Background: an optimization exercise with open tools, aiming at small area. Do not read the settings as production practice.
Only simulation tests tie the RTL to the original design; equivalence was not proved.
The series may have gaps, and a smaller design here may also do less where the tests do not look.

## flow/config.mk

```make
export PLATFORM = sky130hd
export DESIGN_NAME = Final_Watch
export DESIGN_NICKNAME = Final_Watch
export VERILOG_FILES = /design/flow/design.v
export SDC_FILE = /design/flow/constraint.sdc
export NUM_CORES = 4
export LEC_CHECK = 0
export CAP_MARGIN = 20
export CORE_MARGIN = 2
export CORE_UTILIZATION = 40
export SLEW_MARGIN = 20
```

## flow/constraint.sdc

```tcl
create_clock -name core_clock -period 22.0 [get_ports {clk}]
set_input_delay 4.4000 -clock core_clock [delete_from_list [all_inputs] [get_ports {clk}]]
set_output_delay 4.4000 -clock core_clock [all_outputs]
set_load 0.01 [all_outputs]
```

## flow/design.v

```verilog
`timescale 1ns / 1ps
module Final_Watch(
    input clk,                
    input rst_sw,           
    input [7:1] dip_sw,      
    input [11:0] key_pad,    
    output [7:0] seg_data,
    output [7:0] seg_com,
    output [7:0] lcd_data,
    output lcd_rs, lcd_rw, lcd_e,
    output reg [3:0] led_r,
    output reg [3:0] led_g,
    output reg [3:0] led_b,
    output piezo
);
    wire rst = rst_sw;
    wire [11:0] btn;
    oneshot_universal #(.WIDTH(12)) u_key(
        .clk(clk),
        .rst(rst),
        .btn(key_pad),
        .btn_trig(btn)
    );
    reg view_24h_mode;   
    always @(posedge clk or negedge rst) begin
        if(!rst) 
            view_24h_mode <= 1;  
        else if((dip_sw[1] | dip_sw[2] | dip_sw[3] | dip_sw[4]) && btn[10])  
            view_24h_mode <= ~view_24h_mode;
    end
    reg [25:0] cnt_1s; 
    reg tick_1hz;
    always @(posedge clk or negedge rst) begin
        if(!rst) begin 
            cnt_1s   <= 0; 
            tick_1hz <= 0; 
        end
        else if(cnt_1s == 26'd4_999) begin
            cnt_1s   <= 0; 
            tick_1hz <= 1; 
        end
        else begin
            cnt_1s   <= cnt_1s + 1; 
            tick_1hz <= 0; 
        end
    end
    reg [15:0] cnt_1ms; 
    reg tick_1khz;
    always @(posedge clk or negedge rst) begin
        if(!rst) begin 
            cnt_1ms   <= 0; 
            tick_1khz <= 0; 
        end
        else if(cnt_1ms == 16'd4) begin
            cnt_1ms   <= 0; 
            tick_1khz <= 1; 
        end
        else begin
            cnt_1ms   <= cnt_1ms + 1; 
            tick_1khz <= 0; 
        end
    end
    reg [16:0] cnt_lcd; 
    reg lcd_clk;
    always @(posedge clk or negedge rst) begin
        if(!rst) begin 
            cnt_lcd <= 0; 
            lcd_clk <= 0; 
        end
        else begin
            cnt_lcd <= cnt_lcd + 1;
            lcd_clk <= cnt_lcd[3];
        end
    end
    wire [3:0] c_h10, c_h1, c_m10, c_m1, c_s10, c_s1;
    wire [127:0] lcd_clk_1, lcd_clk_2;
    Mode_Clock u_clock(
        .clk(clk),
        .rst(rst),
        .tick_1hz(tick_1hz),
        .btn(btn),
        .dip_sw(dip_sw[7:1]),
        .view_24h(view_24h_mode),
        .cur_h10(c_h10), .cur_h1(c_h1),
        .cur_m10(c_m10), .cur_m1(c_m1),
        .cur_s10(c_s10), .cur_s1(c_s1),
        .lcd_l1(lcd_clk_1),
        .lcd_l2(lcd_clk_2)
    );
    wire ring_alm;
    wire [127:0] lcd_alm_1, lcd_alm_2;
    Mode_Alarm u_alarm(
        .clk(clk),
        .rst(rst),
        .btn(btn),
        .dip_sw(dip_sw[7:1]),
        .cur_h10(c_h10), .cur_h1(c_h1),
        .cur_m10(c_m10), .cur_m1(c_m1),
        .cur_s10(c_s10), .cur_s1(c_s1),
        .alarm_ring(ring_alm),
        .lcd_l1(lcd_alm_1),
        .lcd_l2(lcd_alm_2)
    );
    wire ring_tmr;
    wire [23:0] seg_tmr;
    wire [127:0] lcd_tmr_1, lcd_tmr_2;
    Mode_Timer u_timer(
        .clk(clk),
        .rst(rst),
        .tick_1hz(tick_1hz),
        .btn(btn),
        .dip_sw(dip_sw[7:1]),
        .timer_ring(ring_tmr),
        .timer_seg_data(seg_tmr),
        .lcd_l1(lcd_tmr_1),
        .lcd_l2(lcd_tmr_2)
    );
    wire [23:0] seg_game;
    wire [127:0] lcd_game_1, lcd_game_2;
    wire [3:0] game_r, game_g, game_b;
    Mode_Game u_game(
        .clk(clk),
        .rst(rst),
        .tick_1khz(tick_1khz),
        .btn(btn),
        .dip_sw(dip_sw[7:1]),
        .led_r(game_r),
        .led_g(game_g),
        .led_b(game_b),
        .game_seg_data(seg_game),
        .lcd_l1(lcd_game_1),
        .lcd_l2(lcd_game_2)
    );
    reg [4:0] base_hour_24;
    reg [4:0] off_h;
    reg [4:0] city_hour_24;
    always @(*) begin
        base_hour_24 = (c_h10 * 5'd10) + c_h1;
        if(dip_sw[2])       off_h = 5'd10; 
        else if(dip_sw[3])  off_h = 5'd15; 
        else if(dip_sw[4])  off_h = 5'd16; 
        else                off_h = 5'd0;  
        city_hour_24 = base_hour_24 + off_h;
        if(city_hour_24 >= 5'd24)
            city_hour_24 = city_hour_24 - 5'd24;
    end
    reg [3:0] city_h10_24, city_h1_24;
    always @(*) begin
        if(city_hour_24 >= 5'd20) begin
            city_h10_24 = 4'd2;
            city_h1_24  = city_hour_24 - 5'd20;
        end
        else if(city_hour_24 >= 5'd10) begin
            city_h10_24 = 4'd1;
            city_h1_24  = city_hour_24 - 5'd10;
        end
        else begin
            city_h10_24 = 4'd0;
            city_h1_24  = city_hour_24[3:0];
        end
    end
    reg [3:0] disp_h10, disp_h1;
    always @(*) begin
        if(view_24h_mode) begin
            disp_h10 = city_h10_24;
            disp_h1  = city_h1_24;
        end
        else begin
            if(city_h10_24 == 0 && city_h1_24 == 0) begin
                disp_h10 = 4'd1;
                disp_h1  = 4'd2;
            end
            else if(city_h10_24 == 1 && city_h1_24 > 4'd2) begin
                disp_h10 = 4'd0;
                disp_h1  = city_h1_24 - 4'd2;
            end
            else if(city_h10_24 == 2) begin
                disp_h10 = (city_h1_24 >= 4'd2) ? 4'd1 : 4'd0;
                if(city_h1_24 == 4'd0)      disp_h1 = 4'd8; 
                else if(city_h1_24 == 4'd1) disp_h1 = 4'd9; 
                else                        disp_h1 = city_h1_24 - 4'd2; 
            end
            else begin
                disp_h10 = city_h10_24;
                disp_h1  = city_h1_24;
            end
        end
    end
    reg [23:0] final_seg;
    reg [5:0]  final_dots;
    reg [127:0] final_l1, final_l2;
    reg final_piezo;
    always @(*) begin
        final_seg   = {disp_h10, disp_h1, c_m10, c_m1, c_s10, c_s1};
        final_dots  = 6'b010100; 
        final_l1    = lcd_clk_1;
        final_l2    = lcd_clk_2;
        final_piezo = ring_alm; 
        led_r = 0;
        led_g = 0;
        led_b = 0;
        if(dip_sw[7]) begin
            final_seg   = seg_game;
            final_l1    = lcd_game_1;
            final_l2    = lcd_game_2;
            final_dots  = 6'b000000;
            led_r = game_r;
            led_g = game_g;
            led_b = game_b;
            final_piezo = 1'b0; 
        end
        else if(dip_sw[6]) begin
            final_seg   = seg_tmr;
            final_l1    = lcd_tmr_1;
            final_l2    = lcd_tmr_2;
            final_piezo = ring_tmr;
        end
        else if(dip_sw[5]) begin
            final_seg = {c_h10, c_h1, c_m10, c_m1, c_s10, c_s1};
            final_l1  = lcd_alm_1;
            final_l2  = lcd_alm_2;
        end
    end
    Piezo_Driver u_piezo(
        .clk(clk),
        .rst(rst),
        .en(final_piezo),
        .piezo_out(piezo)
    );
    Seven_Seg_Driver u_seg(
        .clk(clk),
        .rst(rst),
        .disp_data(final_seg),
        .dots(final_dots),
        .seg_data(seg_data),
        .seg_com(seg_com)
    );
    wire lcd_step = cnt_lcd[3] & ~lcd_clk;
    assign lcd_e = lcd_clk;
    Text_LCD_Driver u_lcd(
        .clk(clk),
        .en(lcd_step),
        .rst(rst),
        .line1_data(final_l1),
        .line2_data(final_l2),
        .LCD_RS(lcd_rs),
        .LCD_RW(lcd_rw),
        .LCD_DATA(lcd_data)
    );
endmodule
module oneshot_universal(
    input clk,
    input rst,
    input  [WIDTH-1:0] btn,
    output reg [WIDTH-1:0] btn_trig
);
    parameter WIDTH = 1;
    reg [WIDTH-1:0] btn_reg;
    always @(posedge clk or negedge rst) begin
        if(!rst) begin
            btn_reg   <= {WIDTH{1'b0}};
            btn_trig  <= {WIDTH{1'b0}};
        end
        else begin
            btn_reg  <= btn;
            btn_trig <= btn & ~btn_reg; 
        end
    end
endmodule
module Mode_Clock(
    input clk, rst,
    input tick_1hz,
    input [11:0] btn,
    input [7:1] dip_sw,
    input view_24h,
    output reg [3:0] cur_h10, cur_h1,
    output reg [3:0] cur_m10, cur_m1,
    output reg [3:0] cur_s10, cur_s1,
    output reg [127:0] lcd_l1,
    output reg [127:0] lcd_l2
);
    localparam KEY_1    = 0;
    localparam KEY_2    = 1;
    localparam KEY_3    = 2;
    localparam KEY_STAR = 9;
    localparam KEY_SHARP= 11;
    reg [1:0] state;
    always @(posedge clk or negedge rst) begin
        if(!rst) begin
            {cur_h10, cur_h1, cur_m10, cur_m1, cur_s10, cur_s1} <= 24'h12_00_00; 
        end 
        else begin
            if(tick_1hz) begin
                if(cur_s1 == 9) begin
                    cur_s1 <= 0;
                    if(cur_s10 == 5) begin
                        cur_s10 <= 0;
                        if(cur_m1 == 9) begin
                            cur_m1 <= 0;
                            if(cur_m10 == 5) begin
                                cur_m10 <= 0;
                                if(cur_h10==2 && cur_h1==3) begin
                                    cur_h10 <= 0; 
                                    cur_h1  <= 0;
                                end
                                else if(cur_h1==9) begin
                                    cur_h1  <= 0;
                                    cur_h10 <= cur_h10 + 1;
                                end
                                else cur_h1 <= cur_h1 + 1;
                            end
                            else cur_m10 <= cur_m10 + 1;
                        end
                        else cur_m1 <= cur_m1 + 1;
                    end
                    else cur_s10 <= cur_s10 + 1;
                end
                else cur_s1 <= cur_s1 + 1;
            end
            if(dip_sw[1]) begin
                case(state)
                    2'd1: begin 
                        if(btn[KEY_3]) begin
                            if(cur_h10==2 && cur_h1==3) begin 
                                cur_h10<=0; cur_h1<=0; 
                            end
                            else if(cur_h1==9) begin 
                                cur_h1<=0; cur_h10<=cur_h10+1; 
                            end
                            else cur_h1<=cur_h1+1;
                        end
                        if(btn[KEY_1]) begin
                            if(cur_h10==0 && cur_h1==0) begin 
                                cur_h10<=2; cur_h1<=3; 
                            end
                            else if(cur_h1==0) begin 
                                cur_h1<=9; cur_h10<=cur_h10-1; 
                            end
                            else cur_h1<=cur_h1-1;
                        end
                    end
                    2'd2: begin  
                        if(btn[KEY_3]) begin
                            if(cur_m1==9) begin
                                cur_m1<=0;
                                if(cur_m10==5) cur_m10<=0;
                                else           cur_m10<=cur_m10+1;
                            end 
                            else cur_m1<=cur_m1+1;
                        end
                        if(btn[KEY_1]) begin
                            if(cur_m10==0 && cur_m1==0) begin 
                                cur_m10<=5; cur_m1<=9; 
                            end
                            else if(cur_m1==0) begin 
                                cur_m1<=9;
                                if(cur_m10==0) cur_m10<=5;
                                else           cur_m10<=cur_m10-1;
                            end
                            else cur_m1<=cur_m1-1;
                        end
                    end
                    2'd3: begin  
                        if(btn[KEY_2]) begin 
                            cur_s10<=0; cur_s1<=0; 
                        end
                    end
                endcase
            end
        end
    end
    always @(posedge clk or negedge rst) begin
        if(!rst) 
            state <= 0;
        else if(dip_sw[1]) begin
            if(btn[KEY_STAR])      state <= (state==0)?3:state-1;
            else if(btn[KEY_SHARP])state <= (state==3)?0:state+1;
        end
        else 
            state <= 0;
    end
    always @(*) begin
        if(dip_sw[1]) begin
            lcd_l1 = "     Seoul      ";
            case(state)
                0: lcd_l2 = view_24h ? "    Mode:24H    " : "    Mode:12H    ";
                1: lcd_l2 = "   Adjust Hour  ";
                2: lcd_l2 = "   Adjust Min   ";
                3: lcd_l2 = "    Reset Sec   ";
            endcase
        end
        else if(dip_sw[2]) begin 
            lcd_l1="    New York    "; 
            lcd_l2 = view_24h ? "    Mode:24H    " : "    Mode:12H    ";
        end
        else if(dip_sw[3]) begin 
            lcd_l1="     London     "; 
            lcd_l2 = view_24h ? "    Mode:24H    " : "    Mode:12H    ";
        end
        else if(dip_sw[4]) begin 
            lcd_l1="     Paris      "; 
            lcd_l2 = view_24h ? "    Mode:24H    " : "    Mode:12H    "; 
        end
        else begin
            lcd_l1="                "; 
            lcd_l2="                "; 
        end
    end
endmodule
module Mode_Alarm(
    input clk, rst,
    input [11:0] btn,
    input [7:1] dip_sw,
    input [3:0] cur_h10, cur_h1,
    input [3:0] cur_m10, cur_m1,
    input [3:0] cur_s10, cur_s1,
    output alarm_ring,
    output reg [127:0] lcd_l1,
    output reg [127:0] lcd_l2
);
    localparam KEY_1    = 0;
    localparam KEY_2    = 1;
    localparam KEY_3    = 2;
    localparam KEY_STAR = 9;
    localparam KEY_0    = 10;
    localparam KEY_SHARP= 11;
    reg [2:0] state;
    reg [3:0] al_h10, al_h1, al_m10, al_m1, al_s10, al_s1;
    reg is_ringing;
    reg alarm_set; 
    always @(posedge clk or negedge rst) begin
        if(!rst) begin
            state <= 0;
            {al_h10,al_h1,al_m10,al_m1,al_s10,al_s1} <= 0;
            is_ringing <= 0;
            alarm_set  <= 0;
        end 
        else begin
            if(is_ringing && btn[KEY_0]) 
                is_ringing <= 0;
            if(state == 3'd4) begin
                if({cur_h10,cur_h1,cur_m10,cur_m1,cur_s10,cur_s1} ==
                   {al_h10,al_h1,al_m10,al_m1,al_s10,al_s1})
                    is_ringing <= 1;
            end
            if(dip_sw[5]) begin
                if(btn[KEY_STAR])       state <= (state==0)?4:state-1;
                else if(btn[KEY_SHARP]) state <= (state==4)?0:state+1;
                if(state==0 && btn[KEY_2]) begin
                    {al_h10,al_h1,al_m10,al_m1,al_s10,al_s1} <= 0;
                    alarm_set  <= 0;
                    is_ringing <= 0;
                end
                if(state==1) begin
                    if(btn[KEY_3]) begin
                        alarm_set <= 1;
                        if(al_h10==2 && al_h1==3) begin 
                            al_h10<=0; al_h1<=0; 
                        end
                        else if(al_h1==9) begin 
                            al_h1<=0; al_h10<=al_h10+1; 
                        end
                        else al_h1<=al_h1+1;
                    end
                    if(btn[KEY_1]) begin
                        alarm_set <= 1;
                        if(al_h10==0 && al_h1==0) begin 
                            al_h10<=2; al_h1<=3; 
                        end
                        else if(al_h1==0) begin 
                            al_h1<=9; al_h10<=al_h10-1; 
                        end
                        else al_h1<=al_h1-1;
                    end
                end
                else if(state==2) begin
                    if(btn[KEY_3]) begin
                        alarm_set <= 1;
                        if(al_m1==9) begin 
                            al_m1<=0; 
                            al_m10 <= (al_m10==5)?0:al_m10+1; 
                        end
                        else al_m1<=al_m1+1;
                    end
                    if(btn[KEY_1]) begin
                        alarm_set <= 1;
                        if(al_m10==0 && al_m1==0) begin 
                            al_m10<=5; al_m1<=9; 
                        end
                        else if(al_m1==0) begin 
                            al_m1<=9; 
                            al_m10 <= (al_m10==0)?5:al_m10-1; 
                        end
                        else al_m1<=al_m1-1;
                    end
                end
                else if(state==3) begin
                    if(btn[KEY_3]) begin
                        alarm_set <= 1;
                        if(al_s1==9) begin 
                            al_s1  <= 0; 
                            al_s10 <= (al_s10==5)? 0 : al_s10+1; 
                        end
                        else al_s1 <= al_s1+1;
                    end
                    if(btn[KEY_1]) begin
                        alarm_set <= 1;
                        if(al_s10==0 && al_s1==0) begin 
                            al_s10 <= 5; 
                            al_s1  <= 9; 
                        end
                        else if(al_s1==0) begin 
                            al_s1  <= 9; 
                            al_s10 <= (al_s10==0)? 5 : al_s10-1; 
                        end
                        else al_s1 <= al_s1-1;
                    end
                    if(btn[KEY_2]) begin 
                        alarm_set <= 1;
                        al_s10 <= 0; 
                        al_s1  <= 0; 
                    end
                end
            end
        end
    end
    assign alarm_ring = is_ringing;
    always @(*) begin
        lcd_l1 = "   Alarm Mode   ";
        if(state==0) begin
            if(!alarm_set)
                lcd_l2 = "Alarm:Non       ";
            else
                lcd_l2 = "Alarm:OFF       ";
        end
        else if(state==1) begin
            lcd_l2 = {"Set H ",
                (8'd48 + al_h10), (8'd48 + al_h1), ":",
                (8'd48 + al_m10), (8'd48 + al_m1), ":",
                (8'd48 + al_s10), (8'd48 + al_s1),
                "  "
            };
        end
        else if(state==2) begin
            lcd_l2 = {
                    "Set M ",
                    (8'd48 + al_h10), (8'd48 + al_h1), ":",
                    (8'd48 + al_m10), (8'd48 + al_m1), ":",
                    (8'd48 + al_s10), (8'd48 + al_s1),
                    "  "
                };
        end
        else if(state==3) begin
            lcd_l2 = {
                    "Set S ",
                    (8'd48 + al_h10), (8'd48 + al_h1), ":",
                    (8'd48 + al_m10), (8'd48 + al_m1), ":",
                    (8'd48 + al_s10), (8'd48 + al_s1),
                    "  "
                };
        end
        else begin
            if(is_ringing)
                lcd_l2 = "Alarm Ringing!! ";  
            else
                lcd_l2 = {
                    "Alarm ",
                    (8'd48 + al_h10), (8'd48 + al_h1), ":",
                    (8'd48 + al_m10), (8'd48 + al_m1), ":",
                    (8'd48 + al_s10), (8'd48 + al_s1),
                    "  "
                };
        end
    end
endmodule
module Mode_Timer(
    input clk, rst, tick_1hz,
    input [11:0] btn,
    input [7:1] dip_sw,
    output timer_ring,
    output reg [23:0] timer_seg_data,
    output reg [127:0] lcd_l1, lcd_l2
);
    localparam KEY_1    = 0;
    localparam KEY_3    = 2;
    localparam KEY_STAR = 9;
    localparam KEY_0    = 10;
    localparam KEY_SHARP= 11;
    reg [3:0] tm_m10, tm_m1, tm_s10, tm_s1;
    reg [1:0] state;   
    reg is_run, is_end;
    always @(posedge clk or negedge rst) begin
        if(!rst) begin
            state <= 0; 
            is_run <= 0; 
            is_end <= 0;
            {tm_m10,tm_m1,tm_s10,tm_s1} <= 0;
        end 
        else begin
            if(is_run && tick_1hz) begin
                if(tm_s1==0) begin
                    if(tm_s10==0) begin
                        if(tm_m1==0) begin
                            if(tm_m10==0) begin 
                                is_run <= 0; 
                                is_end <= 1;   
                            end 
                            else begin 
                                tm_m10 <= tm_m10-1; 
                                tm_m1  <= 9; 
                                tm_s10 <= 5; 
                                tm_s1  <= 9; 
                            end
                        end 
                        else begin 
                            tm_m1  <= tm_m1-1; 
                            tm_s10 <= 5; 
                            tm_s1  <= 9; 
                        end
                    end 
                    else begin 
                        tm_s10 <= tm_s10-1; 
                        tm_s1  <= 9; 
                    end
                end 
                else tm_s1 <= tm_s1-1;
            end
            if(dip_sw[6]) begin
                if(btn[KEY_STAR])      state <= (state==0)?3:state-1;
                else if(btn[KEY_SHARP])state <= (state==3)?0:state+1;
                if(state==2'd3 && btn[KEY_0]) begin
                    if(is_end) begin 
                        is_end <= 0; 
                        state  <= 0;   
                    end
                    else 
                        is_run <= ~is_run;
                end
                if(state==2'd1) begin
                    if(btn[KEY_3]) begin
                        if(tm_m1==9) begin 
                            tm_m1 <= 0; 
                            tm_m10 <= (tm_m10==5)?0:tm_m10+1; 
                        end
                        else tm_m1 <= tm_m1+1;
                    end
                    if(btn[KEY_1]) begin
                        if(tm_m10==0 && tm_m1==0) begin 
                            tm_m10<=5; tm_m1<=9; 
                        end
                        else if(tm_m1==0) begin 
                            tm_m1<=9; 
                            tm_m10 <= (tm_m10==0)?5:tm_m10-1; 
                        end
                        else tm_m1<=tm_m1-1;
                    end
                end
                if(state==2'd2) begin
                    if(btn[KEY_3]) begin
                        if(tm_s1==9) begin 
                            tm_s1<=0; 
                            tm_s10 <= (tm_s10==5)?0:tm_s10+1; 
                        end
                        else tm_s1<=tm_s1+1;
                    end
                    if(btn[KEY_1]) begin
                        if(tm_s10==0 && tm_s1==0) begin 
                            tm_s10<=5; tm_s1<=9; 
                        end
                        else if(tm_s1==0) begin 
                            tm_s1<=9; 
                            tm_s10 <= (tm_s10==0)?5:tm_s10-1; 
                        end
                        else tm_s1<=tm_s1-1;
                    end
                end
                if(state==2'd0) begin
                    {tm_m10,tm_m1,tm_s10,tm_s1} <= 0;
                    is_run <= 0;
                    is_end <= 0;
                end
            end
        end
    end
    assign timer_ring = is_end;
    always @(*) begin
        timer_seg_data = {4'h0,4'h0, tm_m10,tm_m1,tm_s10,tm_s1};
        lcd_l1 = "   Timer Mode   ";
        case(state)
            2'd0: lcd_l2 = "   Reset Mode   ";  
            2'd1: lcd_l2 = "   Set Minute   ";
            2'd2: lcd_l2 = "   Set Second   ";
            2'd3: begin
                if(is_end)      lcd_l2 = "   Time OVER!!! ";
                else if(is_run) lcd_l2 = "   Running...   ";
                else            lcd_l2 = "   Pause/Ready  ";
            end
        endcase
    end
endmodule
module Mode_Game(
    input clk, rst, tick_1khz,
    input [11:0] btn,
    input [7:1] dip_sw,
    output reg [3:0] led_r,
    output reg [3:0] led_g,
    output reg [3:0] led_b,
    output reg [23:0] game_seg_data,
    output reg [127:0] lcd_l1, lcd_l2
);
    localparam KEY_0 = 10;
    reg [1:0] g_state; 
    reg [15:0] ms_cnt;        
    reg [15:0] result_ms;    
    reg [15:0] wait_timer;    
    always @(posedge clk or negedge rst) begin
        if(!rst) begin
            g_state    <= 0; 
            ms_cnt     <= 0; 
            wait_timer <= 0;
            result_ms  <= 16'hFFFF;
            led_r <= 0; 
            led_g <= 0; 
            led_b <= 0;
        end 
        else if(dip_sw[7]) begin
            case(g_state)
                2'd0: begin
                    led_r <= 0; led_g <= 0; led_b <= 0;
                    ms_cnt     <= 0;
                    wait_timer <= 0;
                    result_ms  <= 16'hFFFF; 
                    if(btn[KEY_0]) begin
                        g_state    <= 1;
                        wait_timer <= 0;
                    end
                end
                2'd1: begin
                    led_r <= 0; 
                    led_g <= 0; 
                    led_b <= 4'hF; 
                    if(btn[KEY_0]) begin
                        g_state   <= 3;
                        result_ms <= 16'hFFFF; 
                        led_r <= 4'hF; led_g <= 0; led_b <= 0; 
                    end
                    else if(tick_1khz) begin
                        if(wait_timer >= 16'd3000) begin
                            g_state <= 2; 
                            ms_cnt  <= 0;
                        end
                        else 
                            wait_timer <= wait_timer + 1;
                    end
                end
                2'd2: begin
                    led_r <= 0; 
                    led_g <= 4'hF; 
                    led_b <= 0; 
                    if(btn[KEY_0]) begin
                        g_state   <= 3;
                        result_ms <= ms_cnt; 
                        led_r <= 4'hF; led_g <= 4'hF; led_b <= 4'hF; 
                    end
                    else if(tick_1khz) begin
                        if(ms_cnt < 16'd9999) 
                            ms_cnt <= ms_cnt + 1;
                    end
                end
                2'd3: begin
                    if(btn[KEY_0]) begin
                        g_state <= 0;
                    end
                end
            endcase
        end
    end
    reg [3:0] ms_th, ms_h, ms_t, ms_o; 
    integer tmp;
    always @(*) begin
        lcd_l1 = "  Reaction Test ";
        if(result_ms == 16'hFFFF) begin
            game_seg_data = 24'hEEEEEE;
        end
        else begin
            tmp  = result_ms;
            ms_th = tmp / 1000;
            tmp   = tmp % 1000;
            ms_h  = tmp / 100;
            tmp   = tmp % 100;
            ms_t  = tmp / 10;
            ms_o  = tmp % 10;
            game_seg_data = {4'h0, 4'h0, ms_th, ms_h, ms_t, ms_o};
        end
        case(g_state)
            2'd0: lcd_l2 = "     Start      ";
            2'd1: lcd_l2 = "     Ready      ";
            2'd2: lcd_l2 = " Wait for Green ";
            2'd3: begin
                if(result_ms == 16'hFFFF) 
                    lcd_l2 = "    Too Fast    ";
                else if(result_ms < 16'd200) 
                    lcd_l2 = "    Great       ";   
                else if(result_ms < 16'd300) 
                    lcd_l2 = "     Good       ";   
                else 
                    lcd_l2 = "     Slow       ";   
            end
        endcase
    end
endmodule
module Piezo_Driver(
    input  clk,
    input  rst,
    input  en,
    output reg piezo_out
);
    localparam integer DIV_TONE   = 5;
    localparam integer TICK_CNT   = 250;
    reg [31:0] tick_cnt;
    reg        tick;       
    always @(posedge clk or negedge rst) begin
        if (!rst) begin
            tick_cnt <= 0;
            tick     <= 0;
        end else if (!en) begin
            tick_cnt <= 0;
            tick     <= 0;
        end else begin
            if (tick_cnt >= TICK_CNT - 1) begin
                tick_cnt <= 0;
                tick     <= 1;
            end else begin
                tick_cnt <= tick_cnt + 1;
                tick     <= 0;
            end
        end
    end
    localparam integer NUM_STEPS = 6;
    reg [2:0] step_idx;        
    reg [3:0] step_len;       
    reg       step_sound_on;   
    reg [3:0] step_tick_cnt;   
    always @(*) begin
        case (step_idx)
            3'd0: begin step_sound_on = 1; step_len = 4'd2; end
            3'd1: begin step_sound_on = 0; step_len = 4'd1; end
            3'd2: begin step_sound_on = 1; step_len = 4'd2; end
            3'd3: begin step_sound_on = 0; step_len = 4'd1; end
            3'd4: begin step_sound_on = 1; step_len = 4'd6; end
            3'd5: begin step_sound_on = 0; step_len = 4'd6; end
            default: begin
                step_sound_on = 0;
                step_len      = 4'd2;
            end
        endcase
    end
    always @(posedge clk or negedge rst) begin
        if (!rst) begin
            step_idx      <= 0;
            step_tick_cnt <= 0;
        end else if (!en) begin
            step_idx      <= 0;
            step_tick_cnt <= 0;
        end else begin
            if (tick) begin
                if (step_tick_cnt + 1 >= step_len) begin
                    step_tick_cnt <= 0;
                    if (step_idx == NUM_STEPS - 1)
                        step_idx <= 0;         
                    else
                        step_idx <= step_idx + 1;
                end else begin
                    step_tick_cnt <= step_tick_cnt + 1;
                end
            end
        end
    end
    reg [31:0] tone_cnt;
    always @(posedge clk or negedge rst) begin
        if (!rst) begin
            tone_cnt  <= 0;
            piezo_out <= 0;
        end else if (!en || !step_sound_on) begin
            tone_cnt  <= 0;
            piezo_out <= 0;    
        end else begin
            if (tone_cnt >= DIV_TONE - 1) begin
                tone_cnt  <= 0;
                piezo_out <= ~piezo_out;   
            end else begin
                tone_cnt <= tone_cnt + 1;
            end
        end
    end
endmodule
module Seven_Seg_Driver(
    input clk,              
    input rst,              
    input [23:0] disp_data,                             
    input [5:0] dots,                            
    output reg [7:0] seg_data, 
    output reg [7:0] seg_com   
);
    reg [15:0] scan_cnt;
    wire tick_scan = (scan_cnt == 16'd4); 
    always @(posedge clk or negedge rst) begin
        if(!rst) 
            scan_cnt <= 0;
        else if(tick_scan) 
            scan_cnt <= 0;
        else 
            scan_cnt <= scan_cnt + 1;
    end
    reg [2:0] digit_sel; 
    always @(posedge clk or negedge rst) begin
        if(!rst) 
            digit_sel <= 0;
        else if(tick_scan) begin
            if(digit_sel >= 3'd5) digit_sel <= 0;
            else                   digit_sel <= digit_sel + 1;
        end
    end
    reg [3:0] hex_in;
    reg dot_in;
    always @(*) begin
        case(digit_sel)
            3'd0: begin seg_com = ~(8'b0000_0001); hex_in = disp_data[3:0];    dot_in = dots[0]; end  
            3'd1: begin seg_com = ~(8'b0000_0010); hex_in = disp_data[7:4];    dot_in = dots[1]; end
            3'd2: begin seg_com = ~(8'b0000_0100); hex_in = disp_data[11:8];   dot_in = dots[2]; end
            3'd3: begin seg_com = ~(8'b0000_1000); hex_in = disp_data[15:12];  dot_in = dots[3]; end
            3'd4: begin seg_com = ~(8'b0001_0000); hex_in = disp_data[19:16];  dot_in = dots[4]; end
            3'd5: begin seg_com = ~(8'b0010_0000); hex_in = disp_data[23:20];  dot_in = dots[5]; end
            default: begin seg_com = 8'hFF; hex_in = 4'h0; dot_in = 1'b0; end
        endcase
    end
    always @(*) begin
        case(hex_in)
            4'h0: seg_data[7:1] = 7'b1111110;
            4'h1: seg_data[7:1] = 7'b0110000;
            4'h2: seg_data[7:1] = 7'b1101101;
            4'h3: seg_data[7:1] = 7'b1111001;
            4'h4: seg_data[7:1] = 7'b0110011;
            4'h5: seg_data[7:1] = 7'b1011011;
            4'h6: seg_data[7:1] = 7'b1011111;
            4'h7: seg_data[7:1] = 7'b1110000;
            4'h8: seg_data[7:1] = 7'b1111111;
            4'h9: seg_data[7:1] = 7'b1111011;
            4'hA: seg_data[7:1] = 7'b1110111;  
            4'hB: seg_data[7:1] = 7'b0011111;  
            4'hC: seg_data[7:1] = 7'b1001110;  
            4'hD: seg_data[7:1] = 7'b0111101;  
            4'hE: seg_data[7:1] = 7'b1001111;  
            4'hF: seg_data[7:1] = 7'b1000111;  
            default: seg_data[7:1] = 7'b0000000;
        endcase
        seg_data[0] = dot_in;  
    end
endmodule
module Text_LCD_Driver(
    input clk, rst,
    input en,
    input [127:0] line1_data, 
    input [127:0] line2_data, 
    output reg LCD_RS, LCD_RW,
    output reg [7:0] LCD_DATA
);
    reg [2:0] state;
    parameter DELAY       = 3'b000,
              FUNCTION_SET= 3'b001,
              ENTRY_MODE  = 3'b010,
              DISP_ONOFF  = 3'b011,
              LINE1       = 3'b100,
              LINE2       = 3'b101,
              DELAY_T     = 3'b110,
              CLEAR_DISP  = 3'b111;
    integer cnt;
    always @(posedge clk or negedge rst) begin
        if(!rst) 
            state <= DELAY;
        else if(en) begin
            case(state)
                DELAY:          if(cnt == 70) state <= FUNCTION_SET;
                FUNCTION_SET:   if(cnt == 30) state <= DISP_ONOFF;
                DISP_ONOFF:     if(cnt == 30) state <= ENTRY_MODE;
                ENTRY_MODE:     if(cnt == 30) state <= LINE1;
                LINE1:          if(cnt == 16) state <= LINE2;
                LINE2:          if(cnt == 16) state <= DELAY_T;
                DELAY_T:        if(cnt == 5) state <= LINE1;
                CLEAR_DISP:     if(cnt == 5) state <= LINE1;
                default:        state <= DELAY;
            endcase
        end
    end
    always @(posedge clk or negedge rst) begin
        if(!rst) 
            cnt <= 0;
        else if(en) begin
            case(state)
                DELAY:        if(cnt >= 70) cnt <= 0; else cnt <= cnt + 1;
                FUNCTION_SET: if(cnt >= 30) cnt <= 0; else cnt <= cnt + 1;
                DISP_ONOFF:   if(cnt >= 30) cnt <= 0; else cnt <= cnt + 1;
                ENTRY_MODE:   if(cnt >= 30) cnt <= 0; else cnt <= cnt + 1;
                LINE1, LINE2: if(cnt >= 16) cnt <= 0; else cnt <= cnt + 1;
                DELAY_T,
                CLEAR_DISP:   if(cnt >= 5)  cnt <= 0; else cnt <= cnt + 1;
                default:      cnt <= 0;
            endcase
        end
    end
    always @(posedge clk or negedge rst) begin
        if(!rst) begin
            LCD_RS   <= 1'b1;
            LCD_RW   <= 1'b1;
            LCD_DATA <= 8'h00;
        end
        else if(en) begin
            case(state)
                FUNCTION_SET: begin
                    LCD_RS   <= 1'b0;
                    LCD_RW   <= 1'b0;
                    LCD_DATA <= 8'b0011_1000; 
                end
                DISP_ONOFF: begin
                    LCD_RS   <= 1'b0;
                    LCD_RW   <= 1'b0;
                    LCD_DATA <= 8'b0000_1100; 
                end
                ENTRY_MODE: begin
                    LCD_RS   <= 1'b0;
                    LCD_RW   <= 1'b0;
                    LCD_DATA <= 8'b0000_0110; 
                end
                LINE1: begin
                    if(cnt < 16) begin
                        LCD_RS   <= 1'b1;
                        LCD_RW   <= 1'b0;
                        LCD_DATA <= line1_data[(15-cnt)*8 +: 8];
                    end 
                    else begin
                        LCD_RS   <= 1'b0;
                        LCD_RW   <= 1'b0;
                        LCD_DATA <= 8'b1100_0000; 
                    end
                end
                LINE2: begin
                    if(cnt < 16) begin
                        LCD_RS   <= 1'b1;
                        LCD_RW   <= 1'b0;
                        LCD_DATA <= line2_data[(15-cnt)*8 +: 8];
                    end 
                    else begin
                        LCD_RS   <= 1'b0;
                        LCD_RW   <= 1'b0;
                        LCD_DATA <= 8'b1000_0000;
                    end
                end
                DELAY_T: begin
                    LCD_RS   <= 1'b0;
                    LCD_RW   <= 1'b0;
                    LCD_DATA <= 8'b0000_0010; 
                end
                CLEAR_DISP: begin
                    LCD_RS   <= 1'b0;
                    LCD_RW   <= 1'b0;
                    LCD_DATA <= 8'b0000_0001; 
                end
                default: begin
                    LCD_RS   <= 1'b1;
                    LCD_RW   <= 1'b1;
                    LCD_DATA <= 8'h00;
                end
            endcase
        end
    end
endmodule
```

## flow/run.sh

```bash
#!/bin/bash
# synth_recipe.tcl (not shown) runs the flow's synth.tcl, then flattens the netlist and writes it again
# the make line also repeats each setting of config.mk as NAME=value (left out here)
make -C /OpenROAD-flow-scripts/flow DESIGN_CONFIG=/design/flow/config.mk WORK_HOME=/design/flow/orfs CLKGATE_MAP_FILE= SYNTH_SCRIPT=/design/flow/synth_recipe.tcl finish
```

==> run_1/layer_met2.png <==
Cells faint in the background.
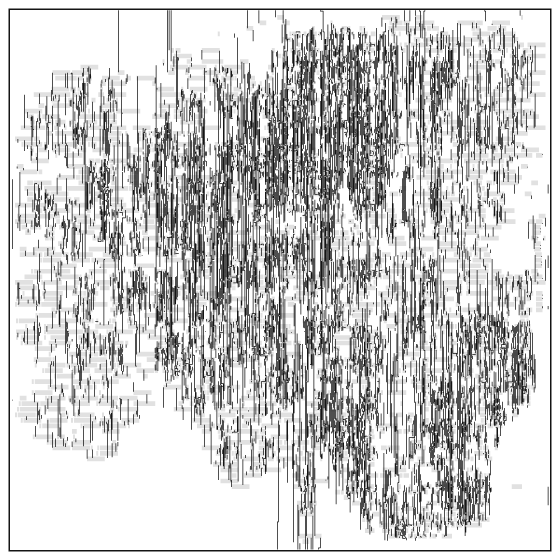
main direction: vertical
share of all routed wire: 44%
longest straight run: 83.6 µm
GR Util met2: 36.3%
via count: 26700
final WL: 84600 µm

==> run_1/layout.png <==
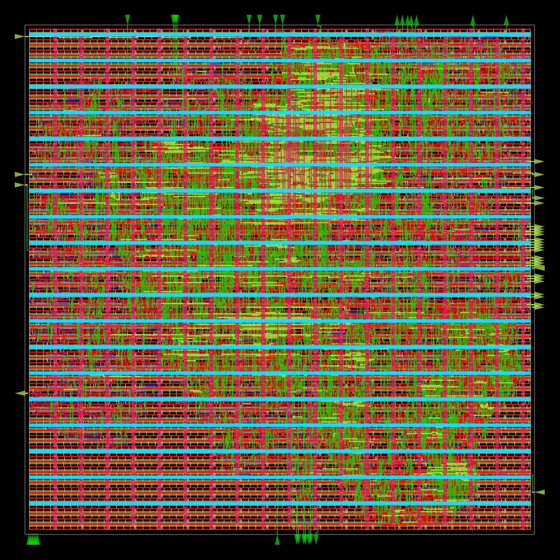
Die H: 266 µm
Die X-Extent: 266 µm
post-route insts no fill: 4414
I/O pins: 61
fin util: 44.1%

==> run_results.csv, run 1 <==
group,metric,value,unit
cells_and_area,drive_gt1_share,7.19,%
floorplanning,start_util,40.2,%
setup_path,cp.arrival,14800,ps
cells_and_area,mostFrequentLayoutCell,"nand2_1",
cts,cts.htree.levels,2,
cells_and_area,bufAreaShareNonClock,2.54,%
run_status,status,"finished clean",
timing,drv_slew,0,
setup_path,path_delay_family,"compound AO/OA/AOI/OAI gates",
cts,cts_made_buffers,41,
global_route,track_usage,23.4,%
placed_design,portBuffers,52,
detailed_routing,drtPass1Iterations,6,
synth,async_flop_share,100,%
detailed_routing,wl_per_cell,19.2,µm
synth,synth_fa_ha_area_share,5.59,%
timing,rsz0062_at_grt,"false",
cells_and_area,multi_input_cells,2934,
synth,synth_cell_type_count,132,
placed_design,gp_congestion,1.06,
synth,synth-xor-area-share,5.76,%
timing,fin_skew,25.2,ps
cts,clk_pin_slew_worst_paths,60,ps
floorplanning,rows,96,
hold_path,min_to,"u_key.btn_trig[9]",
synth,synth_edf_count,0,
cells_and_area,seq_share,27.3,%
setup_path,setup.worst_path.end_class,"primary output",
cts,postCtsSetupBuffers,0,
timing,setup_viol,0,
cts,cts.sinks,327,
setup_path,crit_cells,42,
synth,seq_area_frac_synth,29.9,%
placed_design,dpl.cell_count,4338,
setup_path,worst_r2r_path_depth,17,
run,maxCapViolCount,0,
cts,cts_max_path_buffers,3,
hold_path,hold_depth,1,
placed_design,dpl-instance-area,28600,µm²
cells_and_area,ff_latch_area,8210,µm²
cells_and_area,n_clock_buffer,51,
synth,avgSynthCellArea,7.77,µm²
global_route,grt_pass1_wl,135000,µm
setup_path,regToRegStartpoint,"u_game.result_ms[13]",
cts,root_buffer,"clkbuf_16",
setup_path,crit_buf_inv,3,
placed_design,hpwl,60300,µm
hold_path,hold_path_startpoint,"u_key.btn_reg[9]",
cells_and_area,n_all_buffers,85,
cells_and_area,fin_area,30100,µm²
cts,ctsHoldBuffers,0,
timing,fmax,52.1,MHz
detailed_routing,drt-met1-wl,38300,µm
synth,synthesis.area,27500,µm²
cells_and_area,nNetsFinal,3639,
floorplanning,nWellTaps,882,
synth,syn-instance-count,3536,
synth,muxShareOfSynthArea,2.29,%
hold_path,hold_class,"flop to flop",
floorplanning,core,68300,µm²
setup_path,critPathMaxStageDelay,730,ps
setup_path,r2r_setup_slack,16840,ps
synth,yosysWarnings,9,
cells_and_area,antenna_cells,0,
synth,synthSimpleGateAreaFrac,25.0,%
==> run_1/by_instance.png <==
Other sequential cells in the stronger gray, the rest of the logic in the fainter gray.
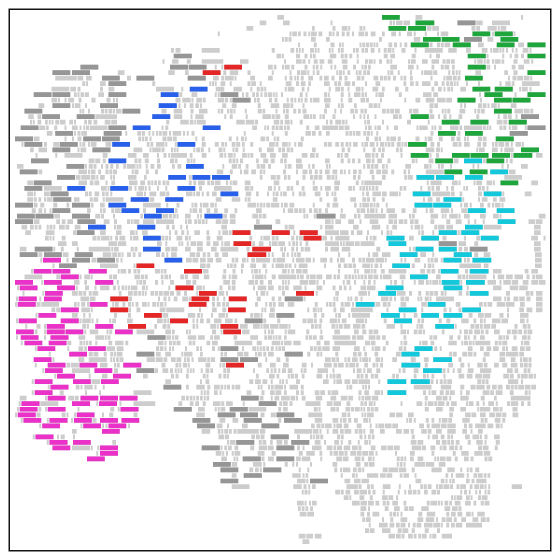
| color | scope | flops |
|---|---|---|
| cyan | u_game | 53 |
| red | u_clock | 26 |
| magenta | u_piezo | 73 |
| green | u_lcd | 45 |
| blue | u_alarm | 29 |
not colored: 101
Die ar.: 70800 µm²

==> run_1/ir_drop.png <==
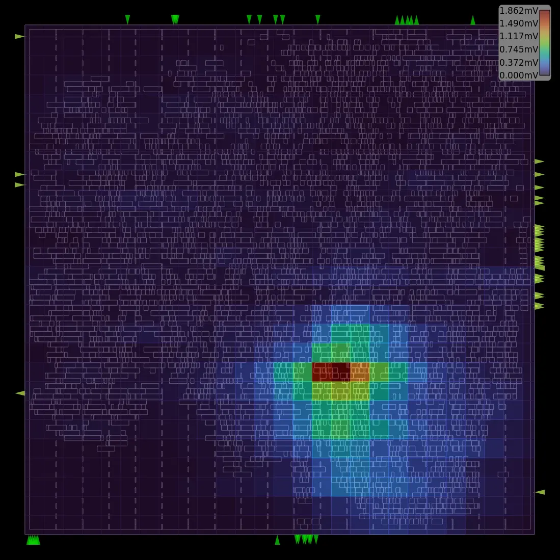

==> run 1: synth_stat cells, types with 27 or more instances <==
cell type	instances	share of area, %
nand2_1	381	5.2
nor2_1	371	5.1
dfrtp_1	306	28
o21ai_0	300	5.5
a21oi_1	252	4.6
clkbuf_1	161	2.2
nand3_1	146	2.7
ha_1	113	5.1
nor3_1	109	2.0
inv_1	106	1.4
xnor2_1	97	3.1
xor2_1	80	2.5
a31oi_1	58	1.3
and3_1	57	1.3
nor4_1	54	1.2
nor2b_1	51	1.2
a211oi_1	47	1.3
and2_1	44	1.0
nand4_1	42	0.96
o211ai_1	39	1.1
o22ai_1	38	0.87
nand2b_1	37	0.84
o31ai_1	32	0.87
mux2i_1	27	0.98
==> run 1: through the flow <==
step                hold slack [ps]  setup WS, ps
finish                          391          2800
global route                    401          1640
CTS                             394          3010
detailed placement              386          3640
global placement                381          3640
floorplan                       378          6640
==> run 1: layer usage <==
metal | vias up | track usage [%]
met5 | - | 0
met2 | 1025 | 36.3
met1 | 12700 | 33.0
li1 | 12800 | -
met3 | 171 | 4.14
met4 | 0 | 7.53
## Run 2: files that changed since run 1, shown whole
==> flow/design.v <==
`timescale 1ns / 1ps
module Final_Watch(
    input clk,
    input rst_sw,
    input [7:1] dip_sw,
    input [11:0] key_pad,
    output [7:0] seg_data,
    output [7:0] seg_com,
    output [7:0] lcd_data,
    output lcd_rs, lcd_rw, lcd_e,
    output [3:0] led_r,
    output [3:0] led_g,
    output [3:0] led_b,
    output piezo
);
    wire rst = rst_sw;
    function [3:0] dec_inc;    
        input [3:0] d;
        dec_inc = {(d[3] & ~d[0]) | (d[2] & d[1] & d[0]),
                   d[2] ^ (d[1] & d[0]),
                   (d[1] ^ d[0]) & ~d[3],
                   ~d[0]};
    endfunction
    function [3:0] dec_dec;    
        input [3:0] d;
        dec_dec = {(~d[3] & ~d[2] & ~d[1] & ~d[0]) | (d[3] & d[0]),
                   (d[2] & (d[1] | d[0])) | (d[3] & ~d[0]),
                   (d[1] & d[0]) | (d[2] & ~d[1] & ~d[0]) | (d[3] & ~d[0]),
                   ~d[0]};
    endfunction
    function [2:0] sex_inc;    
        input [2:0] d;
        sex_inc = {(d[2] & ~d[0]) | (d[1] & d[0]),
                   (d[1] ^ d[0]) & ~d[2],
                   ~d[0]};
    endfunction
    function [2:0] sex_dec;    
        input [2:0] d;
        sex_dec = {(~d[2] & ~d[1] & ~d[0]) | (d[2] & d[0]),
                   (d[1] & d[0]) | (d[2] & ~d[0]),
                   ~d[0]};
    endfunction
    function [3:0] hex_inc;    
        input [3:0] d;
        hex_inc = d ^ {d[2] & d[1] & d[0], d[1] & d[0], d[0], 1'b1};
    endfunction
    function [3:0] hex_dec;    
        input [3:0] d;
        hex_dec = d ^ {~d[2] & ~d[1] & ~d[0], ~d[1] & ~d[0], ~d[0], 1'b1};
    endfunction
    reg [5:0] k_reg, k_trig;    
    wire [5:0] k_in = {key_pad[11], key_pad[10], key_pad[9], key_pad[2], key_pad[1], key_pad[0]};
    always @(posedge clk or negedge rst) begin
        if(!rst) begin
            k_reg  <= 6'd0;
            k_trig <= 6'd0;
        end else begin
            k_reg  <= k_in;
            k_trig <= k_in & ~k_reg;
        end
    end
    wire key1 = k_trig[0], key2 = k_trig[1], key3 = k_trig[2];
    wire kstar = k_trig[3], key0 = k_trig[4], ksharp = k_trig[5];
    reg [2:0] c5;
    always @(posedge clk or negedge rst) begin
        if(!rst) c5 <= 3'd0;
        else     c5 <= {(c5[1] & c5[0]) | (c5[2] & ~c5[0]), (c5[1] ^ c5[0]) & ~c5[2], ~c5[0] | c5[2]};
    end
    wire c5_is4 = (c5 == 3'd4);           
    wire tick_1khz = (c5 == 3'd5);
    reg [9:0] k1000;                       
    always @(posedge clk or negedge rst) begin
        if(!rst) k1000 <= 10'd0;
        else if(c5_is4) k1000 <= (k1000 == 10'd999) ? 10'd0 : k1000 ^ {&k1000[8:0], &k1000[7:0], &k1000[6:0], &k1000[5:0], &k1000[4:0], &k1000[3:0], &k1000[2:0], &k1000[1:0], k1000[0], 1'b1};
    end
    wire tick_1hz = tick_1khz & (k1000 == 10'd0);
    reg [3:0] cnt_lcd;
    always @(posedge clk or negedge rst) begin
        if(!rst) cnt_lcd <= 4'd0;
        else     cnt_lcd <= hex_inc(cnt_lcd);
    end
    assign lcd_e = ((cnt_lcd[3] & (cnt_lcd[2] | cnt_lcd[1] | cnt_lcd[0])) | (cnt_lcd == 4'd0)) & (c5 != 3'd0);
    wire lcd_step = (cnt_lcd == 4'd8);
    reg view_24h;
    always @(posedge clk or negedge rst) begin
        if(!rst) view_24h <= 1'b1;
        else if((dip_sw[1] | dip_sw[2] | dip_sw[3] | dip_sw[4]) && key0)
            view_24h <= ~view_24h;
    end
    reg [3:0] c_h10, c_h1, c_m1, c_s1;
    reg [2:0] c_m10, c_s10;
    reg [1:0] c_state;
    always @(posedge clk or negedge rst) begin
        if(!rst) begin
            c_h10 <= 4'd1; c_h1 <= 4'd2;
            c_m10 <= 3'd0; c_m1 <= 4'd0;
            c_s10 <= 3'd0; c_s1 <= 4'd0;
        end else begin
            if(tick_1hz) begin
                if(c_s1 == 4'd9) begin
                    c_s1 <= 4'd0;
                    if(c_s10 == 3'd5) begin
                        c_s10 <= 3'd0;
                        if(c_m1 == 4'd9) begin
                            c_m1 <= 4'd0;
                            if(c_m10 == 3'd5) begin
                                c_m10 <= 3'd0;
                                if(c_h10 == 4'd2 && c_h1 == 4'd3) begin
                                    c_h10 <= 4'd0; c_h1 <= 4'd0;
                                end
                                else if(c_h1 == 4'd9) begin
                                    c_h1 <= 4'd0; c_h10 <= hex_inc(c_h10);
                                end
                                else c_h1 <= dec_inc(c_h1);
                            end
                            else c_m10 <= sex_inc(c_m10);
                        end
                        else c_m1 <= dec_inc(c_m1);
                    end
                    else c_s10 <= sex_inc(c_s10);
                end
                else c_s1 <= dec_inc(c_s1);
            end
            if(dip_sw[1]) begin
                case(c_state)
                    2'd1: begin
                        if(key3) begin
                            if(c_h10 == 4'd2 && c_h1 == 4'd3) begin c_h10 <= 4'd0; c_h1 <= 4'd0; end
                            else if(c_h1 == 4'd9) begin c_h1 <= 4'd0; c_h10 <= hex_inc(c_h10); end
                            else c_h1 <= dec_inc(c_h1);
                        end
                        if(key1) begin
                            if(c_h10 == 4'd0 && c_h1 == 4'd0) begin c_h10 <= 4'd2; c_h1 <= 4'd3; end
                            else if(c_h1 == 4'd0) begin c_h1 <= 4'd9; c_h10 <= hex_dec(c_h10); end
                            else c_h1 <= dec_dec(c_h1);
                        end
                    end
                    2'd2: begin
                        if(key3) begin
                            if(c_m1 == 4'd9) begin
                                c_m1 <= 4'd0;
                                c_m10 <= sex_inc(c_m10);
                            end
                            else c_m1 <= dec_inc(c_m1);
                        end
                        if(key1) begin
                            if(c_m10 == 3'd0 && c_m1 == 4'd0) begin c_m10 <= 3'd5; c_m1 <= 4'd9; end
                            else if(c_m1 == 4'd0) begin
                                c_m1 <= 4'd9;
                                c_m10 <= sex_dec(c_m10);
                            end
                            else c_m1 <= dec_dec(c_m1);
                        end
                    end
                    2'd3: begin
                        if(key2) begin c_s10 <= 3'd0; c_s1 <= 4'd0; end
                    end
                    default: ;
                endcase
            end
        end
    end
    always @(posedge clk or negedge rst) begin
        if(!rst) c_state <= 2'd0;
        else if(dip_sw[1]) begin
            if(kstar)       c_state <= {c_state[1] ~^ c_state[0], ~c_state[0]};
            else if(ksharp) c_state <= {c_state[1] ^ c_state[0], ~c_state[0]};
        end
        else c_state <= 2'd0;
    end
    reg [2:0] a_state;
    reg [3:0] al_h10, al_h1, al_m1, al_s1;
    reg [2:0] al_m10, al_s10;
    reg is_ringing, alarm_set;
    reg [2:0] a_state_up, a_state_dn;
    always @(*) begin
        case(a_state)
            3'd0: begin a_state_up = 3'd1; a_state_dn = 3'd4; end
            3'd1: begin a_state_up = 3'd2; a_state_dn = 3'd0; end
            3'd2: begin a_state_up = 3'd3; a_state_dn = 3'd1; end
            3'd3: begin a_state_up = 3'd4; a_state_dn = 3'd2; end
            default: begin a_state_up = 3'd0; a_state_dn = 3'd3; end
        endcase
    end
    wire al_match = {c_h10, c_h1, c_m10, c_m1, c_s10, c_s1} ==
                    {al_h10, al_h1, al_m10, al_m1, al_s10, al_s1};
    always @(posedge clk or negedge rst) begin
        if(!rst) begin
            a_state <= 3'd0;
            {al_h10, al_h1, al_m10, al_m1, al_s10, al_s1} <= 22'd0;
            is_ringing <= 1'b0;
            alarm_set  <= 1'b0;
        end else begin
            if(is_ringing && key0) is_ringing <= 1'b0;
            if(a_state == 3'd4 && al_match) is_ringing <= 1'b1;
            if(dip_sw[5]) begin
                if(kstar)       a_state <= a_state_dn;
                else if(ksharp) a_state <= a_state_up;
                if(a_state == 3'd0 && key2) begin
                    {al_h10, al_h1, al_m10, al_m1, al_s10, al_s1} <= 22'd0;
                    alarm_set  <= 1'b0;
                    is_ringing <= 1'b0;
                end
                if(a_state == 3'd1) begin
                    if(key3) begin
                        alarm_set <= 1'b1;
                        if(al_h10 == 4'd2 && al_h1 == 4'd3) begin al_h10 <= 4'd0; al_h1 <= 4'd0; end
                        else if(al_h1 == 4'd9) begin al_h1 <= 4'd0; al_h10 <= hex_inc(al_h10); end
                        else al_h1 <= dec_inc(al_h1);
                    end
                    if(key1) begin
                        alarm_set <= 1'b1;
                        if(al_h10 == 4'd0 && al_h1 == 4'd0) begin al_h10 <= 4'd2; al_h1 <= 4'd3; end
                        else if(al_h1 == 4'd0) begin al_h1 <= 4'd9; al_h10 <= hex_dec(al_h10); end
                        else al_h1 <= dec_dec(al_h1);
                    end
                end
                else if(a_state == 3'd2) begin
                    if(key3) begin
                        alarm_set <= 1'b1;
                        if(al_m1 == 4'd9) begin
                            al_m1 <= 4'd0;
                            al_m10 <= sex_inc(al_m10);
                        end
                        else al_m1 <= dec_inc(al_m1);
                    end
                    if(key1) begin
                        alarm_set <= 1'b1;
                        if(al_m10 == 3'd0 && al_m1 == 4'd0) begin al_m10 <= 3'd5; al_m1 <= 4'd9; end
                        else if(al_m1 == 4'd0) begin
                            al_m1 <= 4'd9;
                            al_m10 <= sex_dec(al_m10);
                        end
                        else al_m1 <= dec_dec(al_m1);
                    end
                end
                else if(a_state == 3'd3) begin
                    if(key3) begin
                        alarm_set <= 1'b1;
                        if(al_s1 == 4'd9) begin
                            al_s1 <= 4'd0;
                            al_s10 <= sex_inc(al_s10);
                        end
                        else al_s1 <= dec_inc(al_s1);
                    end
                    if(key1) begin
                        alarm_set <= 1'b1;
                        if(al_s10 == 3'd0 && al_s1 == 4'd0) begin al_s10 <= 3'd5; al_s1 <= 4'd9; end
                        else if(al_s1 == 4'd0) begin
                            al_s1 <= 4'd9;
                            al_s10 <= sex_dec(al_s10);
                        end
                        else al_s1 <= dec_dec(al_s1);
                    end
                    if(key2) begin
                        alarm_set <= 1'b1;
                        al_s10 <= 3'd0;
                        al_s1  <= 4'd0;
                    end
                end
            end
        end
    end
    reg [3:0] tm_m1, tm_s1;
    reg [2:0] tm_m10, tm_s10;
    reg [1:0] t_state;
    reg is_run, is_end;
    always @(posedge clk or negedge rst) begin
        if(!rst) begin
            t_state <= 2'd0;
            is_run <= 1'b0;
            is_end <= 1'b0;
            {tm_m10, tm_m1, tm_s10, tm_s1} <= 14'd0;
        end else begin
            if(is_run && tick_1hz) begin
                if(tm_s1 == 4'd0) begin
                    if(tm_s10 == 3'd0) begin
                        if(tm_m1 == 4'd0) begin
                            if(tm_m10 == 3'd0) begin
                                is_run <= 1'b0;
                                is_end <= 1'b1;
                            end
                            else begin
                                tm_m10 <= sex_dec(tm_m10);
                                tm_m1  <= 4'd9;
                                tm_s10 <= 3'd5;
                                tm_s1  <= 4'd9;
                            end
                        end
                        else begin
                            tm_m1  <= dec_dec(tm_m1);
                            tm_s10 <= 3'd5;
                            tm_s1  <= 4'd9;
                        end
                    end
                    else begin
                        tm_s10 <= sex_dec(tm_s10);
                        tm_s1  <= 4'd9;
                    end
                end
                else tm_s1 <= dec_dec(tm_s1);
            end
            if(dip_sw[6]) begin
                if(kstar)       t_state <= {t_state[1] ~^ t_state[0], ~t_state[0]};
                else if(ksharp) t_state <= {t_state[1] ^ t_state[0], ~t_state[0]};
                if(t_state == 2'd3 && key0) begin
                    if(is_end) begin
                        is_end  <= 1'b0;
                        t_state <= 2'd0;
                    end
                    else is_run <= ~is_run;
                end
                if(t_state == 2'd1) begin
                    if(key3) begin
                        if(tm_m1 == 4'd9) begin
                            tm_m1 <= 4'd0;
                            tm_m10 <= sex_inc(tm_m10);
                        end
                        else tm_m1 <= dec_inc(tm_m1);
                    end
                    if(key1) begin
                        if(tm_m10 == 3'd0 && tm_m1 == 4'd0) begin tm_m10 <= 3'd5; tm_m1 <= 4'd9; end
                        else if(tm_m1 == 4'd0) begin
                            tm_m1 <= 4'd9;
                            tm_m10 <= sex_dec(tm_m10);
                        end
                        else tm_m1 <= dec_dec(tm_m1);
                    end
                end
                if(t_state == 2'd2) begin
                    if(key3) begin
                        if(tm_s1 == 4'd9) begin
                            tm_s1 <= 4'd0;
                            tm_s10 <= sex_inc(tm_s10);
                        end
                        else tm_s1 <= dec_inc(tm_s1);
                    end
                    if(key1) begin
                        if(tm_s10 == 3'd0 && tm_s1 == 4'd0) begin tm_s10 <= 3'd5; tm_s1 <= 4'd9; end
                        else if(tm_s1 == 4'd0) begin
                            tm_s1 <= 4'd9;
                            tm_s10 <= sex_dec(tm_s10);
                        end
                        else tm_s1 <= dec_dec(tm_s1);
                    end
                end
                if(t_state == 2'd0) begin
                    {tm_m10, tm_m1, tm_s10, tm_s1} <= 14'd0;
                    is_run <= 1'b0;
                    is_end <= 1'b0;
                end
            end
        end
    end
    reg [1:0] g_state;
    reg [3:0] g_d3, g_d2, g_d1, g_d0;
    reg g_valid, g_stale;
    wire g_all9 = (g_d3 == 4'd9) && (g_d2 == 4'd9) && (g_d1 == 4'd9) && (g_d0 == 4'd9);
    wire g_wait_done = (g_d3 == 4'd3);
    wire g_inc = tick_1khz && !key0 &&
                 ((g_state == 2'd1 && !g_wait_done) || (g_state == 2'd2 && !g_all9));
    wire g_go2 = (g_state == 2'd1) && !key0 && tick_1khz && g_wait_done;
    always @(posedge clk or negedge rst) begin
        if(!rst) begin
            g_state <= 2'd0;
            {g_d3, g_d2, g_d1, g_d0} <= 16'd0;
            g_valid <= 1'b0;
            g_stale <= 1'b0;
        end else if(dip_sw[7]) begin
            g_stale <= key0 | g_go2;
            if(g_state == 2'd0 || g_go2) begin
                {g_d3, g_d2, g_d1, g_d0} <= 16'd0;
            end else if(g_inc) begin
                g_d0 <= dec_inc(g_d0);
                if(g_d0 == 4'd9) begin
                    g_d1 <= dec_inc(g_d1);
                    if(g_d1 == 4'd9) begin
                        g_d2 <= dec_inc(g_d2);
                        if(g_d2 == 4'd9) g_d3 <= dec_inc(g_d3);
                    end
                end
            end
            case(g_state)
                2'd0: begin
                    g_valid <= 1'b0;
                    if(key0) g_state <= 2'd1;
                end
                2'd1: begin
                    if(key0) g_state <= 2'd3;
                    else if(g_go2) g_state <= 2'd2;
                end
                2'd2: begin
                    if(key0) begin
                        g_state <= 2'd3;
                        g_valid <= 1'b1;
                    end
                end
                2'd3: begin
                    if(key0) g_state <= 2'd0;
                end
            endcase
        end
    end
    reg g_r, g_g, g_b;
    always @(*) begin
        case(g_state)
            2'd0: {g_r, g_g, g_b} = g_stale ? {1'b1, g_valid, g_valid} : 3'b000;
            2'd1: {g_r, g_g, g_b} = g_stale ? 3'b000 : 3'b001;
            2'd2: {g_r, g_g, g_b} = g_stale ? 3'b001 : 3'b010;
            default: {g_r, g_g, g_b} = {1'b1, g_valid, g_valid};
        endcase
    end
    assign led_r = {4{dip_sw[7] & g_r}};
    assign led_g = {4{dip_sw[7] & g_g}};
    assign led_b = {4{dip_sw[7] & g_b}};
    reg [4:0] base_hour_24, off_h, city_hour_24;
    reg [3:0] city_h10_24, city_h1_24, disp_h10, disp_h1;
    always @(*) begin
        base_hour_24 = (c_h10 * 5'd10) + c_h1;
        if(dip_sw[2])      off_h = 5'd10;
        else if(dip_sw[3]) off_h = 5'd15;
        else if(dip_sw[4]) off_h = 5'd16;
        else               off_h = 5'd0;
        city_hour_24 = base_hour_24 + off_h;
        if(city_hour_24 >= 5'd24) city_hour_24 = city_hour_24 - 5'd24;
        if(city_hour_24 >= 5'd20) begin
            city_h10_24 = 4'd2; city_h1_24 = city_hour_24 - 5'd20;
        end else if(city_hour_24 >= 5'd10) begin
            city_h10_24 = 4'd1; city_h1_24 = city_hour_24 - 5'd10;
        end else begin
            city_h10_24 = 4'd0; city_h1_24 = city_hour_24[3:0];
        end
        if(view_24h) begin
            disp_h10 = city_h10_24; disp_h1 = city_h1_24;
        end else if(city_h10_24 == 0 && city_h1_24 == 0) begin
            disp_h10 = 4'd1; disp_h1 = 4'd2;
        end else if(city_h10_24 == 1 && city_h1_24 > 4'd2) begin
            disp_h10 = 4'd0; disp_h1 = city_h1_24 - 4'd2;
        end else if(city_h10_24 == 2) begin
            disp_h10 = (city_h1_24 >= 4'd2) ? 4'd1 : 4'd0;
            if(city_h1_24 == 4'd0)      disp_h1 = 4'd8;
            else if(city_h1_24 == 4'd1) disp_h1 = 4'd9;
            else                        disp_h1 = city_h1_24 - 4'd2;
        end else begin
            disp_h10 = city_h10_24; disp_h1 = city_h1_24;
        end
    end
    reg [2:0] digit_sel;
    always @(posedge clk or negedge rst) begin
        if(!rst) digit_sel <= 3'd0;
        else if(c5_is4) digit_sel <= sex_inc(digit_sel);
    end
    reg [3:0] hex_in;
    reg [7:0] com;
    always @(*) begin
        case(digit_sel)
            3'd0: com = 8'b1111_1110;
            3'd1: com = 8'b1111_1101;
            3'd2: com = 8'b1111_1011;
            3'd3: com = 8'b1111_0111;
            3'd4: com = 8'b1110_1111;
            default: com = 8'b1101_1111;
        endcase
        if(dip_sw[7]) begin
            if(!g_valid) hex_in = 4'hE;
            else case(digit_sel)
                3'd0: hex_in = g_d0;
                3'd1: hex_in = g_d1;
                3'd2: hex_in = g_d2;
                3'd3: hex_in = g_d3;
                default: hex_in = 4'h0;
            endcase
        end else if(dip_sw[6]) begin
            case(digit_sel)
                3'd0: hex_in = tm_s1;
                3'd1: hex_in = {1'b0, tm_s10};
                3'd2: hex_in = tm_m1;
                3'd3: hex_in = {1'b0, tm_m10};
                default: hex_in = 4'h0;
            endcase
        end else begin
            case(digit_sel)
                3'd0: hex_in = c_s1;
                3'd1: hex_in = {1'b0, c_s10};
                3'd2: hex_in = c_m1;
                3'd3: hex_in = {1'b0, c_m10};
                3'd4: hex_in = dip_sw[5] ? c_h1 : disp_h1;
                default: hex_in = dip_sw[5] ? c_h10 : disp_h10;
            endcase
        end
    end
    assign seg_com = com;
    reg [6:0] seg7;
    always @(*) begin
        case(hex_in)
            4'h0: seg7 = 7'b1111110;
            4'h1: seg7 = 7'b0110000;
            4'h2: seg7 = 7'b1101101;
            4'h3: seg7 = 7'b1111001;
            4'h4: seg7 = 7'b0110011;
            4'h5: seg7 = 7'b1011011;
            4'h6: seg7 = 7'b1011111;
            4'h7: seg7 = 7'b1110000;
            4'h8: seg7 = 7'b1111111;
            4'h9: seg7 = 7'b1111011;
            4'hA: seg7 = 7'b1110111;
            4'hB: seg7 = 7'b0011111;
            4'hC: seg7 = 7'b1001110;
            4'hD: seg7 = 7'b0111101;
            4'hE: seg7 = 7'b1001111;
            default: seg7 = 7'b1000111;
        endcase
    end
    assign seg_data = {seg7, ~dip_sw[7] & (digit_sel == 3'd2 || digit_sel == 3'd4)};
    wire pz_en = ~dip_sw[7] & (dip_sw[6] ? is_end : is_ringing);
    reg [2:0] pz_lo;       
    reg [5:0] pz_hi;       
    reg [4:0] pz_p;        
    wire pz_tick = pz_hi[5] & pz_hi[4] & pz_hi[1];
    reg pz_on;
    always @(*) begin
        case(pz_p)
            5'd0, 5'd1, 5'd3, 5'd4, 5'd6, 5'd7, 5'd8, 5'd9, 5'd10, 5'd11, 5'd18, 5'd19: pz_on = 1'b1;
            default: pz_on = 1'b0;
        endcase
    end
    always @(posedge clk or negedge rst) begin
        if(!rst) begin
            pz_lo <= 3'd0; pz_hi <= 6'd0; pz_p <= 5'd0;
        end else if(!pz_en) begin
            pz_lo <= 3'd0; pz_hi <= 6'd0; pz_p <= 5'd0;
        end else begin
            pz_lo <= {pz_lo[1] & pz_lo[0], pz_lo[1] ^ pz_lo[0], ~pz_lo[0] & ~pz_lo[2]};
            if(pz_tick) pz_hi <= 6'd0;
            else if(pz_lo[2]) pz_hi <= pz_hi ^ {&pz_hi[4:0], &pz_hi[3:0], &pz_hi[2:0], &pz_hi[1:0], pz_hi[0], 1'b1};
            if(pz_tick) pz_p <= (pz_p == 5'd19) ? 5'd2 : pz_p ^ {&pz_p[3:0], &pz_p[2:0], &pz_p[1:0], pz_p[0], 1'b1};
        end
    end
    wire pz_late = |pz_p[4:1];
    assign piezo = pz_on & (pz_hi[0] ^ (pz_late & ~(pz_lo[2] | pz_lo[1] | pz_lo[0])));
    localparam DELAY = 3'b000, FUNCTION_SET = 3'b001, ENTRY_MODE = 3'b010,
               DISP_ONOFF = 3'b011, LINE1 = 3'b100, LINE2 = 3'b101, DELAY_T = 3'b110;
    reg [2:0] l_state;
    reg [6:0] l_cnt;
    reg l_rs, l_rw;
    reg [7:0] l_data;
    wire [3:0] ci = l_cnt[3:0];
    wire [6:0] l_cnt_inc = l_cnt ^ {&l_cnt[5:0], &l_cnt[4:0], &l_cnt[3:0], &l_cnt[2:0], &l_cnt[1:0], l_cnt[0], 1'b1};
    wire line2 = l_state[0];
    reg [7:0] ch;
    always @(*) begin
        ch = 8'h20;
        if(!line2) begin
            if(dip_sw[7]) begin
                case(ci)
                    4'd2: ch = 8'h52;
                    4'd3: ch = 8'h65;
                    4'd4: ch = 8'h61;
                    4'd5: ch = 8'h63;
                    4'd6: ch = 8'h74;
                    4'd7: ch = 8'h69;
                    4'd8: ch = 8'h6F;
                    4'd9: ch = 8'h6E;
                    4'd11: ch = 8'h54;
                    4'd12: ch = 8'h65;
                    4'd13: ch = 8'h73;
                    4'd14: ch = 8'h74;
                    default: ch = 8'h20;
                endcase
            end
            else if(dip_sw[6]) begin
                case(ci)
                    4'd3: ch = 8'h54;
                    4'd4: ch = 8'h69;
                    4'd5: ch = 8'h6D;
                    4'd6: ch = 8'h65;
                    4'd7: ch = 8'h72;
                    4'd9: ch = 8'h4D;
                    4'd10: ch = 8'h6F;
                    4'd11: ch = 8'h64;
                    4'd12: ch = 8'h65;
                    default: ch = 8'h20;
                endcase
            end
            else if(dip_sw[5]) begin
                case(ci)
                    4'd3: ch = 8'h41;
                    4'd4: ch = 8'h6C;
                    4'd5: ch = 8'h61;
                    4'd6: ch = 8'h72;
                    4'd7: ch = 8'h6D;
                    4'd9: ch = 8'h4D;
                    4'd10: ch = 8'h6F;
                    4'd11: ch = 8'h64;
                    4'd12: ch = 8'h65;
                    default: ch = 8'h20;
                endcase
            end
            else if(dip_sw[1]) begin
                case(ci)
                    4'd5: ch = 8'h53;
                    4'd6: ch = 8'h65;
                    4'd7: ch = 8'h6F;
                    4'd8: ch = 8'h75;
                    4'd9: ch = 8'h6C;
                    default: ch = 8'h20;
                endcase
            end
            else if(dip_sw[2]) begin
                case(ci)
                    4'd4: ch = 8'h4E;
                    4'd5: ch = 8'h65;
                    4'd6: ch = 8'h77;
                    4'd8: ch = 8'h59;
                    4'd9: ch = 8'h6F;
                    4'd10: ch = 8'h72;
                    4'd11: ch = 8'h6B;
                    default: ch = 8'h20;
                endcase
            end
            else if(dip_sw[3]) begin
                case(ci)
                    4'd5: ch = 8'h4C;
                    4'd6: ch = 8'h6F;
                    4'd7: ch = 8'h6E;
                    4'd8: ch = 8'h64;
                    4'd9: ch = 8'h6F;
                    4'd10: ch = 8'h6E;
                    default: ch = 8'h20;
                endcase
            end
            else if(dip_sw[4]) begin
                case(ci)
                    4'd5: ch = 8'h50;
                    4'd6: ch = 8'h61;
                    4'd7: ch = 8'h72;
                    4'd8: ch = 8'h69;
                    4'd9: ch = 8'h73;
                    default: ch = 8'h20;
                endcase
            end
        end else begin
            if(dip_sw[7]) begin
                case(g_state)
                    2'd0: begin
                        case(ci)
                            4'd5: ch = 8'h53;
                            4'd6: ch = 8'h74;
                            4'd7: ch = 8'h61;
                            4'd8: ch = 8'h72;
                            4'd9: ch = 8'h74;
                            default: ch = 8'h20;
                        endcase
                    end
                    2'd1: begin
                        case(ci)
                            4'd5: ch = 8'h52;
                            4'd6: ch = 8'h65;
                            4'd7: ch = 8'h61;
                            4'd8: ch = 8'h64;
                            4'd9: ch = 8'h79;
                            default: ch = 8'h20;
                        endcase
                    end
                    2'd2: begin
                        case(ci)
                            4'd1: ch = 8'h57;
                            4'd2: ch = 8'h61;
                            4'd3: ch = 8'h69;
                            4'd4: ch = 8'h74;
                            4'd6: ch = 8'h66;
                            4'd7: ch = 8'h6F;
                            4'd8: ch = 8'h72;
                            4'd10: ch = 8'h47;
                            4'd11: ch = 8'h72;
                            4'd12: ch = 8'h65;
                            4'd13: ch = 8'h65;
                            4'd14: ch = 8'h6E;
                            default: ch = 8'h20;
                        endcase
                    end
                    default: begin
                        if(!g_valid) begin
                            case(ci)
                                4'd4: ch = 8'h54;
                                4'd5: ch = 8'h6F;
                                4'd6: ch = 8'h6F;
                                4'd8: ch = 8'h46;
                                4'd9: ch = 8'h61;
                                4'd10: ch = 8'h73;
                                4'd11: ch = 8'h74;
                                default: ch = 8'h20;
                            endcase
                        end
                        else if(g_d3 == 4'd0 && g_d2[3:1] == 3'd0) begin
                            case(ci)
                                4'd4: ch = 8'h47;
                                4'd5: ch = 8'h72;
                                4'd6: ch = 8'h65;
                                4'd7: ch = 8'h61;
                                4'd8: ch = 8'h74;
                                default: ch = 8'h20;
                            endcase
                        end
                        else if(g_d3 == 4'd0 && g_d2[3:2] == 2'd0 && !(g_d2[1] & g_d2[0])) begin
                            case(ci)
                                4'd5: ch = 8'h47;
                                4'd6: ch = 8'h6F;
                                4'd7: ch = 8'h6F;
                                4'd8: ch = 8'h64;
                                default: ch = 8'h20;
                            endcase
                        end
                        else begin
                            case(ci)
                                4'd5: ch = 8'h53;
                                4'd6: ch = 8'h6C;
                                4'd7: ch = 8'h6F;
                                4'd8: ch = 8'h77;
                                default: ch = 8'h20;
                            endcase
                        end
                    end
                endcase
            end else if(dip_sw[6]) begin
                case(t_state)
                    2'd0: begin
                        case(ci)
                            4'd3: ch = 8'h52;
                            4'd4: ch = 8'h65;
                            4'd5: ch = 8'h73;
                            4'd6: ch = 8'h65;
                            4'd7: ch = 8'h74;
                            4'd9: ch = 8'h4D;
                            4'd10: ch = 8'h6F;
                            4'd11: ch = 8'h64;
                            4'd12: ch = 8'h65;
                            default: ch = 8'h20;
                        endcase
                    end
                    2'd1: begin
                        case(ci)
                            4'd3: ch = 8'h53;
                            4'd4: ch = 8'h65;
                            4'd5: ch = 8'h74;
                            4'd7: ch = 8'h4D;
                            4'd8: ch = 8'h69;
                            4'd9: ch = 8'h6E;
                            4'd10: ch = 8'h75;
                            4'd11: ch = 8'h74;
                            4'd12: ch = 8'h65;
                            default: ch = 8'h20;
                        endcase
                    end
                    2'd2: begin
                        case(ci)
                            4'd3: ch = 8'h53;
                            4'd4: ch = 8'h65;
                            4'd5: ch = 8'h74;
                            4'd7: ch = 8'h53;
                            4'd8: ch = 8'h65;
                            4'd9: ch = 8'h63;
                            4'd10: ch = 8'h6F;
                            4'd11: ch = 8'h6E;
                            4'd12: ch = 8'h64;
                            default: ch = 8'h20;
                        endcase
                    end
                    default: begin
                        if(is_end) begin
                            case(ci)
                                4'd3: ch = 8'h54;
                                4'd4: ch = 8'h69;
                                4'd5: ch = 8'h6D;
                                4'd6: ch = 8'h65;
                                4'd8: ch = 8'h4F;
                                4'd9: ch = 8'h56;
                                4'd10: ch = 8'h45;
                                4'd11: ch = 8'h52;
                                4'd12: ch = 8'h21;
                                4'd13: ch = 8'h21;
                                4'd14: ch = 8'h21;
                                default: ch = 8'h20;
                            endcase
                        end
                        else if(is_run) begin
                            case(ci)
                                4'd3: ch = 8'h52;
                                4'd4: ch = 8'h75;
                                4'd5: ch = 8'h6E;
                                4'd6: ch = 8'h6E;
                                4'd7: ch = 8'h69;
                                4'd8: ch = 8'h6E;
                                4'd9: ch = 8'h67;
                                4'd10: ch = 8'h2E;
                                4'd11: ch = 8'h2E;
                                4'd12: ch = 8'h2E;
                                default: ch = 8'h20;
                            endcase
                        end
                        else begin
                            case(ci)
                                4'd3: ch = 8'h50;
                                4'd4: ch = 8'h61;
                                4'd5: ch = 8'h75;
                                4'd6: ch = 8'h73;
                                4'd7: ch = 8'h65;
                                4'd8: ch = 8'h2F;
                                4'd9: ch = 8'h52;
                                4'd10: ch = 8'h65;
                                4'd11: ch = 8'h61;
                                4'd12: ch = 8'h64;
                                4'd13: ch = 8'h79;
                                default: ch = 8'h20;
                            endcase
                        end
                    end
                endcase
            end else if(dip_sw[5]) begin
                case(a_state)
                    3'd0: begin
                        if(!alarm_set) begin
                            case(ci)
                                4'd0: ch = 8'h41;
                                4'd1: ch = 8'h6C;
                                4'd2: ch = 8'h61;
                                4'd3: ch = 8'h72;
                                4'd4: ch = 8'h6D;
                                4'd5: ch = 8'h3A;
                                4'd6: ch = 8'h4E;
                                4'd7: ch = 8'h6F;
                                4'd8: ch = 8'h6E;
                                default: ch = 8'h20;
                            endcase
                        end
                        else begin
                            case(ci)
                                4'd0: ch = 8'h41;
                                4'd1: ch = 8'h6C;
                                4'd2: ch = 8'h61;
                                4'd3: ch = 8'h72;
                                4'd4: ch = 8'h6D;
                                4'd5: ch = 8'h3A;
                                4'd6: ch = 8'h4F;
                                4'd7: ch = 8'h46;
                                4'd8: ch = 8'h46;
                                default: ch = 8'h20;
                            endcase
                        end
                    end
                    3'd1: begin
                        case(ci)
                            4'd0: ch = 8'h53;
                            4'd1: ch = 8'h65;
                            4'd2: ch = 8'h74;
                            4'd4: ch = 8'h48;
                            4'd6: ch = {4'h3, al_h10};
                            4'd7: ch = {4'h3, al_h1};
                            4'd8: ch = 8'h3A;
                            4'd9: ch = {4'h3, {1'b0, al_m10}};
                            4'd10: ch = {4'h3, al_m1};
                            4'd11: ch = 8'h3A;
                            4'd12: ch = {4'h3, {1'b0, al_s10}};
                            4'd13: ch = {4'h3, al_s1};
                            default: ch = 8'h20;
                        endcase
                    end
                    3'd2: begin
                        case(ci)
                            4'd0: ch = 8'h53;
                            4'd1: ch = 8'h65;
                            4'd2: ch = 8'h74;
                            4'd4: ch = 8'h4D;
                            4'd6: ch = {4'h3, al_h10};
                            4'd7: ch = {4'h3, al_h1};
                            4'd8: ch = 8'h3A;
                            4'd9: ch = {4'h3, {1'b0, al_m10}};
                            4'd10: ch = {4'h3, al_m1};
                            4'd11: ch = 8'h3A;
                            4'd12: ch = {4'h3, {1'b0, al_s10}};
                            4'd13: ch = {4'h3, al_s1};
                            default: ch = 8'h20;
                        endcase
                    end
                    3'd3: begin
                        case(ci)
                            4'd0: ch = 8'h53;
                            4'd1: ch = 8'h65;
                            4'd2: ch = 8'h74;
                            4'd4: ch = 8'h53;
                            4'd6: ch = {4'h3, al_h10};
                            4'd7: ch = {4'h3, al_h1};
                            4'd8: ch = 8'h3A;
                            4'd9: ch = {4'h3, {1'b0, al_m10}};
                            4'd10: ch = {4'h3, al_m1};
                            4'd11: ch = 8'h3A;
                            4'd12: ch = {4'h3, {1'b0, al_s10}};
                            4'd13: ch = {4'h3, al_s1};
                            default: ch = 8'h20;
                        endcase
                    end
                    default: begin
                        if(is_ringing) begin
                            case(ci)
                                4'd0: ch = 8'h41;
                                4'd1: ch = 8'h6C;
                                4'd2: ch = 8'h61;
                                4'd3: ch = 8'h72;
                                4'd4: ch = 8'h6D;
                                4'd6: ch = 8'h52;
                                4'd7: ch = 8'h69;
                                4'd8: ch = 8'h6E;
                                4'd9: ch = 8'h67;
                                4'd10: ch = 8'h69;
                                4'd11: ch = 8'h6E;
                                4'd12: ch = 8'h67;
                                4'd13: ch = 8'h21;
                                4'd14: ch = 8'h21;
                                default: ch = 8'h20;
                            endcase
                        end
                        else begin
                            case(ci)
                                4'd0: ch = 8'h41;
                                4'd1: ch = 8'h6C;
                                4'd2: ch = 8'h61;
                                4'd3: ch = 8'h72;
                                4'd4: ch = 8'h6D;
                                4'd6: ch = {4'h3, al_h10};
                                4'd7: ch = {4'h3, al_h1};
                                4'd8: ch = 8'h3A;
                                4'd9: ch = {4'h3, {1'b0, al_m10}};
                                4'd10: ch = {4'h3, al_m1};
                                4'd11: ch = 8'h3A;
                                4'd12: ch = {4'h3, {1'b0, al_s10}};
                                4'd13: ch = {4'h3, al_s1};
                                default: ch = 8'h20;
                            endcase
                        end
                    end
                endcase
            end else if(dip_sw[1]) begin
                case(c_state)
                    2'd0: begin
                        if(view_24h) begin
                            case(ci)
                                4'd4: ch = 8'h4D;
                                4'd5: ch = 8'h6F;
                                4'd6: ch = 8'h64;
                                4'd7: ch = 8'h65;
                                4'd8: ch = 8'h3A;
                                4'd9: ch = 8'h32;
                                4'd10: ch = 8'h34;
                                4'd11: ch = 8'h48;
                                default: ch = 8'h20;
                            endcase
                        end
                        else begin
                            case(ci)
                                4'd4: ch = 8'h4D;
                                4'd5: ch = 8'h6F;
                                4'd6: ch = 8'h64;
                                4'd7: ch = 8'h65;
                                4'd8: ch = 8'h3A;
                                4'd9: ch = 8'h31;
                                4'd10: ch = 8'h32;
                                4'd11: ch = 8'h48;
                                default: ch = 8'h20;
                            endcase
                        end
                    end
                    2'd1: begin
                        case(ci)
                            4'd3: ch = 8'h41;
                            4'd4: ch = 8'h64;
                            4'd5: ch = 8'h6A;
                            4'd6: ch = 8'h75;
                            4'd7: ch = 8'h73;
                            4'd8: ch = 8'h74;
                            4'd10: ch = 8'h48;
                            4'd11: ch = 8'h6F;
                            4'd12: ch = 8'h75;
                            4'd13: ch = 8'h72;
                            default: ch = 8'h20;
                        endcase
                    end
                    2'd2: begin
                        case(ci)
                            4'd3: ch = 8'h41;
                            4'd4: ch = 8'h64;
                            4'd5: ch = 8'h6A;
                            4'd6: ch = 8'h75;
                            4'd7: ch = 8'h73;
                            4'd8: ch = 8'h74;
                            4'd10: ch = 8'h4D;
                            4'd11: ch = 8'h69;
                            4'd12: ch = 8'h6E;
                            default: ch = 8'h20;
                        endcase
                    end
                    default: begin
                        case(ci)
                            4'd4: ch = 8'h52;
                            4'd5: ch = 8'h65;
                            4'd6: ch = 8'h73;
                            4'd7: ch = 8'h65;
                            4'd8: ch = 8'h74;
                            4'd10: ch = 8'h53;
                            4'd11: ch = 8'h65;
                            4'd12: ch = 8'h63;
                            default: ch = 8'h20;
                        endcase
                    end
                endcase
            end else if(dip_sw[2] | dip_sw[3] | dip_sw[4]) begin
                if(view_24h) begin
                    case(ci)
                        4'd4: ch = 8'h4D;
                        4'd5: ch = 8'h6F;
                        4'd6: ch = 8'h64;
                        4'd7: ch = 8'h65;
                        4'd8: ch = 8'h3A;
                        4'd9: ch = 8'h32;
                        4'd10: ch = 8'h34;
                        4'd11: ch = 8'h48;
                        default: ch = 8'h20;
                    endcase
                end
                else begin
                    case(ci)
                        4'd4: ch = 8'h4D;
                        4'd5: ch = 8'h6F;
                        4'd6: ch = 8'h64;
                        4'd7: ch = 8'h65;
                        4'd8: ch = 8'h3A;
                        4'd9: ch = 8'h31;
                        4'd10: ch = 8'h32;
                        4'd11: ch = 8'h48;
                        default: ch = 8'h20;
                    endcase
                end
            end
        end
    end
    always @(posedge clk or negedge rst) begin
        if(!rst) begin
            l_state <= DELAY;
            l_cnt <= 7'd0;
        end else if(lcd_step) begin
            case(l_state)
                DELAY: begin
                    if(l_cnt == 7'd70) begin l_state <= FUNCTION_SET; l_cnt <= 7'd0; end
                    else l_cnt <= l_cnt_inc;
                end
                FUNCTION_SET: begin
                    if(l_cnt == 7'd30) begin l_state <= DISP_ONOFF; l_cnt <= 7'd0; end
                    else l_cnt <= l_cnt_inc;
                end
                DISP_ONOFF: begin
                    if(l_cnt == 7'd30) begin l_state <= ENTRY_MODE; l_cnt <= 7'd0; end
                    else l_cnt <= l_cnt_inc;
                end
                ENTRY_MODE: begin
                    if(l_cnt == 7'd30) begin l_state <= LINE1; l_cnt <= 7'd0; end
                    else l_cnt <= l_cnt_inc;
                end
                LINE1: begin
                    if(l_cnt == 7'd16) begin l_state <= LINE2; l_cnt <= 7'd0; end
                    else l_cnt <= l_cnt_inc;
                end
                LINE2: begin
                    if(l_cnt == 7'd16) begin l_state <= DELAY_T; l_cnt <= 7'd0; end
                    else l_cnt <= l_cnt_inc;
                end
                default: begin
                    if(l_cnt == 7'd5) begin l_state <= LINE1; l_cnt <= 7'd0; end
                    else l_cnt <= l_cnt_inc;
                end
            endcase
        end
    end
    always @(posedge clk or negedge rst) begin
        if(!rst) begin
            l_rs <= 1'b1; l_rw <= 1'b1; l_data <= 8'h00;
        end else if(lcd_step) begin
            case(l_state)
                DELAY:        begin l_rs <= 1'b1; l_rw <= 1'b1; l_data <= 8'h00; end
                FUNCTION_SET: begin l_rs <= 1'b0; l_rw <= 1'b0; l_data <= 8'h38; end
                DISP_ONOFF:   begin l_rs <= 1'b0; l_rw <= 1'b0; l_data <= 8'h0C; end
                ENTRY_MODE:   begin l_rs <= 1'b0; l_rw <= 1'b0; l_data <= 8'h06; end
                LINE1, LINE2: begin
                    l_rw <= 1'b0;
                    if(!l_cnt[4]) begin l_rs <= 1'b1; l_data <= ch; end
                    else begin l_rs <= 1'b0; l_data <= line2 ? 8'h80 : 8'hC0; end
                end
                default:      begin l_rs <= 1'b0; l_rw <= 1'b0; l_data <= 8'h02; end
            endcase
        end
    end
    assign lcd_rs = l_rs;
    assign lcd_rw = l_rw;
    assign lcd_data = l_data;
endmodule
==> flow/config.mk <==
export PLATFORM = sky130hd
export DESIGN_NAME = Final_Watch
export DESIGN_NICKNAME = Final_Watch
export VERILOG_FILES = /design/flow/design.v
export SDC_FILE = /design/flow/constraint.sdc
export NUM_CORES = 4
export LEC_CHECK = 0
export ABC_AREA = 1
export CAP_MARGIN = 20
export CORE_MARGIN = 2
export CORE_UTILIZATION = 40
export SLEW_MARGIN = 20
==> run_2/layer_met2.png <==
Cells faint in the background.
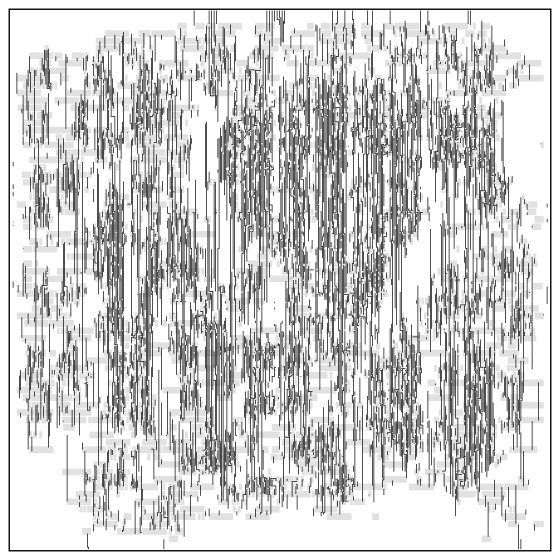
nets with wire on the layer: 1884
wire length on this layer: 25.1 mm
share of all routed wire: 44%
longest straight run: 77.2 µm
final WL: 57300 µm
via count: 16500
GR Util met2: 45.5%

==> run_2/ir_drop.png <==
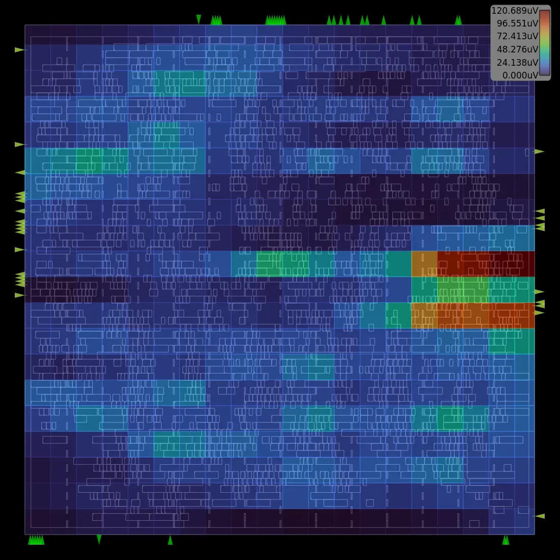

==> run 2 against run 1 <==
  * Count of clock-buffer cells in the layout is 33 lower
  * Core utilization is 0.81 points higher
  * Non-clock buffer count is 15 lower
  * Global-route usage is 6.2 points higher
  * Fmax is 29% higher
  * Critical path type is now primary input to primary output
  * Largest cell class unchanged
==> run_results.csv, run 2 <==
group,metric,value,unit
synth,yosysWarnings,1,
synth,yosys.cell_count.top_type,"nand2_1",
setup_path,cp.arrival,10440,ps
floorplanning,start_util,40.8,%
placed_design,dpl-instance-area,15900,µm²
synth,synth_edf_count,0,
synth,muxShareOfSynthArea,0,%
detailed_routing,drtPass1Iterations,7,
cells_and_area,n_all_buffers,70,
cells_and_area,stdcell_count,2759,
hold_path,min_to,"k_trig[3]",
setup_path,critPathMaxStageDelay,590,ps
cells_and_area,seq_share,23.7,%
placed_design,place_ws,7220,ps
detailed_routing,wl_per_cell,20.8,µm
cts,postCtsSetupBuffers,0,
timing,setup_viol,0,
setup_path,regToRegStartpoint,"l_cnt[0]",
synth,async_flop_share,100,%
cells_and_area,nNetsFinal,2411,
synth,synth_top_area_share,25.2,%
hold_path,hold_path_startpoint,"k_reg[3]",
cells_and_area,multi_input_cells,1685,
timing,fin_skew,14.7,ps
placed_design,hpwl,43500,µm
setup_path,r2r_setup_slack,17400,ps
floorplanning,die_area,39100,µm²
cells_and_area,n_clock_buffer,18,
synth,synth_cell_type_count,65,
synth,seq_area_frac_synth,26.1,%
timing,holdWs,392,ps
synth,synth-xor-area-share,2.39,%
setup_path,worst_r2r_path_depth,18,
hold_path,hold_depth,1,
cells_and_area,fin_area,16500,µm²
synth,synth_fa_ha_area_share,9.57,%
floorplanning,nWellTaps,468,
synth,avgSynthCellArea,6.64,µm²
timing,setup_slack,7160,ps
cells_and_area,ff_latch_area,3910,µm²
synth,ys_top_cells_by_count,"nand2_1, inv_1, nor2_1",
timing,fmax,67.4,MHz
setup_path,setup.worst_path.end_class,"primary output",
timing,drv_slew,0,
global_route,track_usage,29.6,%
run_status,status,"finished clean",
run,maxCapViolCount,0,
cells_and_area,fin_util,44.9,%
global_route,grt_pass1_wl,89100,µm
floorplanning,core,36800,µm²
-- run 2: cell types whose count changed after synthesis, moves of 58 or more --
cell and change:
inv_1 +223, dfrtp_1 -155, clkbuf_1 -106, nor2_1 -106, a21oi_1 -101, o21ai_0 -94, xnor2_1 -83, nor3_1 -58
-- run 2: layer usage --
layer	global-route usage, %	part of all wire [%]	wire length, µm
met1	40.1	44	25000
met4	11.7	3.5	1990
met3	6.80	9.2	5260
met5	0	0	0
met2	45.5	44	25100
-- run 2: worst max-delay path: cells and delay by family --
| family | cells | cell delay [ps] |
|---|---|---|
| buffers and inverters | 8 | 1580 |
| AND/OR/NAND/NOR | 27 | 2640 |
| AO/OA/AOI/OAI | 3 | 550 |
| adder cells (fa/ha/maj) | 5 | 1120 |
| XOR/XNOR | 1 | 150 |
-- run 2: kinds of logic (layout without fill, tap and decap cells) --
logic type | count (synthesis) | in the layout
compound gates | 619 | 619
xor+xnor | 40 | 40
fa+ha+maj | 113 | 113
buf+inv | 421 | 449
flops | 156 | 156
other cells | 1 | 3
simple gates | 911 | 911
==> run 3: changes to the inputs <==
--- a/flow/design.v
+++ b/flow/design.v
@@ -542,7 +542,6 @@
                DISP_ONOFF = 3'b011, LINE1 = 3'b100, LINE2 = 3'b101, DELAY_T = 3'b110;
     reg [2:0] l_state;
     reg [6:0] l_cnt;
-    reg l_rs, l_rw;
     reg [7:0] l_data;
     wire [3:0] ci = l_cnt[3:0];
     wire [6:0] l_cnt_inc = l_cnt ^ {&l_cnt[5:0], &l_cnt[4:0], &l_cnt[3:0], &l_cnt[2:0], &l_cnt[1:0], l_cnt[0], 1'b1};
@@ -1081,23 +1080,20 @@
     end
     always @(posedge clk or negedge rst) begin
         if(!rst) begin
-            l_rs <= 1'b1; l_rw <= 1'b1; l_data <= 8'h00;
+            l_data <= 8'h00;
         end else if(lcd_step) begin
             case(l_state)
-                DELAY:        begin l_rs <= 1'b1; l_rw <= 1'b1; l_data <= 8'h00; end
-                FUNCTION_SET: begin l_rs <= 1'b0; l_rw <= 1'b0; l_data <= 8'h38; end
-                DISP_ONOFF:   begin l_rs <= 1'b0; l_rw <= 1'b0; l_data <= 8'h0C; end
-                ENTRY_MODE:   begin l_rs <= 1'b0; l_rw <= 1'b0; l_data <= 8'h06; end
-                LINE1, LINE2: begin
-                    l_rw <= 1'b0;
-                    if(!l_cnt[4]) begin l_rs <= 1'b1; l_data <= ch; end
-                    else begin l_rs <= 1'b0; l_data <= line2 ? 8'h80 : 8'hC0; end
-                end
-                default:      begin l_rs <= 1'b0; l_rw <= 1'b0; l_data <= 8'h02; end
+                DELAY:        l_data <= 8'h00;
+                FUNCTION_SET: l_data <= 8'h38;
+                DISP_ONOFF:   l_data <= 8'h0C;
+                ENTRY_MODE:   l_data <= 8'h06;
+                LINE1, LINE2: l_data <= !l_cnt[4] ? ch : (line2 ? 8'h80 : 8'hC0);
+                default:      l_data <= 8'h02;
             endcase
         end
     end
-    assign lcd_rs = l_rs;
-    assign lcd_rw = l_rw;
+    wire l_first = (l_state == DELAY) || (l_state == FUNCTION_SET && l_cnt == 7'd0);
+    assign lcd_rw = l_first;
+    assign lcd_rs = l_first || (l_state[2:1] == 2'b10 && l_cnt != 7'd0);
     assign lcd_data = l_data;
 endmodule
==> flow/flow/run.sh (new file) <==
#!/bin/bash
# Own flow: the standard synthesis, then the same synthesis again with an
# area-oriented ABC script and without adder cells; if the registers of the
# two netlists agree (names and cell types) the second netlist is laid out
# by the standard flow, otherwise the standard one is.
set -u
W=$(pwd)
R=$W/orfs/results/$FLOW_PLATFORM/Final_Watch/base
bash standard.sh synth > std_synth.log 2>&1 || exit 1
cp $R/1_2_yosys.v $W/ref_1_2_yosys.v
make -C $FLOW_HOME DESIGN_CONFIG=$W/config.mk WORK_HOME=$W/orfs CLKGATE_MAP_FILE= \
  SYNTH_SCRIPT=$W/flow/my_synth.tcl ADDER_MAP_FILE= do-yosys > my_synth.log 2>&1
ok=0
if [ -s $R/1_2_yosys.v ] && grep -q "endmodule" $R/1_2_yosys.v; then
  cp $R/1_2_yosys.v $W/own_1_2_yosys.v
  python3 $W/flow/fixnames.py $W/ref_1_2_yosys.v $W/own_1_2_yosys.v $W/own_fixed_1_2_yosys.v > fixnames.log 2>&1 \
    && cp $W/own_fixed_1_2_yosys.v $R/1_2_yosys.v
  python3 $W/flow/regs.py $W/ref_1_2_yosys.v > regs_ref.txt
  python3 $W/flow/regs.py $R/1_2_yosys.v > regs_own.txt
  if [ -s regs_ref.txt ] && cmp -s regs_ref.txt regs_own.txt; then ok=1; fi
fi
if [ $ok = 1 ]; then
  echo "own synthesis used" > synth_choice.txt
else
  echo "registers differ or own synthesis failed: standard synthesis used" > synth_choice.txt
  cp $W/ref_1_2_yosys.v $R/1_2_yosys.v
fi
touch $R/1_2_yosys.v
CTS_ARGS="-sink_clustering_enable -repair_clock_nets -buf_list sky130_fd_sc_hd__clkbuf_8 -dont_use_dummy_load" BUFFER_PORTS_ARGS="-buffer_cell sky130_fd_sc_hd__buf_1" bash standard.sh > std_layout.log 2>&1
==> flow/flow/area.abc (new file) <==
strash
&get -n
&deepsyn -T 60
&put
dch -f
amap
topo
==> flow/flow/fixnames.py (new file) <==
# Gives the flip-flops of the own netlist (argv[2]) that have generated names
# (_NNNN_) the name that the standard netlist (argv[1]) gives the flip-flop
# driving the same Q net. Writes the result to argv[3].
import re, sys
FF = re.compile(r'^(\s*)(sky130_fd_sc_hd__(?:df|sdf|edf|dl)\w*)\s+(\S+)\s*\((.*?)\);', re.M | re.S)
def flops(text):
    out = {}
    for m in FF.finditer(text):
        q = re.search(r'\.Q\(\s*(.*?)\s*\)', m.group(4))
        if q:
            out[q.group(1)] = (m.group(3), m.group(2))
    return out
ref = open(sys.argv[1]).read()
own = open(sys.argv[2]).read()
rf, of = flops(ref), flops(own)
names = set(re.findall(r'(?<![\w\\$])(_\d+_)(?!\w)', own))
ren = {}
for q, (rn, rt) in rf.items():
    if q not in of:
        continue
    on, ot = of[q]
    if on != rn:
        if not re.fullmatch(r'_\d+_', on) or rn in names:
            sys.exit("cannot rename %s to %s" % (on, rn))
        ren[on] = rn
def sub(m):
    n = m.group(3)
    if n in ren:
        return m.group(0).replace(' ' + n + ' ', ' ' + ren[n] + ' ', 1)
    return m.group(0)
new = FF.sub(sub, own)
open(sys.argv[3], 'w').write(new)
print("renamed", ren)
==> flow/flow/my_synth.tcl (new file) <==
# The standard synthesis (synth_recipe.tcl) with two changes: no adder-cell
# extraction (ADDER_MAP_FILE is empty on the make line) and an area-oriented
# ABC script for the combinational logic. Registers are mapped as before.
proc synth {args} { yosys synth -nofsm -noshare {*}$args }
set my_abc_script [file join [file dirname [file normalize [info script]]] area.abc]
proc abc {args} {
  global my_abc_script
  set out {}
  set skip 0
  foreach a $args {
    if {$skip} { set skip 0; continue }
    if {$a eq "-script"} { set skip 1; continue }
    lappend out $a
  }
  yosys abc -script $my_abc_script {*}$out
}
source $::env(SCRIPTS_DIR)/synth.tcl
# left out here: clear keep_hierarchy, flatten, clean up, hide names made inside functions, write 1_2_yosys.v
==> flow/flow/regs.py (new file) <==
# Lists the flip-flop instances (name, cell type without drive strength) of a netlist.
import re, sys
s = open(sys.argv[1]).read()
regs = sorted((n, re.sub(r'_\d+$', '', t)) for t, n in
              re.findall(r'^\s*(sky130_fd_sc_hd__(?:df|sdf|edf|dl)\w*)\s+(\S+)\s*\(', s, re.M))
for n, t in regs:
    print(t, n)
==> flow/standard.sh (new file) <==
#!/bin/bash
# synth_recipe.tcl (not shown) runs the flow's synth.tcl, then flattens the netlist and writes it again
# the make line also repeats each setting of config.mk as NAME=value (left out here)
make -C /OpenROAD-flow-scripts/flow DESIGN_CONFIG=/design/flow/config.mk WORK_HOME=/design/flow/orfs CLKGATE_MAP_FILE= SYNTH_SCRIPT=/design/flow/synth_recipe.tcl "${@:-finish}"
--- a/flow/config.mk
+++ b/flow/config.mk
@@ -5,8 +5,8 @@
 export SDC_FILE = /design/flow/constraint.sdc
 export NUM_CORES = 4
 export LEC_CHECK = 0
-export ABC_AREA = 1
 export CAP_MARGIN = 20
 export CORE_MARGIN = 2
 export CORE_UTILIZATION = 40
+export CTS_BUF_LIST = sky130_fd_sc_hd__clkbuf_8
 export SLEW_MARGIN = 20
removed: flow/run.sh
==> run_3/logic_types.png <==
Scale bar: 50 µm.
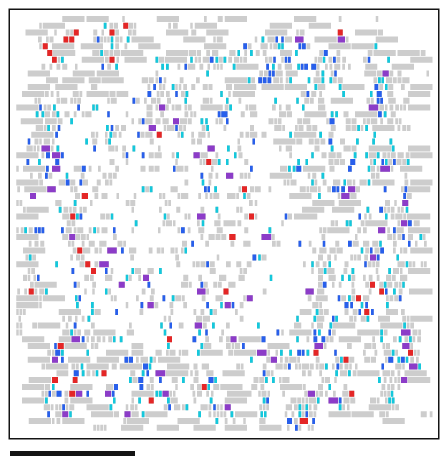
| color | family | cells | where |
|---|---|---|---|
| cyan | inverters | 238 | spread over the die |
| purple | AND-OR and OR-AND gates | 54 | spread over the die |
| red | AND and OR gates | 39 | spread over the die |
| blue | NAND gates | 175 | spread over the die |
fraction of area in multi-input gates: 52.0%
leading cell type in the layout, fill and taps excluded: nor2_1

==> run_3/layout.png <==
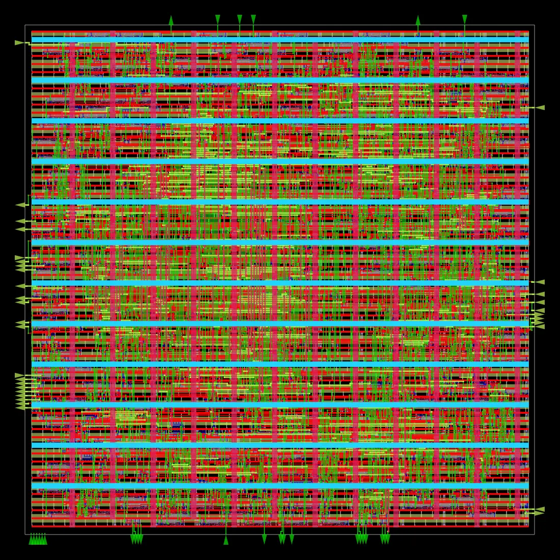
standard-cell rows: 61
Die ar.: 29200 µm²
final WL: 47000 µm
fin util: 43.9%

==> run 3 against run 2 <==
  * Register-to-register slack worse by 950 ps
  * Global-route usage is 3.1 points higher
  * Design area is 27% lower
  * Non-clock buffer count is 2 higher
  * Critical path depth is 18 lower
  * Largest cell class unchanged
  * Die area is 25% lower
  * Critical endpoint is now seg_data[7]
  * Count of clock-buffer cells in the layout is 1 lower
  * Worst setup slack better by 760 ps
  * Synthesized cell count is 29% lower
  * Fmax is 5.4% higher
==> run_results.csv, run 3 <==
group,metric,value,unit
timing,fmax,71.0,MHz
cts,clk_pin_slew_worst_paths,60,ps
global_route,top_usage_layer,"met2",
placed_design,hpwl,36600,µm
run,maxCapViolCount,0,
global_route,grt_use_met2,50.1,%
hold_path,hold_path_startpoint,"k_reg[2]",
setup_path,setup.worst_path.end_class,"primary output",
timing,setup_viol,0,
synth,synth_top_area_share,33.9,%
timing,setup_slack,7920,ps
synth,synth_edf_count,0,
timing,fin_skew,34.6,ps
timing,finalSetupTns,0,ps
global_route,grt_pass1_wl,71600,µm
setup_path,cp.arrival,9680,ps
cells_and_area,stdcell_count,2061,
placed_design,dpl-instance-area,11900,µm²
hold_path,hold_depth,1,
global_route,use_met3,7.12,%
synth,synth.top_cells.by_area,"dfrtp_1, nor2_1, clkinv_1",
hold_path,min_to,"k_trig[2]",
cts,cts-resized-gates,0,
run_status,status,"finished clean",
setup_path,path_delay_family,"compound AO/OA/AOI/OAI gates",
cts,root_buffer,"clkbuf_8",
cts,postCtsSetupBuffers,0,
setup_path,worst-path-max-fanout,11,
global_route,track_usage,32.6,%
cells_and_area,fin_area,12100,µm²
setup_path,regToRegStartpoint,"l_cnt[3]",
synth,synth_seq_cells,154,
synth,yosysWarnings,1,
detailed_routing,wl_met3,4300,µm
cts,cts_max_path_buffers,2,
floorplanning,fp.dieW,171,µm
setup_path,crit_buf_inv,5,
timing,holdWs,391,ps
synth,syn-instance-count,1604,
cells_and_area,nNetsFinal,1706,
floorplanning,fp.dieH,171,µm
synth,ys_top_cells_by_count,"nor2_1, clkinv_1, dfrtp_1",
timing,drv_slew,0,
synth,avgSynthCellArea,6.94,µm²
synth,seq_area_frac_synth,34.6,%
cts,cts.htree.levels,4,
floorplanning,start_util,40.3,%
synth,synth_cell_type_count,53,
cts,cts.sinks,154,
detailed_routing,drtPass1Iterations,5,
synth,yosys.cell_count.top_type,"nor2_1",
detailed_routing,drt-met1-wl,20100,µm
synth,synth_top_area_cell,"dfrtp_1",
setup_path,worst_r2r_path_depth,15,
placed_design,portBuffers,52,
detailed_routing,wl_met2,20400,µm
cts,cts_made_buffers,17,
placed_design,place_ws,8020,ps
cells_and_area,layout_common_cells,"nor2_1, clkinv_1, dfrtp_1",
floorplanning,num_io_pins,61,
cts,ctsHoldBuffers,0,
detailed_routing,routed.top_layer,"met4",
global_route,grt_use_met1,44.0,%
cells_and_area,antenna_cells,0,
hold_path,hold_class,"flop to flop",
detailed_routing,wl_per_cell,22.8,µm
synth,async_flop_share,100,%
timing,rsz0062_at_grt,"false",
setup_path,critPathMaxStageDelay,610,ps
setup_path,r2r_setup_slack,16450,ps
synth,synth-main-ff-cell,"dfrtp_1",
detailed_routing,vias,12900,
synth,synthesis.area,11100,µm²
floorplanning,core,27600,µm²
placed_design,gp_congestion,1.05,
cells_and_area,drive_gt1_share,2.44,%
placed_design,dpl.cell_count,2043,
run 3: kinds of logic after synthesis:
| logic type | Yosys count | synth area share (%) |
|---|---|---|
| AND/OR/NAND/NOR | 707 | 27.4 |
| AO/OA/AOI/OAI | 493 | 29.2 |
| buffers and inverters | 249 | 8.76 |
| flip-flops | 154 | 34.6 |
| other | 1 | 0.0337 |
run 3: worst max-delay path by stage:
stage / endpoint / cells past startpoint
6_report: seg_data[7] / 26
3_5_place_dp: seg_data[7] / 26
3_3_place_gp: seg_data[7] / 26
5_1_grt: seg_data[7] / 26
4_1_cts: seg_data[7] / 26
2_1_floorplan: seg_data[7] / 28
run 3: layout make-up:
class	count	area, µm²
multi-input combinational	1202	6310
clock buffer	17	234
fill	2961	15500
timing repair buffer	72	369
tap	378	473
inverter	238	893
sequential	154	3860
==> run 4: changes to the inputs <==
--- a/flow/flow/run.sh
+++ b/flow/flow/run.sh
@@ -26,4 +26,4 @@
   cp $W/ref_1_2_yosys.v $R/1_2_yosys.v
 fi
 touch $R/1_2_yosys.v
-CTS_ARGS="-sink_clustering_enable -repair_clock_nets -buf_list sky130_fd_sc_hd__clkbuf_8 -dont_use_dummy_load" BUFFER_PORTS_ARGS="-buffer_cell sky130_fd_sc_hd__buf_1" bash standard.sh > std_layout.log 2>&1
+BUFFER_PORTS_ARGS="-buffer_cell sky130_fd_sc_hd__buf_1" bash standard.sh > std_layout.log 2>&1
==> run_4/logic_types.png <==
Scale bar: 50 µm.
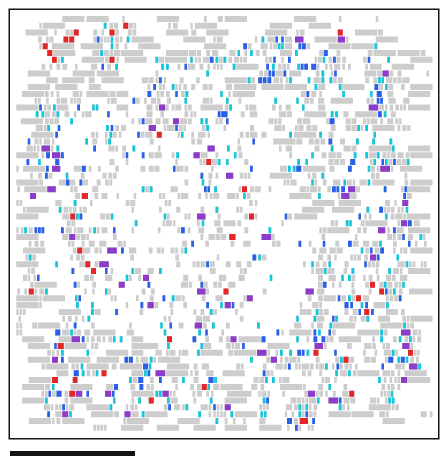
| color | family | cells | where |
|---|---|---|---|
| cyan | inverters | 238 | spread over the die |
| red | AND and OR gates | 39 | spread over the die |
| purple | AND-OR and OR-AND gates | 54 | spread over the die |
| blue | NAND gates | 175 | spread over the die |
fraction of area in multi-input gates: 51.4%
post-route insts no fill: 2076

==> run_4/placement_by_type.png <==
Fill, decap, tap and diode cells in gray.
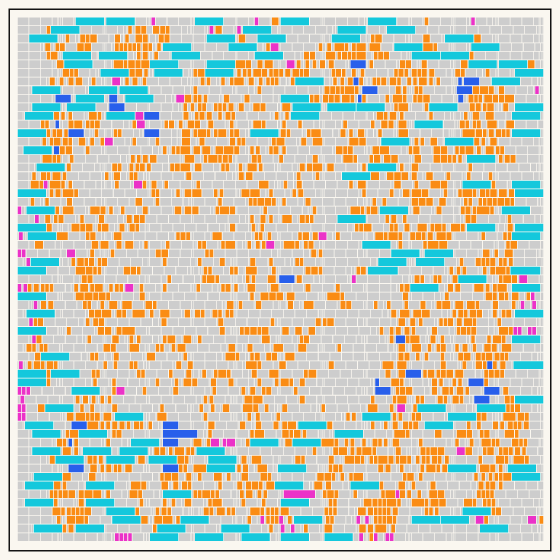
| color | class | cells |
|---|---|---|
| magenta | other buffers and delay cells | 72 |
| blue | clock drivers and dummy loads | 32 |
| orange | combinational and other logic | 1440 |
| cyan | flops | 154 |

==> run 4 against run 3 <==
  * Highest routed layer unchanged
  * Die area is the same
  * Synthesized cell count unchanged
  * Largest cell class unchanged
  * Design area increased by 1.0%
  * Critical endpoint unchanged
==> run_results.csv, run 4 <==
group,metric,value,unit
cts,clk_pin_slew_worst_paths,70,ps
setup_path,path_delay_family,"compound AO/OA/AOI/OAI gates",
cells_and_area,drive_gt1_share,3.00,%
setup_path,crit_buf_inv,5,
cells_and_area,fillers,2961,
synth,syn-instance-count,1604,
cells_and_area,layout_common_cells,"nor2_1, clkinv_1, dfrtp_1",
floorplanning,start_util,40.3,%
detailed_routing,drt-met1-wl,20100,µm
setup_path,setup.worst_path.end_class,"primary output",
floorplanning,fp.dieW,171,µm
synth,seq_area_frac_synth,34.6,%
setup_path,worst-path-max-fanout,11,
global_route,track_usage,32.7,%
global_route,grt_pass1_wl,71800,µm
synth,yosys.cell_count.top_type,"nor2_1",
floorplanning,rows,61,
floorplanning,die_area,29200,µm²
detailed_routing,routed_wl,47100,µm
cells_and_area,ff_latch_area,3860,µm²
cells_and_area,n_all_inverters,238,
global_route,use_met3,7.17,%
synth,synth.top_cells.by_area,"dfrtp_1, nor2_1, clkinv_1",
synth,synth_edf_count,0,
synth,synth_cell_type_count,53,
cells_and_area,nNetsFinal,1706,
cells_and_area,clock_area_share,2.94,%
synth,async_flop_share,100,%
global_route,grt_use_met1,44.1,%
synth,synth_fa_ha_area_share,0,%
synth,synthSimpleGateAreaFrac,27.4,%
cts,root_buffer,"clkbuf_8",
cts,cts_max_path_buffers,2,
placed_design,gp_congestion,1.05,
run_status,status,"finished clean",
global_route,top_usage_layer,"met2",
synth,avgSynthCellArea,6.94,µm²
## run 4: cell counts after synthesis
Identical to the previous run, type by type.
## run 4: cell families (layout without fill, tap and decap cells)
group                  after synthesis  in the layout
AOI/OAI and AO/OA                  493            493
buffers and inverters              249            342
DFF                                154            154
other                                1              2
and+or+nand+nor                    707            707
## run 4: through the flow
step | hold slack (ps) | util (%)
4_1_cts | 394 | 44.3
5_1_grt | 402 | 44.4
3_5_place_dp | 383 | 43.0
3_3_place_gp | 381 | 43.0
2_1_floorplan | 378 | -
6_report | 392 | 44.4
## run 4: final timing paths
| check | startpoint | to | slack [ps] | cells past startpoint |
|---|---|---|---|---|
| max | dip_sw[2] | seg_data[7] | 7890 | 26 |
| max in group asynchronous | rst_sw | pz_lo[0] | 17070 | 2 |
| max reg2reg | l_cnt[3] | l_data[1] | 16540 | 15 |
| min in group asynchronous | rst_sw | tm_m10[1] | 3810 | 1 |
| min | k_reg[2] | k_trig[2] | 390 | 1 |
| min reg2reg | k_reg[2] | k_trig[2] | 390 | 1 |
==> run 5: changes to the inputs <==
--- a/flow/design.v
+++ b/flow/design.v
@@ -68,18 +68,19 @@
     end
     wire c5_is4 = (c5 == 3'd4);           
     wire tick_1khz = (c5 == 3'd5);
-    reg [9:0] k1000;                       
-    always @(posedge clk or negedge rst) begin
-        if(!rst) k1000 <= 10'd0;
-        else if(c5_is4) k1000 <= (k1000 == 10'd999) ? 10'd0 : k1000 ^ {&k1000[8:0], &k1000[7:0], &k1000[6:0], &k1000[5:0], &k1000[4:0], &k1000[3:0], &k1000[2:0], &k1000[1:0], k1000[0], 1'b1};
-    end
-    wire tick_1hz = tick_1khz & (k1000 == 10'd0);
     reg [3:0] cnt_lcd;
     always @(posedge clk or negedge rst) begin
         if(!rst) cnt_lcd <= 4'd0;
         else     cnt_lcd <= hex_inc(cnt_lcd);
     end
     assign lcd_e = ((cnt_lcd[3] & (cnt_lcd[2] | cnt_lcd[1] | cnt_lcd[0])) | (cnt_lcd == 4'd0)) & (c5 != 3'd0);
+    reg [6:0] k125;
+    always @(posedge clk or negedge rst) begin
+        if(!rst) k125 <= 7'd0;
+        else if(c5_is4 && cnt_lcd[2:0] == 3'd7)
+            k125 <= (k125 == 7'd124) ? 7'd0 : k125 ^ {&k125[5:0], &k125[4:0], &k125[3:0], &k125[2:0], &k125[1:0], k125[0], 1'b1};
+    end
+    wire tick_1hz = tick_1khz & (cnt_lcd[2:0] == 3'd0) & (k125 == 7'd0);
     wire lcd_step = (cnt_lcd == 4'd8);
     reg view_24h;
     always @(posedge clk or negedge rst) begin
--- a/flow/flow/run.sh
+++ b/flow/flow/run.sh
@@ -26,4 +26,4 @@
   cp $W/ref_1_2_yosys.v $R/1_2_yosys.v
 fi
 touch $R/1_2_yosys.v
-BUFFER_PORTS_ARGS="-buffer_cell sky130_fd_sc_hd__buf_1" bash standard.sh > std_layout.log 2>&1
+CTS_ARGS="-sink_clustering_enable -repair_clock_nets -buf_list sky130_fd_sc_hd__clkbuf_8 -dont_use_dummy_load" BUFFER_PORTS_ARGS="-buffer_cell sky130_fd_sc_hd__buf_1" bash standard.sh > std_layout.log 2>&1
==> flow/flow/area.abc (replaced) <==
strash
&get -n
&deepsyn -J 100
&put
dch -f
amap
topo
--- a/flow/config.mk
+++ b/flow/config.mk
@@ -5,8 +5,9 @@
 export SDC_FILE = /design/flow/constraint.sdc
 export NUM_CORES = 4
 export LEC_CHECK = 0
-export CAP_MARGIN = 20
+export CAP_MARGIN = 10
 export CORE_MARGIN = 2
 export CORE_UTILIZATION = 40
 export CTS_BUF_LIST = sky130_fd_sc_hd__clkbuf_8
-export SLEW_MARGIN = 20
+export GPL_TIMING_DRIVEN = 0
+export SLEW_MARGIN = 10
==> run_5/layer_met2.png <==
Cells faint in the background.
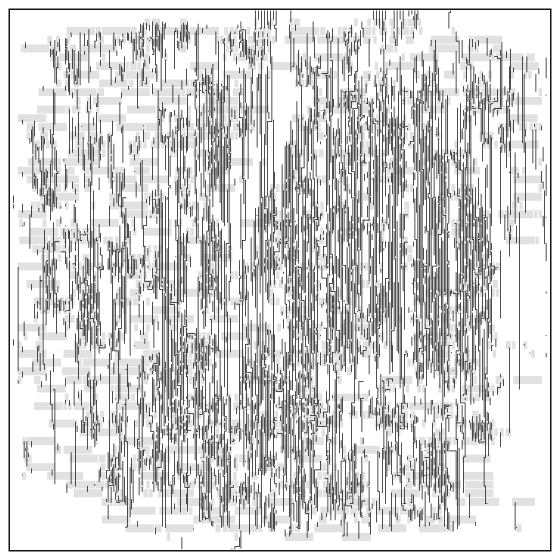
longest straight run: 66.0 µm
main direction: vertical
share of all routed wire: 43%
nets with wire on the layer: 1403

==> run_5/ir_drop.png <==
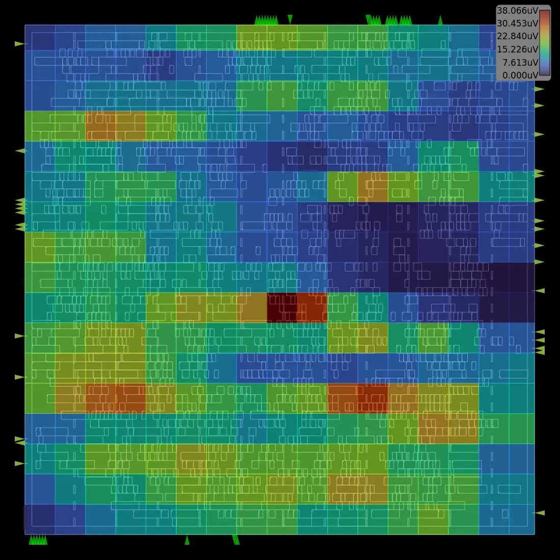

==> run 5 against run 4 <==
  * Still clean
  * Sequential share of layout area rose by 0.63 points
  * Core utilization down 0.28 points
  * Global-route usage is 0.65 points lower
  * Die area down 2.8%
==> run_results.csv, run 5 <==
group,metric,value,unit
setup_path,setup.worst_path.end_class,"primary output",
synth,synth-main-ff-cell,"dfrtp_1",
cells_and_area,mostFrequentLayoutCell,"nor2_1",
synth,syn-instance-count,1567,
synth,async_flop_share,100,%
detailed_routing,vias,12500,
timing,fmax,71.2,MHz
synth,synth_cell_type_count,51,
global_route,track_usage,32.0,%
synth,yosysWarnings,1,
timing,drv_slew,0,
cells_and_area,nNetsFinal,1665,
global_route,grt_pass1_wl,69400,µm
synth,synth_top_area_share,34.3,%
cts,cts.sinks,151,
setup_path,r2r_setup_slack,15840,ps
floorplanning,fp.dieW,168,µm
placed_design,gp_congestion,1.02,
timing,holdWs,366,ps
timing,finalSetupTns,0,ps
floorplanning,num_io_pins,61,
cts,cts.htree.levels,4,
timing,setup_viol,0,
synth,synth_top_area_cell,"dfrtp_1",
cts,ctsHoldBuffers,0,
synth,ys_top_cells_by_count,"nor2_1, clkinv_1, dfrtp_1",
setup_path,r2r-end,"l_data[3]",
cells_and_area,multi_input_area,6080,µm²
cts,postCtsSetupBuffers,0,
synth,synth_seq_cells,151,
cells_and_area,fillers,2842,
cts,cts_made_buffers,17,
setup_path,cp-startpoint,"dip_sw[2]",
synth,avgSynthCellArea,6.90,µm²
synth,seq_area_frac_synth,35.0,%
synth,synthesis.area,10800,µm²
global_route,antenna_found_initial,0,
setup_path,critPathMaxStageDelay,510,ps
placed_design,dpl.cell_count,1966,
detailed_routing,wl_per_cell,22.6,µm
setup_path,cp.arrival,9650,ps
setup_path,worst-path-max-fanout,6,
cts,cts-resized-gates,0,
run_status,status,"finished clean",
cells_and_area,ff_latch_area,3780,µm²
cts,cts_max_path_buffers,2,
floorplanning,core,26700,µm²
synth,synth_edf_count,0,
hold_path,hold_depth,1,
cells_and_area,stdcell_count,1984,
hold_path,min_to,"k_trig[1]",
synth,yosys.cell_count.top_type,"nor2_1",
cts,clk_pin_slew_worst_paths,90,ps
timing,rsz0062_at_grt,"false",
setup_path,worst_r2r_path_depth,11,
synth,synth.top_cells.by_area,"dfrtp_1, nor2_1, clkinv_1",
detailed_routing,routed_wl,44900,µm
floorplanning,fp.dieH,168,µm
run,maxCapViolCount,0,
detailed_routing,drtPass1Iterations,10,
setup_path,regToRegStartpoint,"l_cnt[2]",
hold_path,hold_class,"flop to flop",
hold_path,hold_path_startpoint,"k_reg[1]",
cells_and_area,layout_common_cells,"nor2_1, clkinv_1, dfrtp_1",
floorplanning,die_area,28400,µm²
setup_path,critPathCapture,"seg_data[5]",
placed_design,portBuffers,52,
cells_and_area,drive_gt1_share,2.25,%
timing,fin_skew,38.6,ps
[run 5: area by class of cell]
type	count	area share [%]
buffer	11	0.701
timing repair buffer	57	2.58
antenna	1	0.0212
multi-input combinational	1174	51.6
sequential	151	32.1
clock buffer	17	1.99
inverter	232	7.39
tap	341	3.62
[run 5: per-stage QoR]
stage | utilization [%] | worst slack [ps] | area [µm²]
after floorplan | - | 9710 | 10800
after global placement | 42.8 | 8100 | 11400
after detailed placement | 43.2 | 8110 | 11500
after CTS | 44.1 | 8050 | 11800
after global routing | 44.1 | 7450 | 11800
final | 44.1 | 7950 | 11800
[run 5: kinds of logic after synthesis]
kind of cell    synth area share [%]
simple gates                    28.6
compound gates                  27.6
buf+inv                         8.82
flops                           35.0
other cells                   0.0347
[run 5: per-layer routing]
layer	track usage [%]	share of wire, %	up-vias
met5	0	0	-
met2	48.0	43	668
met1	44.5	43	5907
met4	14.8	4.6	0
li1	-	-	5773
met3	6.61	9.2	134
[run 5: worst max-delay path, delay by kind of cell]
family          cells  cell delay, ps
buf+inv             7            1230
compound gates     10            1790
simple gates       16            2220
==> run 6: changes to the inputs <==
==> flow/config.mk (replaced) <==
export PLATFORM = sky130hd
export DESIGN_NAME = Final_Watch
export DESIGN_NICKNAME = Final_Watch
export VERILOG_FILES = /design/flow/design.v
export SDC_FILE = /design/flow/constraint.sdc
export NUM_CORES = 4
export LEC_CHECK = 0
export CAP_MARGIN = 0
export CORE_MARGIN = 2
export CORE_UTILIZATION = 40
export CTS_BUF_LIST = sky130_fd_sc_hd__clkbuf_8
export SLEW_MARGIN = 0
==> run_6/sizes.png <==
Scale bar: 50 µm.
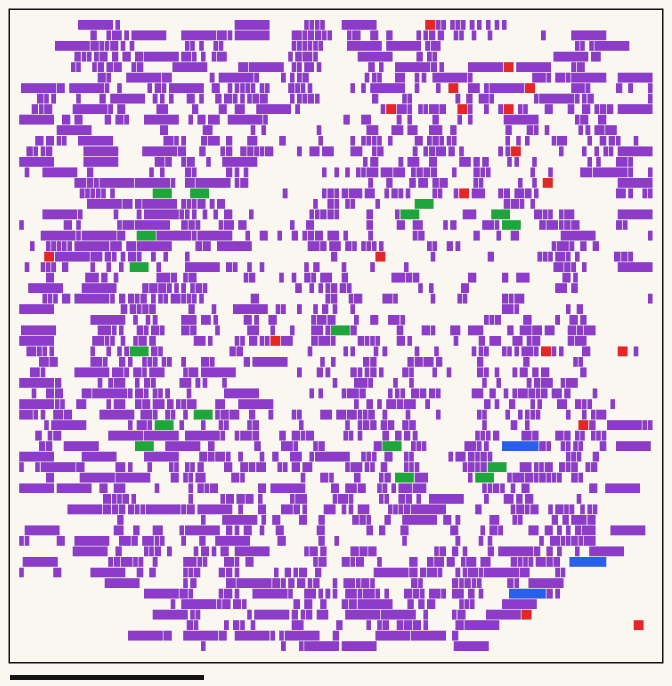
| color | size | cells | share |
|---|---|---|---|
| green | _6 and larger | 17 | 1.0% |
| red | _3 and _4 cells | 18 | 1.1% |
| blue | _2 cells | 3 | 0.18% |
| purple | _0 and _1 cells | 1605 | 98% |
Final Worst Setup Slack: 8210 ps
area grow syn2layout: 8.40%

==> run_6/layer_met2.png <==
Cells faint in the background.
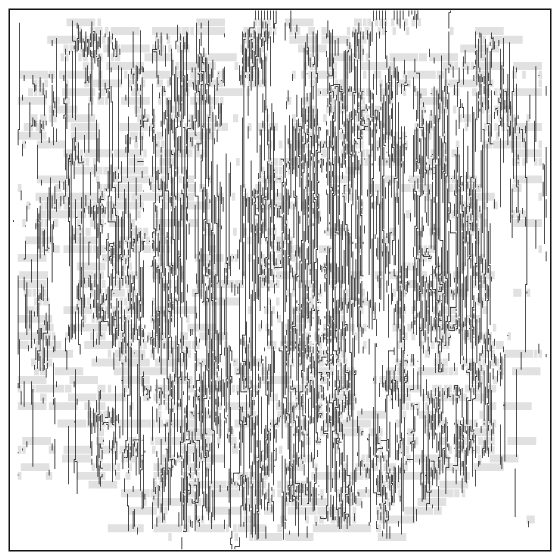
main direction: vertical
nets with wire on the layer: 1391
share of all routed wire: 43%

==> run 6 against run 5 <==
  * Critical endpoint unchanged
  * Area after synthesis unchanged
  * Hold slack improved by 29 ps
  * Critical path depth unchanged
  * First-iteration DRC count increased by 5.8%
  * Die area unchanged
  * Final cell count unchanged
==> run_results.csv, run 6 <==
group,metric,value,unit
detailed_routing,drtPass1Iterations,8,
setup_path,regToRegStartpoint,"l_cnt[1]",
synth,avgSynthCellArea,6.90,µm²
cts,root_buffer,"clkbuf_8",
floorplanning,rows,60,
synth,synth_top_area_share,34.3,%
setup_path,critPathMaxStageDelay,420,ps
setup_path,crit_cells,33,
floorplanning,num_io_pins,61,
timing,setup_viol,0,
floorplanning,start_util,40.5,%
placed_design,gp_congestion,1.03,
detailed_routing,vias,12400,
synth,seq_area_frac_synth,35.0,%
hold_path,min_to,"k_trig[5]",
cts,ctsHoldBuffers,0,
hold_path,hold_class,"flop to flop",
setup_path,setup.worst_path.end_class,"primary output",
floorplanning,die_area,28400,µm²
setup_path,critPathCapture,"seg_data[5]",
synth,synth_edf_count,0,
global_route,top_usage_layer,"met2",
cts,cts.htree.levels,4,
detailed_routing,routed_wl,44600,µm
cells_and_area,mostFrequentLayoutCell,"nor2_1",
synth,ys_top_cells_by_count,"nor2_1, clkinv_1, dfrtp_1",
global_route,grt_use_met2,48.0,%
floorplanning,core,26700,µm²
detailed_routing,wl_per_cell,22.5,µm
synth,synth.top_cells.by_area,"dfrtp_1, nor2_1, clkinv_1",
run_status,status,"finished clean",
placed_design,portBuffers,52,
global_route,track_usage,31.5,%
cells_and_area,layout_common_cells,"nor2_1, clkinv_1, dfrtp_1",
setup_path,path_delay_family,"simple AND/OR/NAND/NOR gates",
global_route,grt_use_met1,42.7,%
setup_path,cp-startpoint,"dip_sw[2]",
setup_path,crit_buf_inv,7,
cells_and_area,fillers,2841,
synth,synth_seq_cells,151,
setup_path,worst-path-max-fanout,6,
global_route,antenna_found_initial,1,
run,maxCapViolCount,0,
timing,fin_skew,30.7,ps
cells_and_area,fin_util,43.9,%
synth,async_flop_share,100,%
timing,rsz0062_at_grt,"false",
cells_and_area,antenna_cells,0,
synth,synth-main-ff-cell,"dfrtp_1",
setup_path,r2r-end,"l_data[1]",
cts,cts.sinks,151,
hold_path,hold_path_startpoint,"k_reg[5]",
timing,finalSetupTns,0,ps
cells_and_area,ff_latch_area,3780,µm²
cells_and_area,nNetsFinal,1666,
hold_path,hold_depth,1,
synth,synth_cell_type_count,51,
synth,synth_top_area_cell,"dfrtp_1",
cts,cts_made_buffers,17,
==> run 6: metrics by stage <==
step / setup slack (ps) / hold slack, ps / cells / instance area (µm²)
3_3_place_gp: 8350 / 382 / 1967 / 11500
5_1_grt: 7500 / 407 / 1984 / 11700
3_5_place_dp: 8270 / 383 / 1967 / 11500
4_1_cts: 8230 / 397 / 1984 / 11700
2_1_floorplan: 9710 / 378 / 1568 / 10800
6_report: 8210 / 396 / 1984 / 11700
==> run 6: cells by family after synthesis <==
group,Yosys count,share of synthesized area [%]
other,1,0.0347
buffers and inverters,243,8.82
and+or+nand+nor,721,28.6
AOI/OAI and AO/OA,451,27.6
DFF,151,35.0
==> run 6: cell type report <==
cell class                      count  area share (%)
Clock buffer                       17            2.00
Inverter                          232            7.43
Multi-Input combinational cell   1174            51.9
Sequential cell                   151            32.3
Tap cell                          341            3.64
Timing Repair Buffer               69            2.79
==> run 6: layer usage <==
| metal | up-vias | share of wire [%] |
|---|---|---|
| li1 | 5759 | - |
| met2 | 653 | 43 |
| met5 | - | 0.036 |
| met3 | 146 | 9.3 |
| met1 | 5825 | 43 |
| met4 | 2 | 4.7 |

## Gallery

Selected gate families.
Scale bar: 50 µm.
(a)
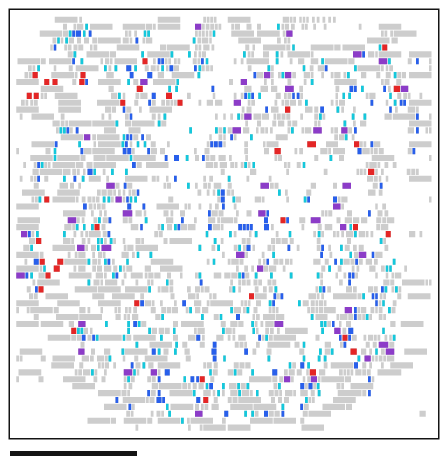
(b)
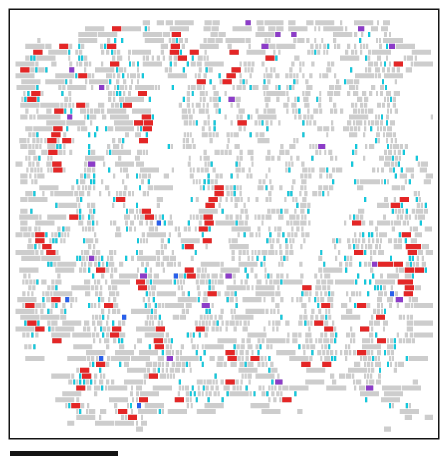
| picture | from |
|---|---|
| (a) | run 6 |
| (b) | run 2 |

Key to (b):
| color | family | cells |
|---|---|---|
| cyan | inverters | 347 |
| purple | AND-OR and OR-AND gates | 21 |
| red | adder and majority cells | 113 |
| blue | AND and OR gates | 7 |

afterwards: timing with drivers on the ports:
How much do the figures lean on ideal ports? The routed layouts below were timed once more, with nothing changed but the port constraints.
Step 1, drivers: a clkbuf_16 drives clk and a buf_2 each remaining input, both assumed.
Step 2 also shifts input and output timing later by t, the mid clock arrival at the registers, as if the neighbouring blocks saw the same clock.
a / b / c = no drivers / after step 1 / after step 2; a / b = the first two.
| run | shift t [ns] | setup WS [ns] | hold WS [ns] |
|---|---|---|---|
| run 1 | 0.632 | 2.796 / 2.731 / 3.363 | 0.391 / 0.391 / 0.391 |
| run 2 | 0.523 | 7.163 / 7.138 / 7.138 | 0.392 / 0.392 / 0.392 |
| run 3 | 0.528 | 7.922 / 7.894 / 7.894 | 0.391 / 0.391 / 0.391 |
| run 4 | 0.533 | 7.891 / 7.863 / 7.863 | 0.392 / 0.392 / 0.392 |
| run 5 | 0.518 | 7.949 / 7.916 / 7.916 | 0.366 / 0.366 / 0.366 |
| run 6 | 0.499 | 8.213 / 8.178 / 8.178 | 0.396 / 0.396 / 0.396 |
After both steps setup and hold are still met in every run listed. The setup slack of run 6, which loses most, moves by -0.035 ns with the drivers and by -0.035 ns with both steps.
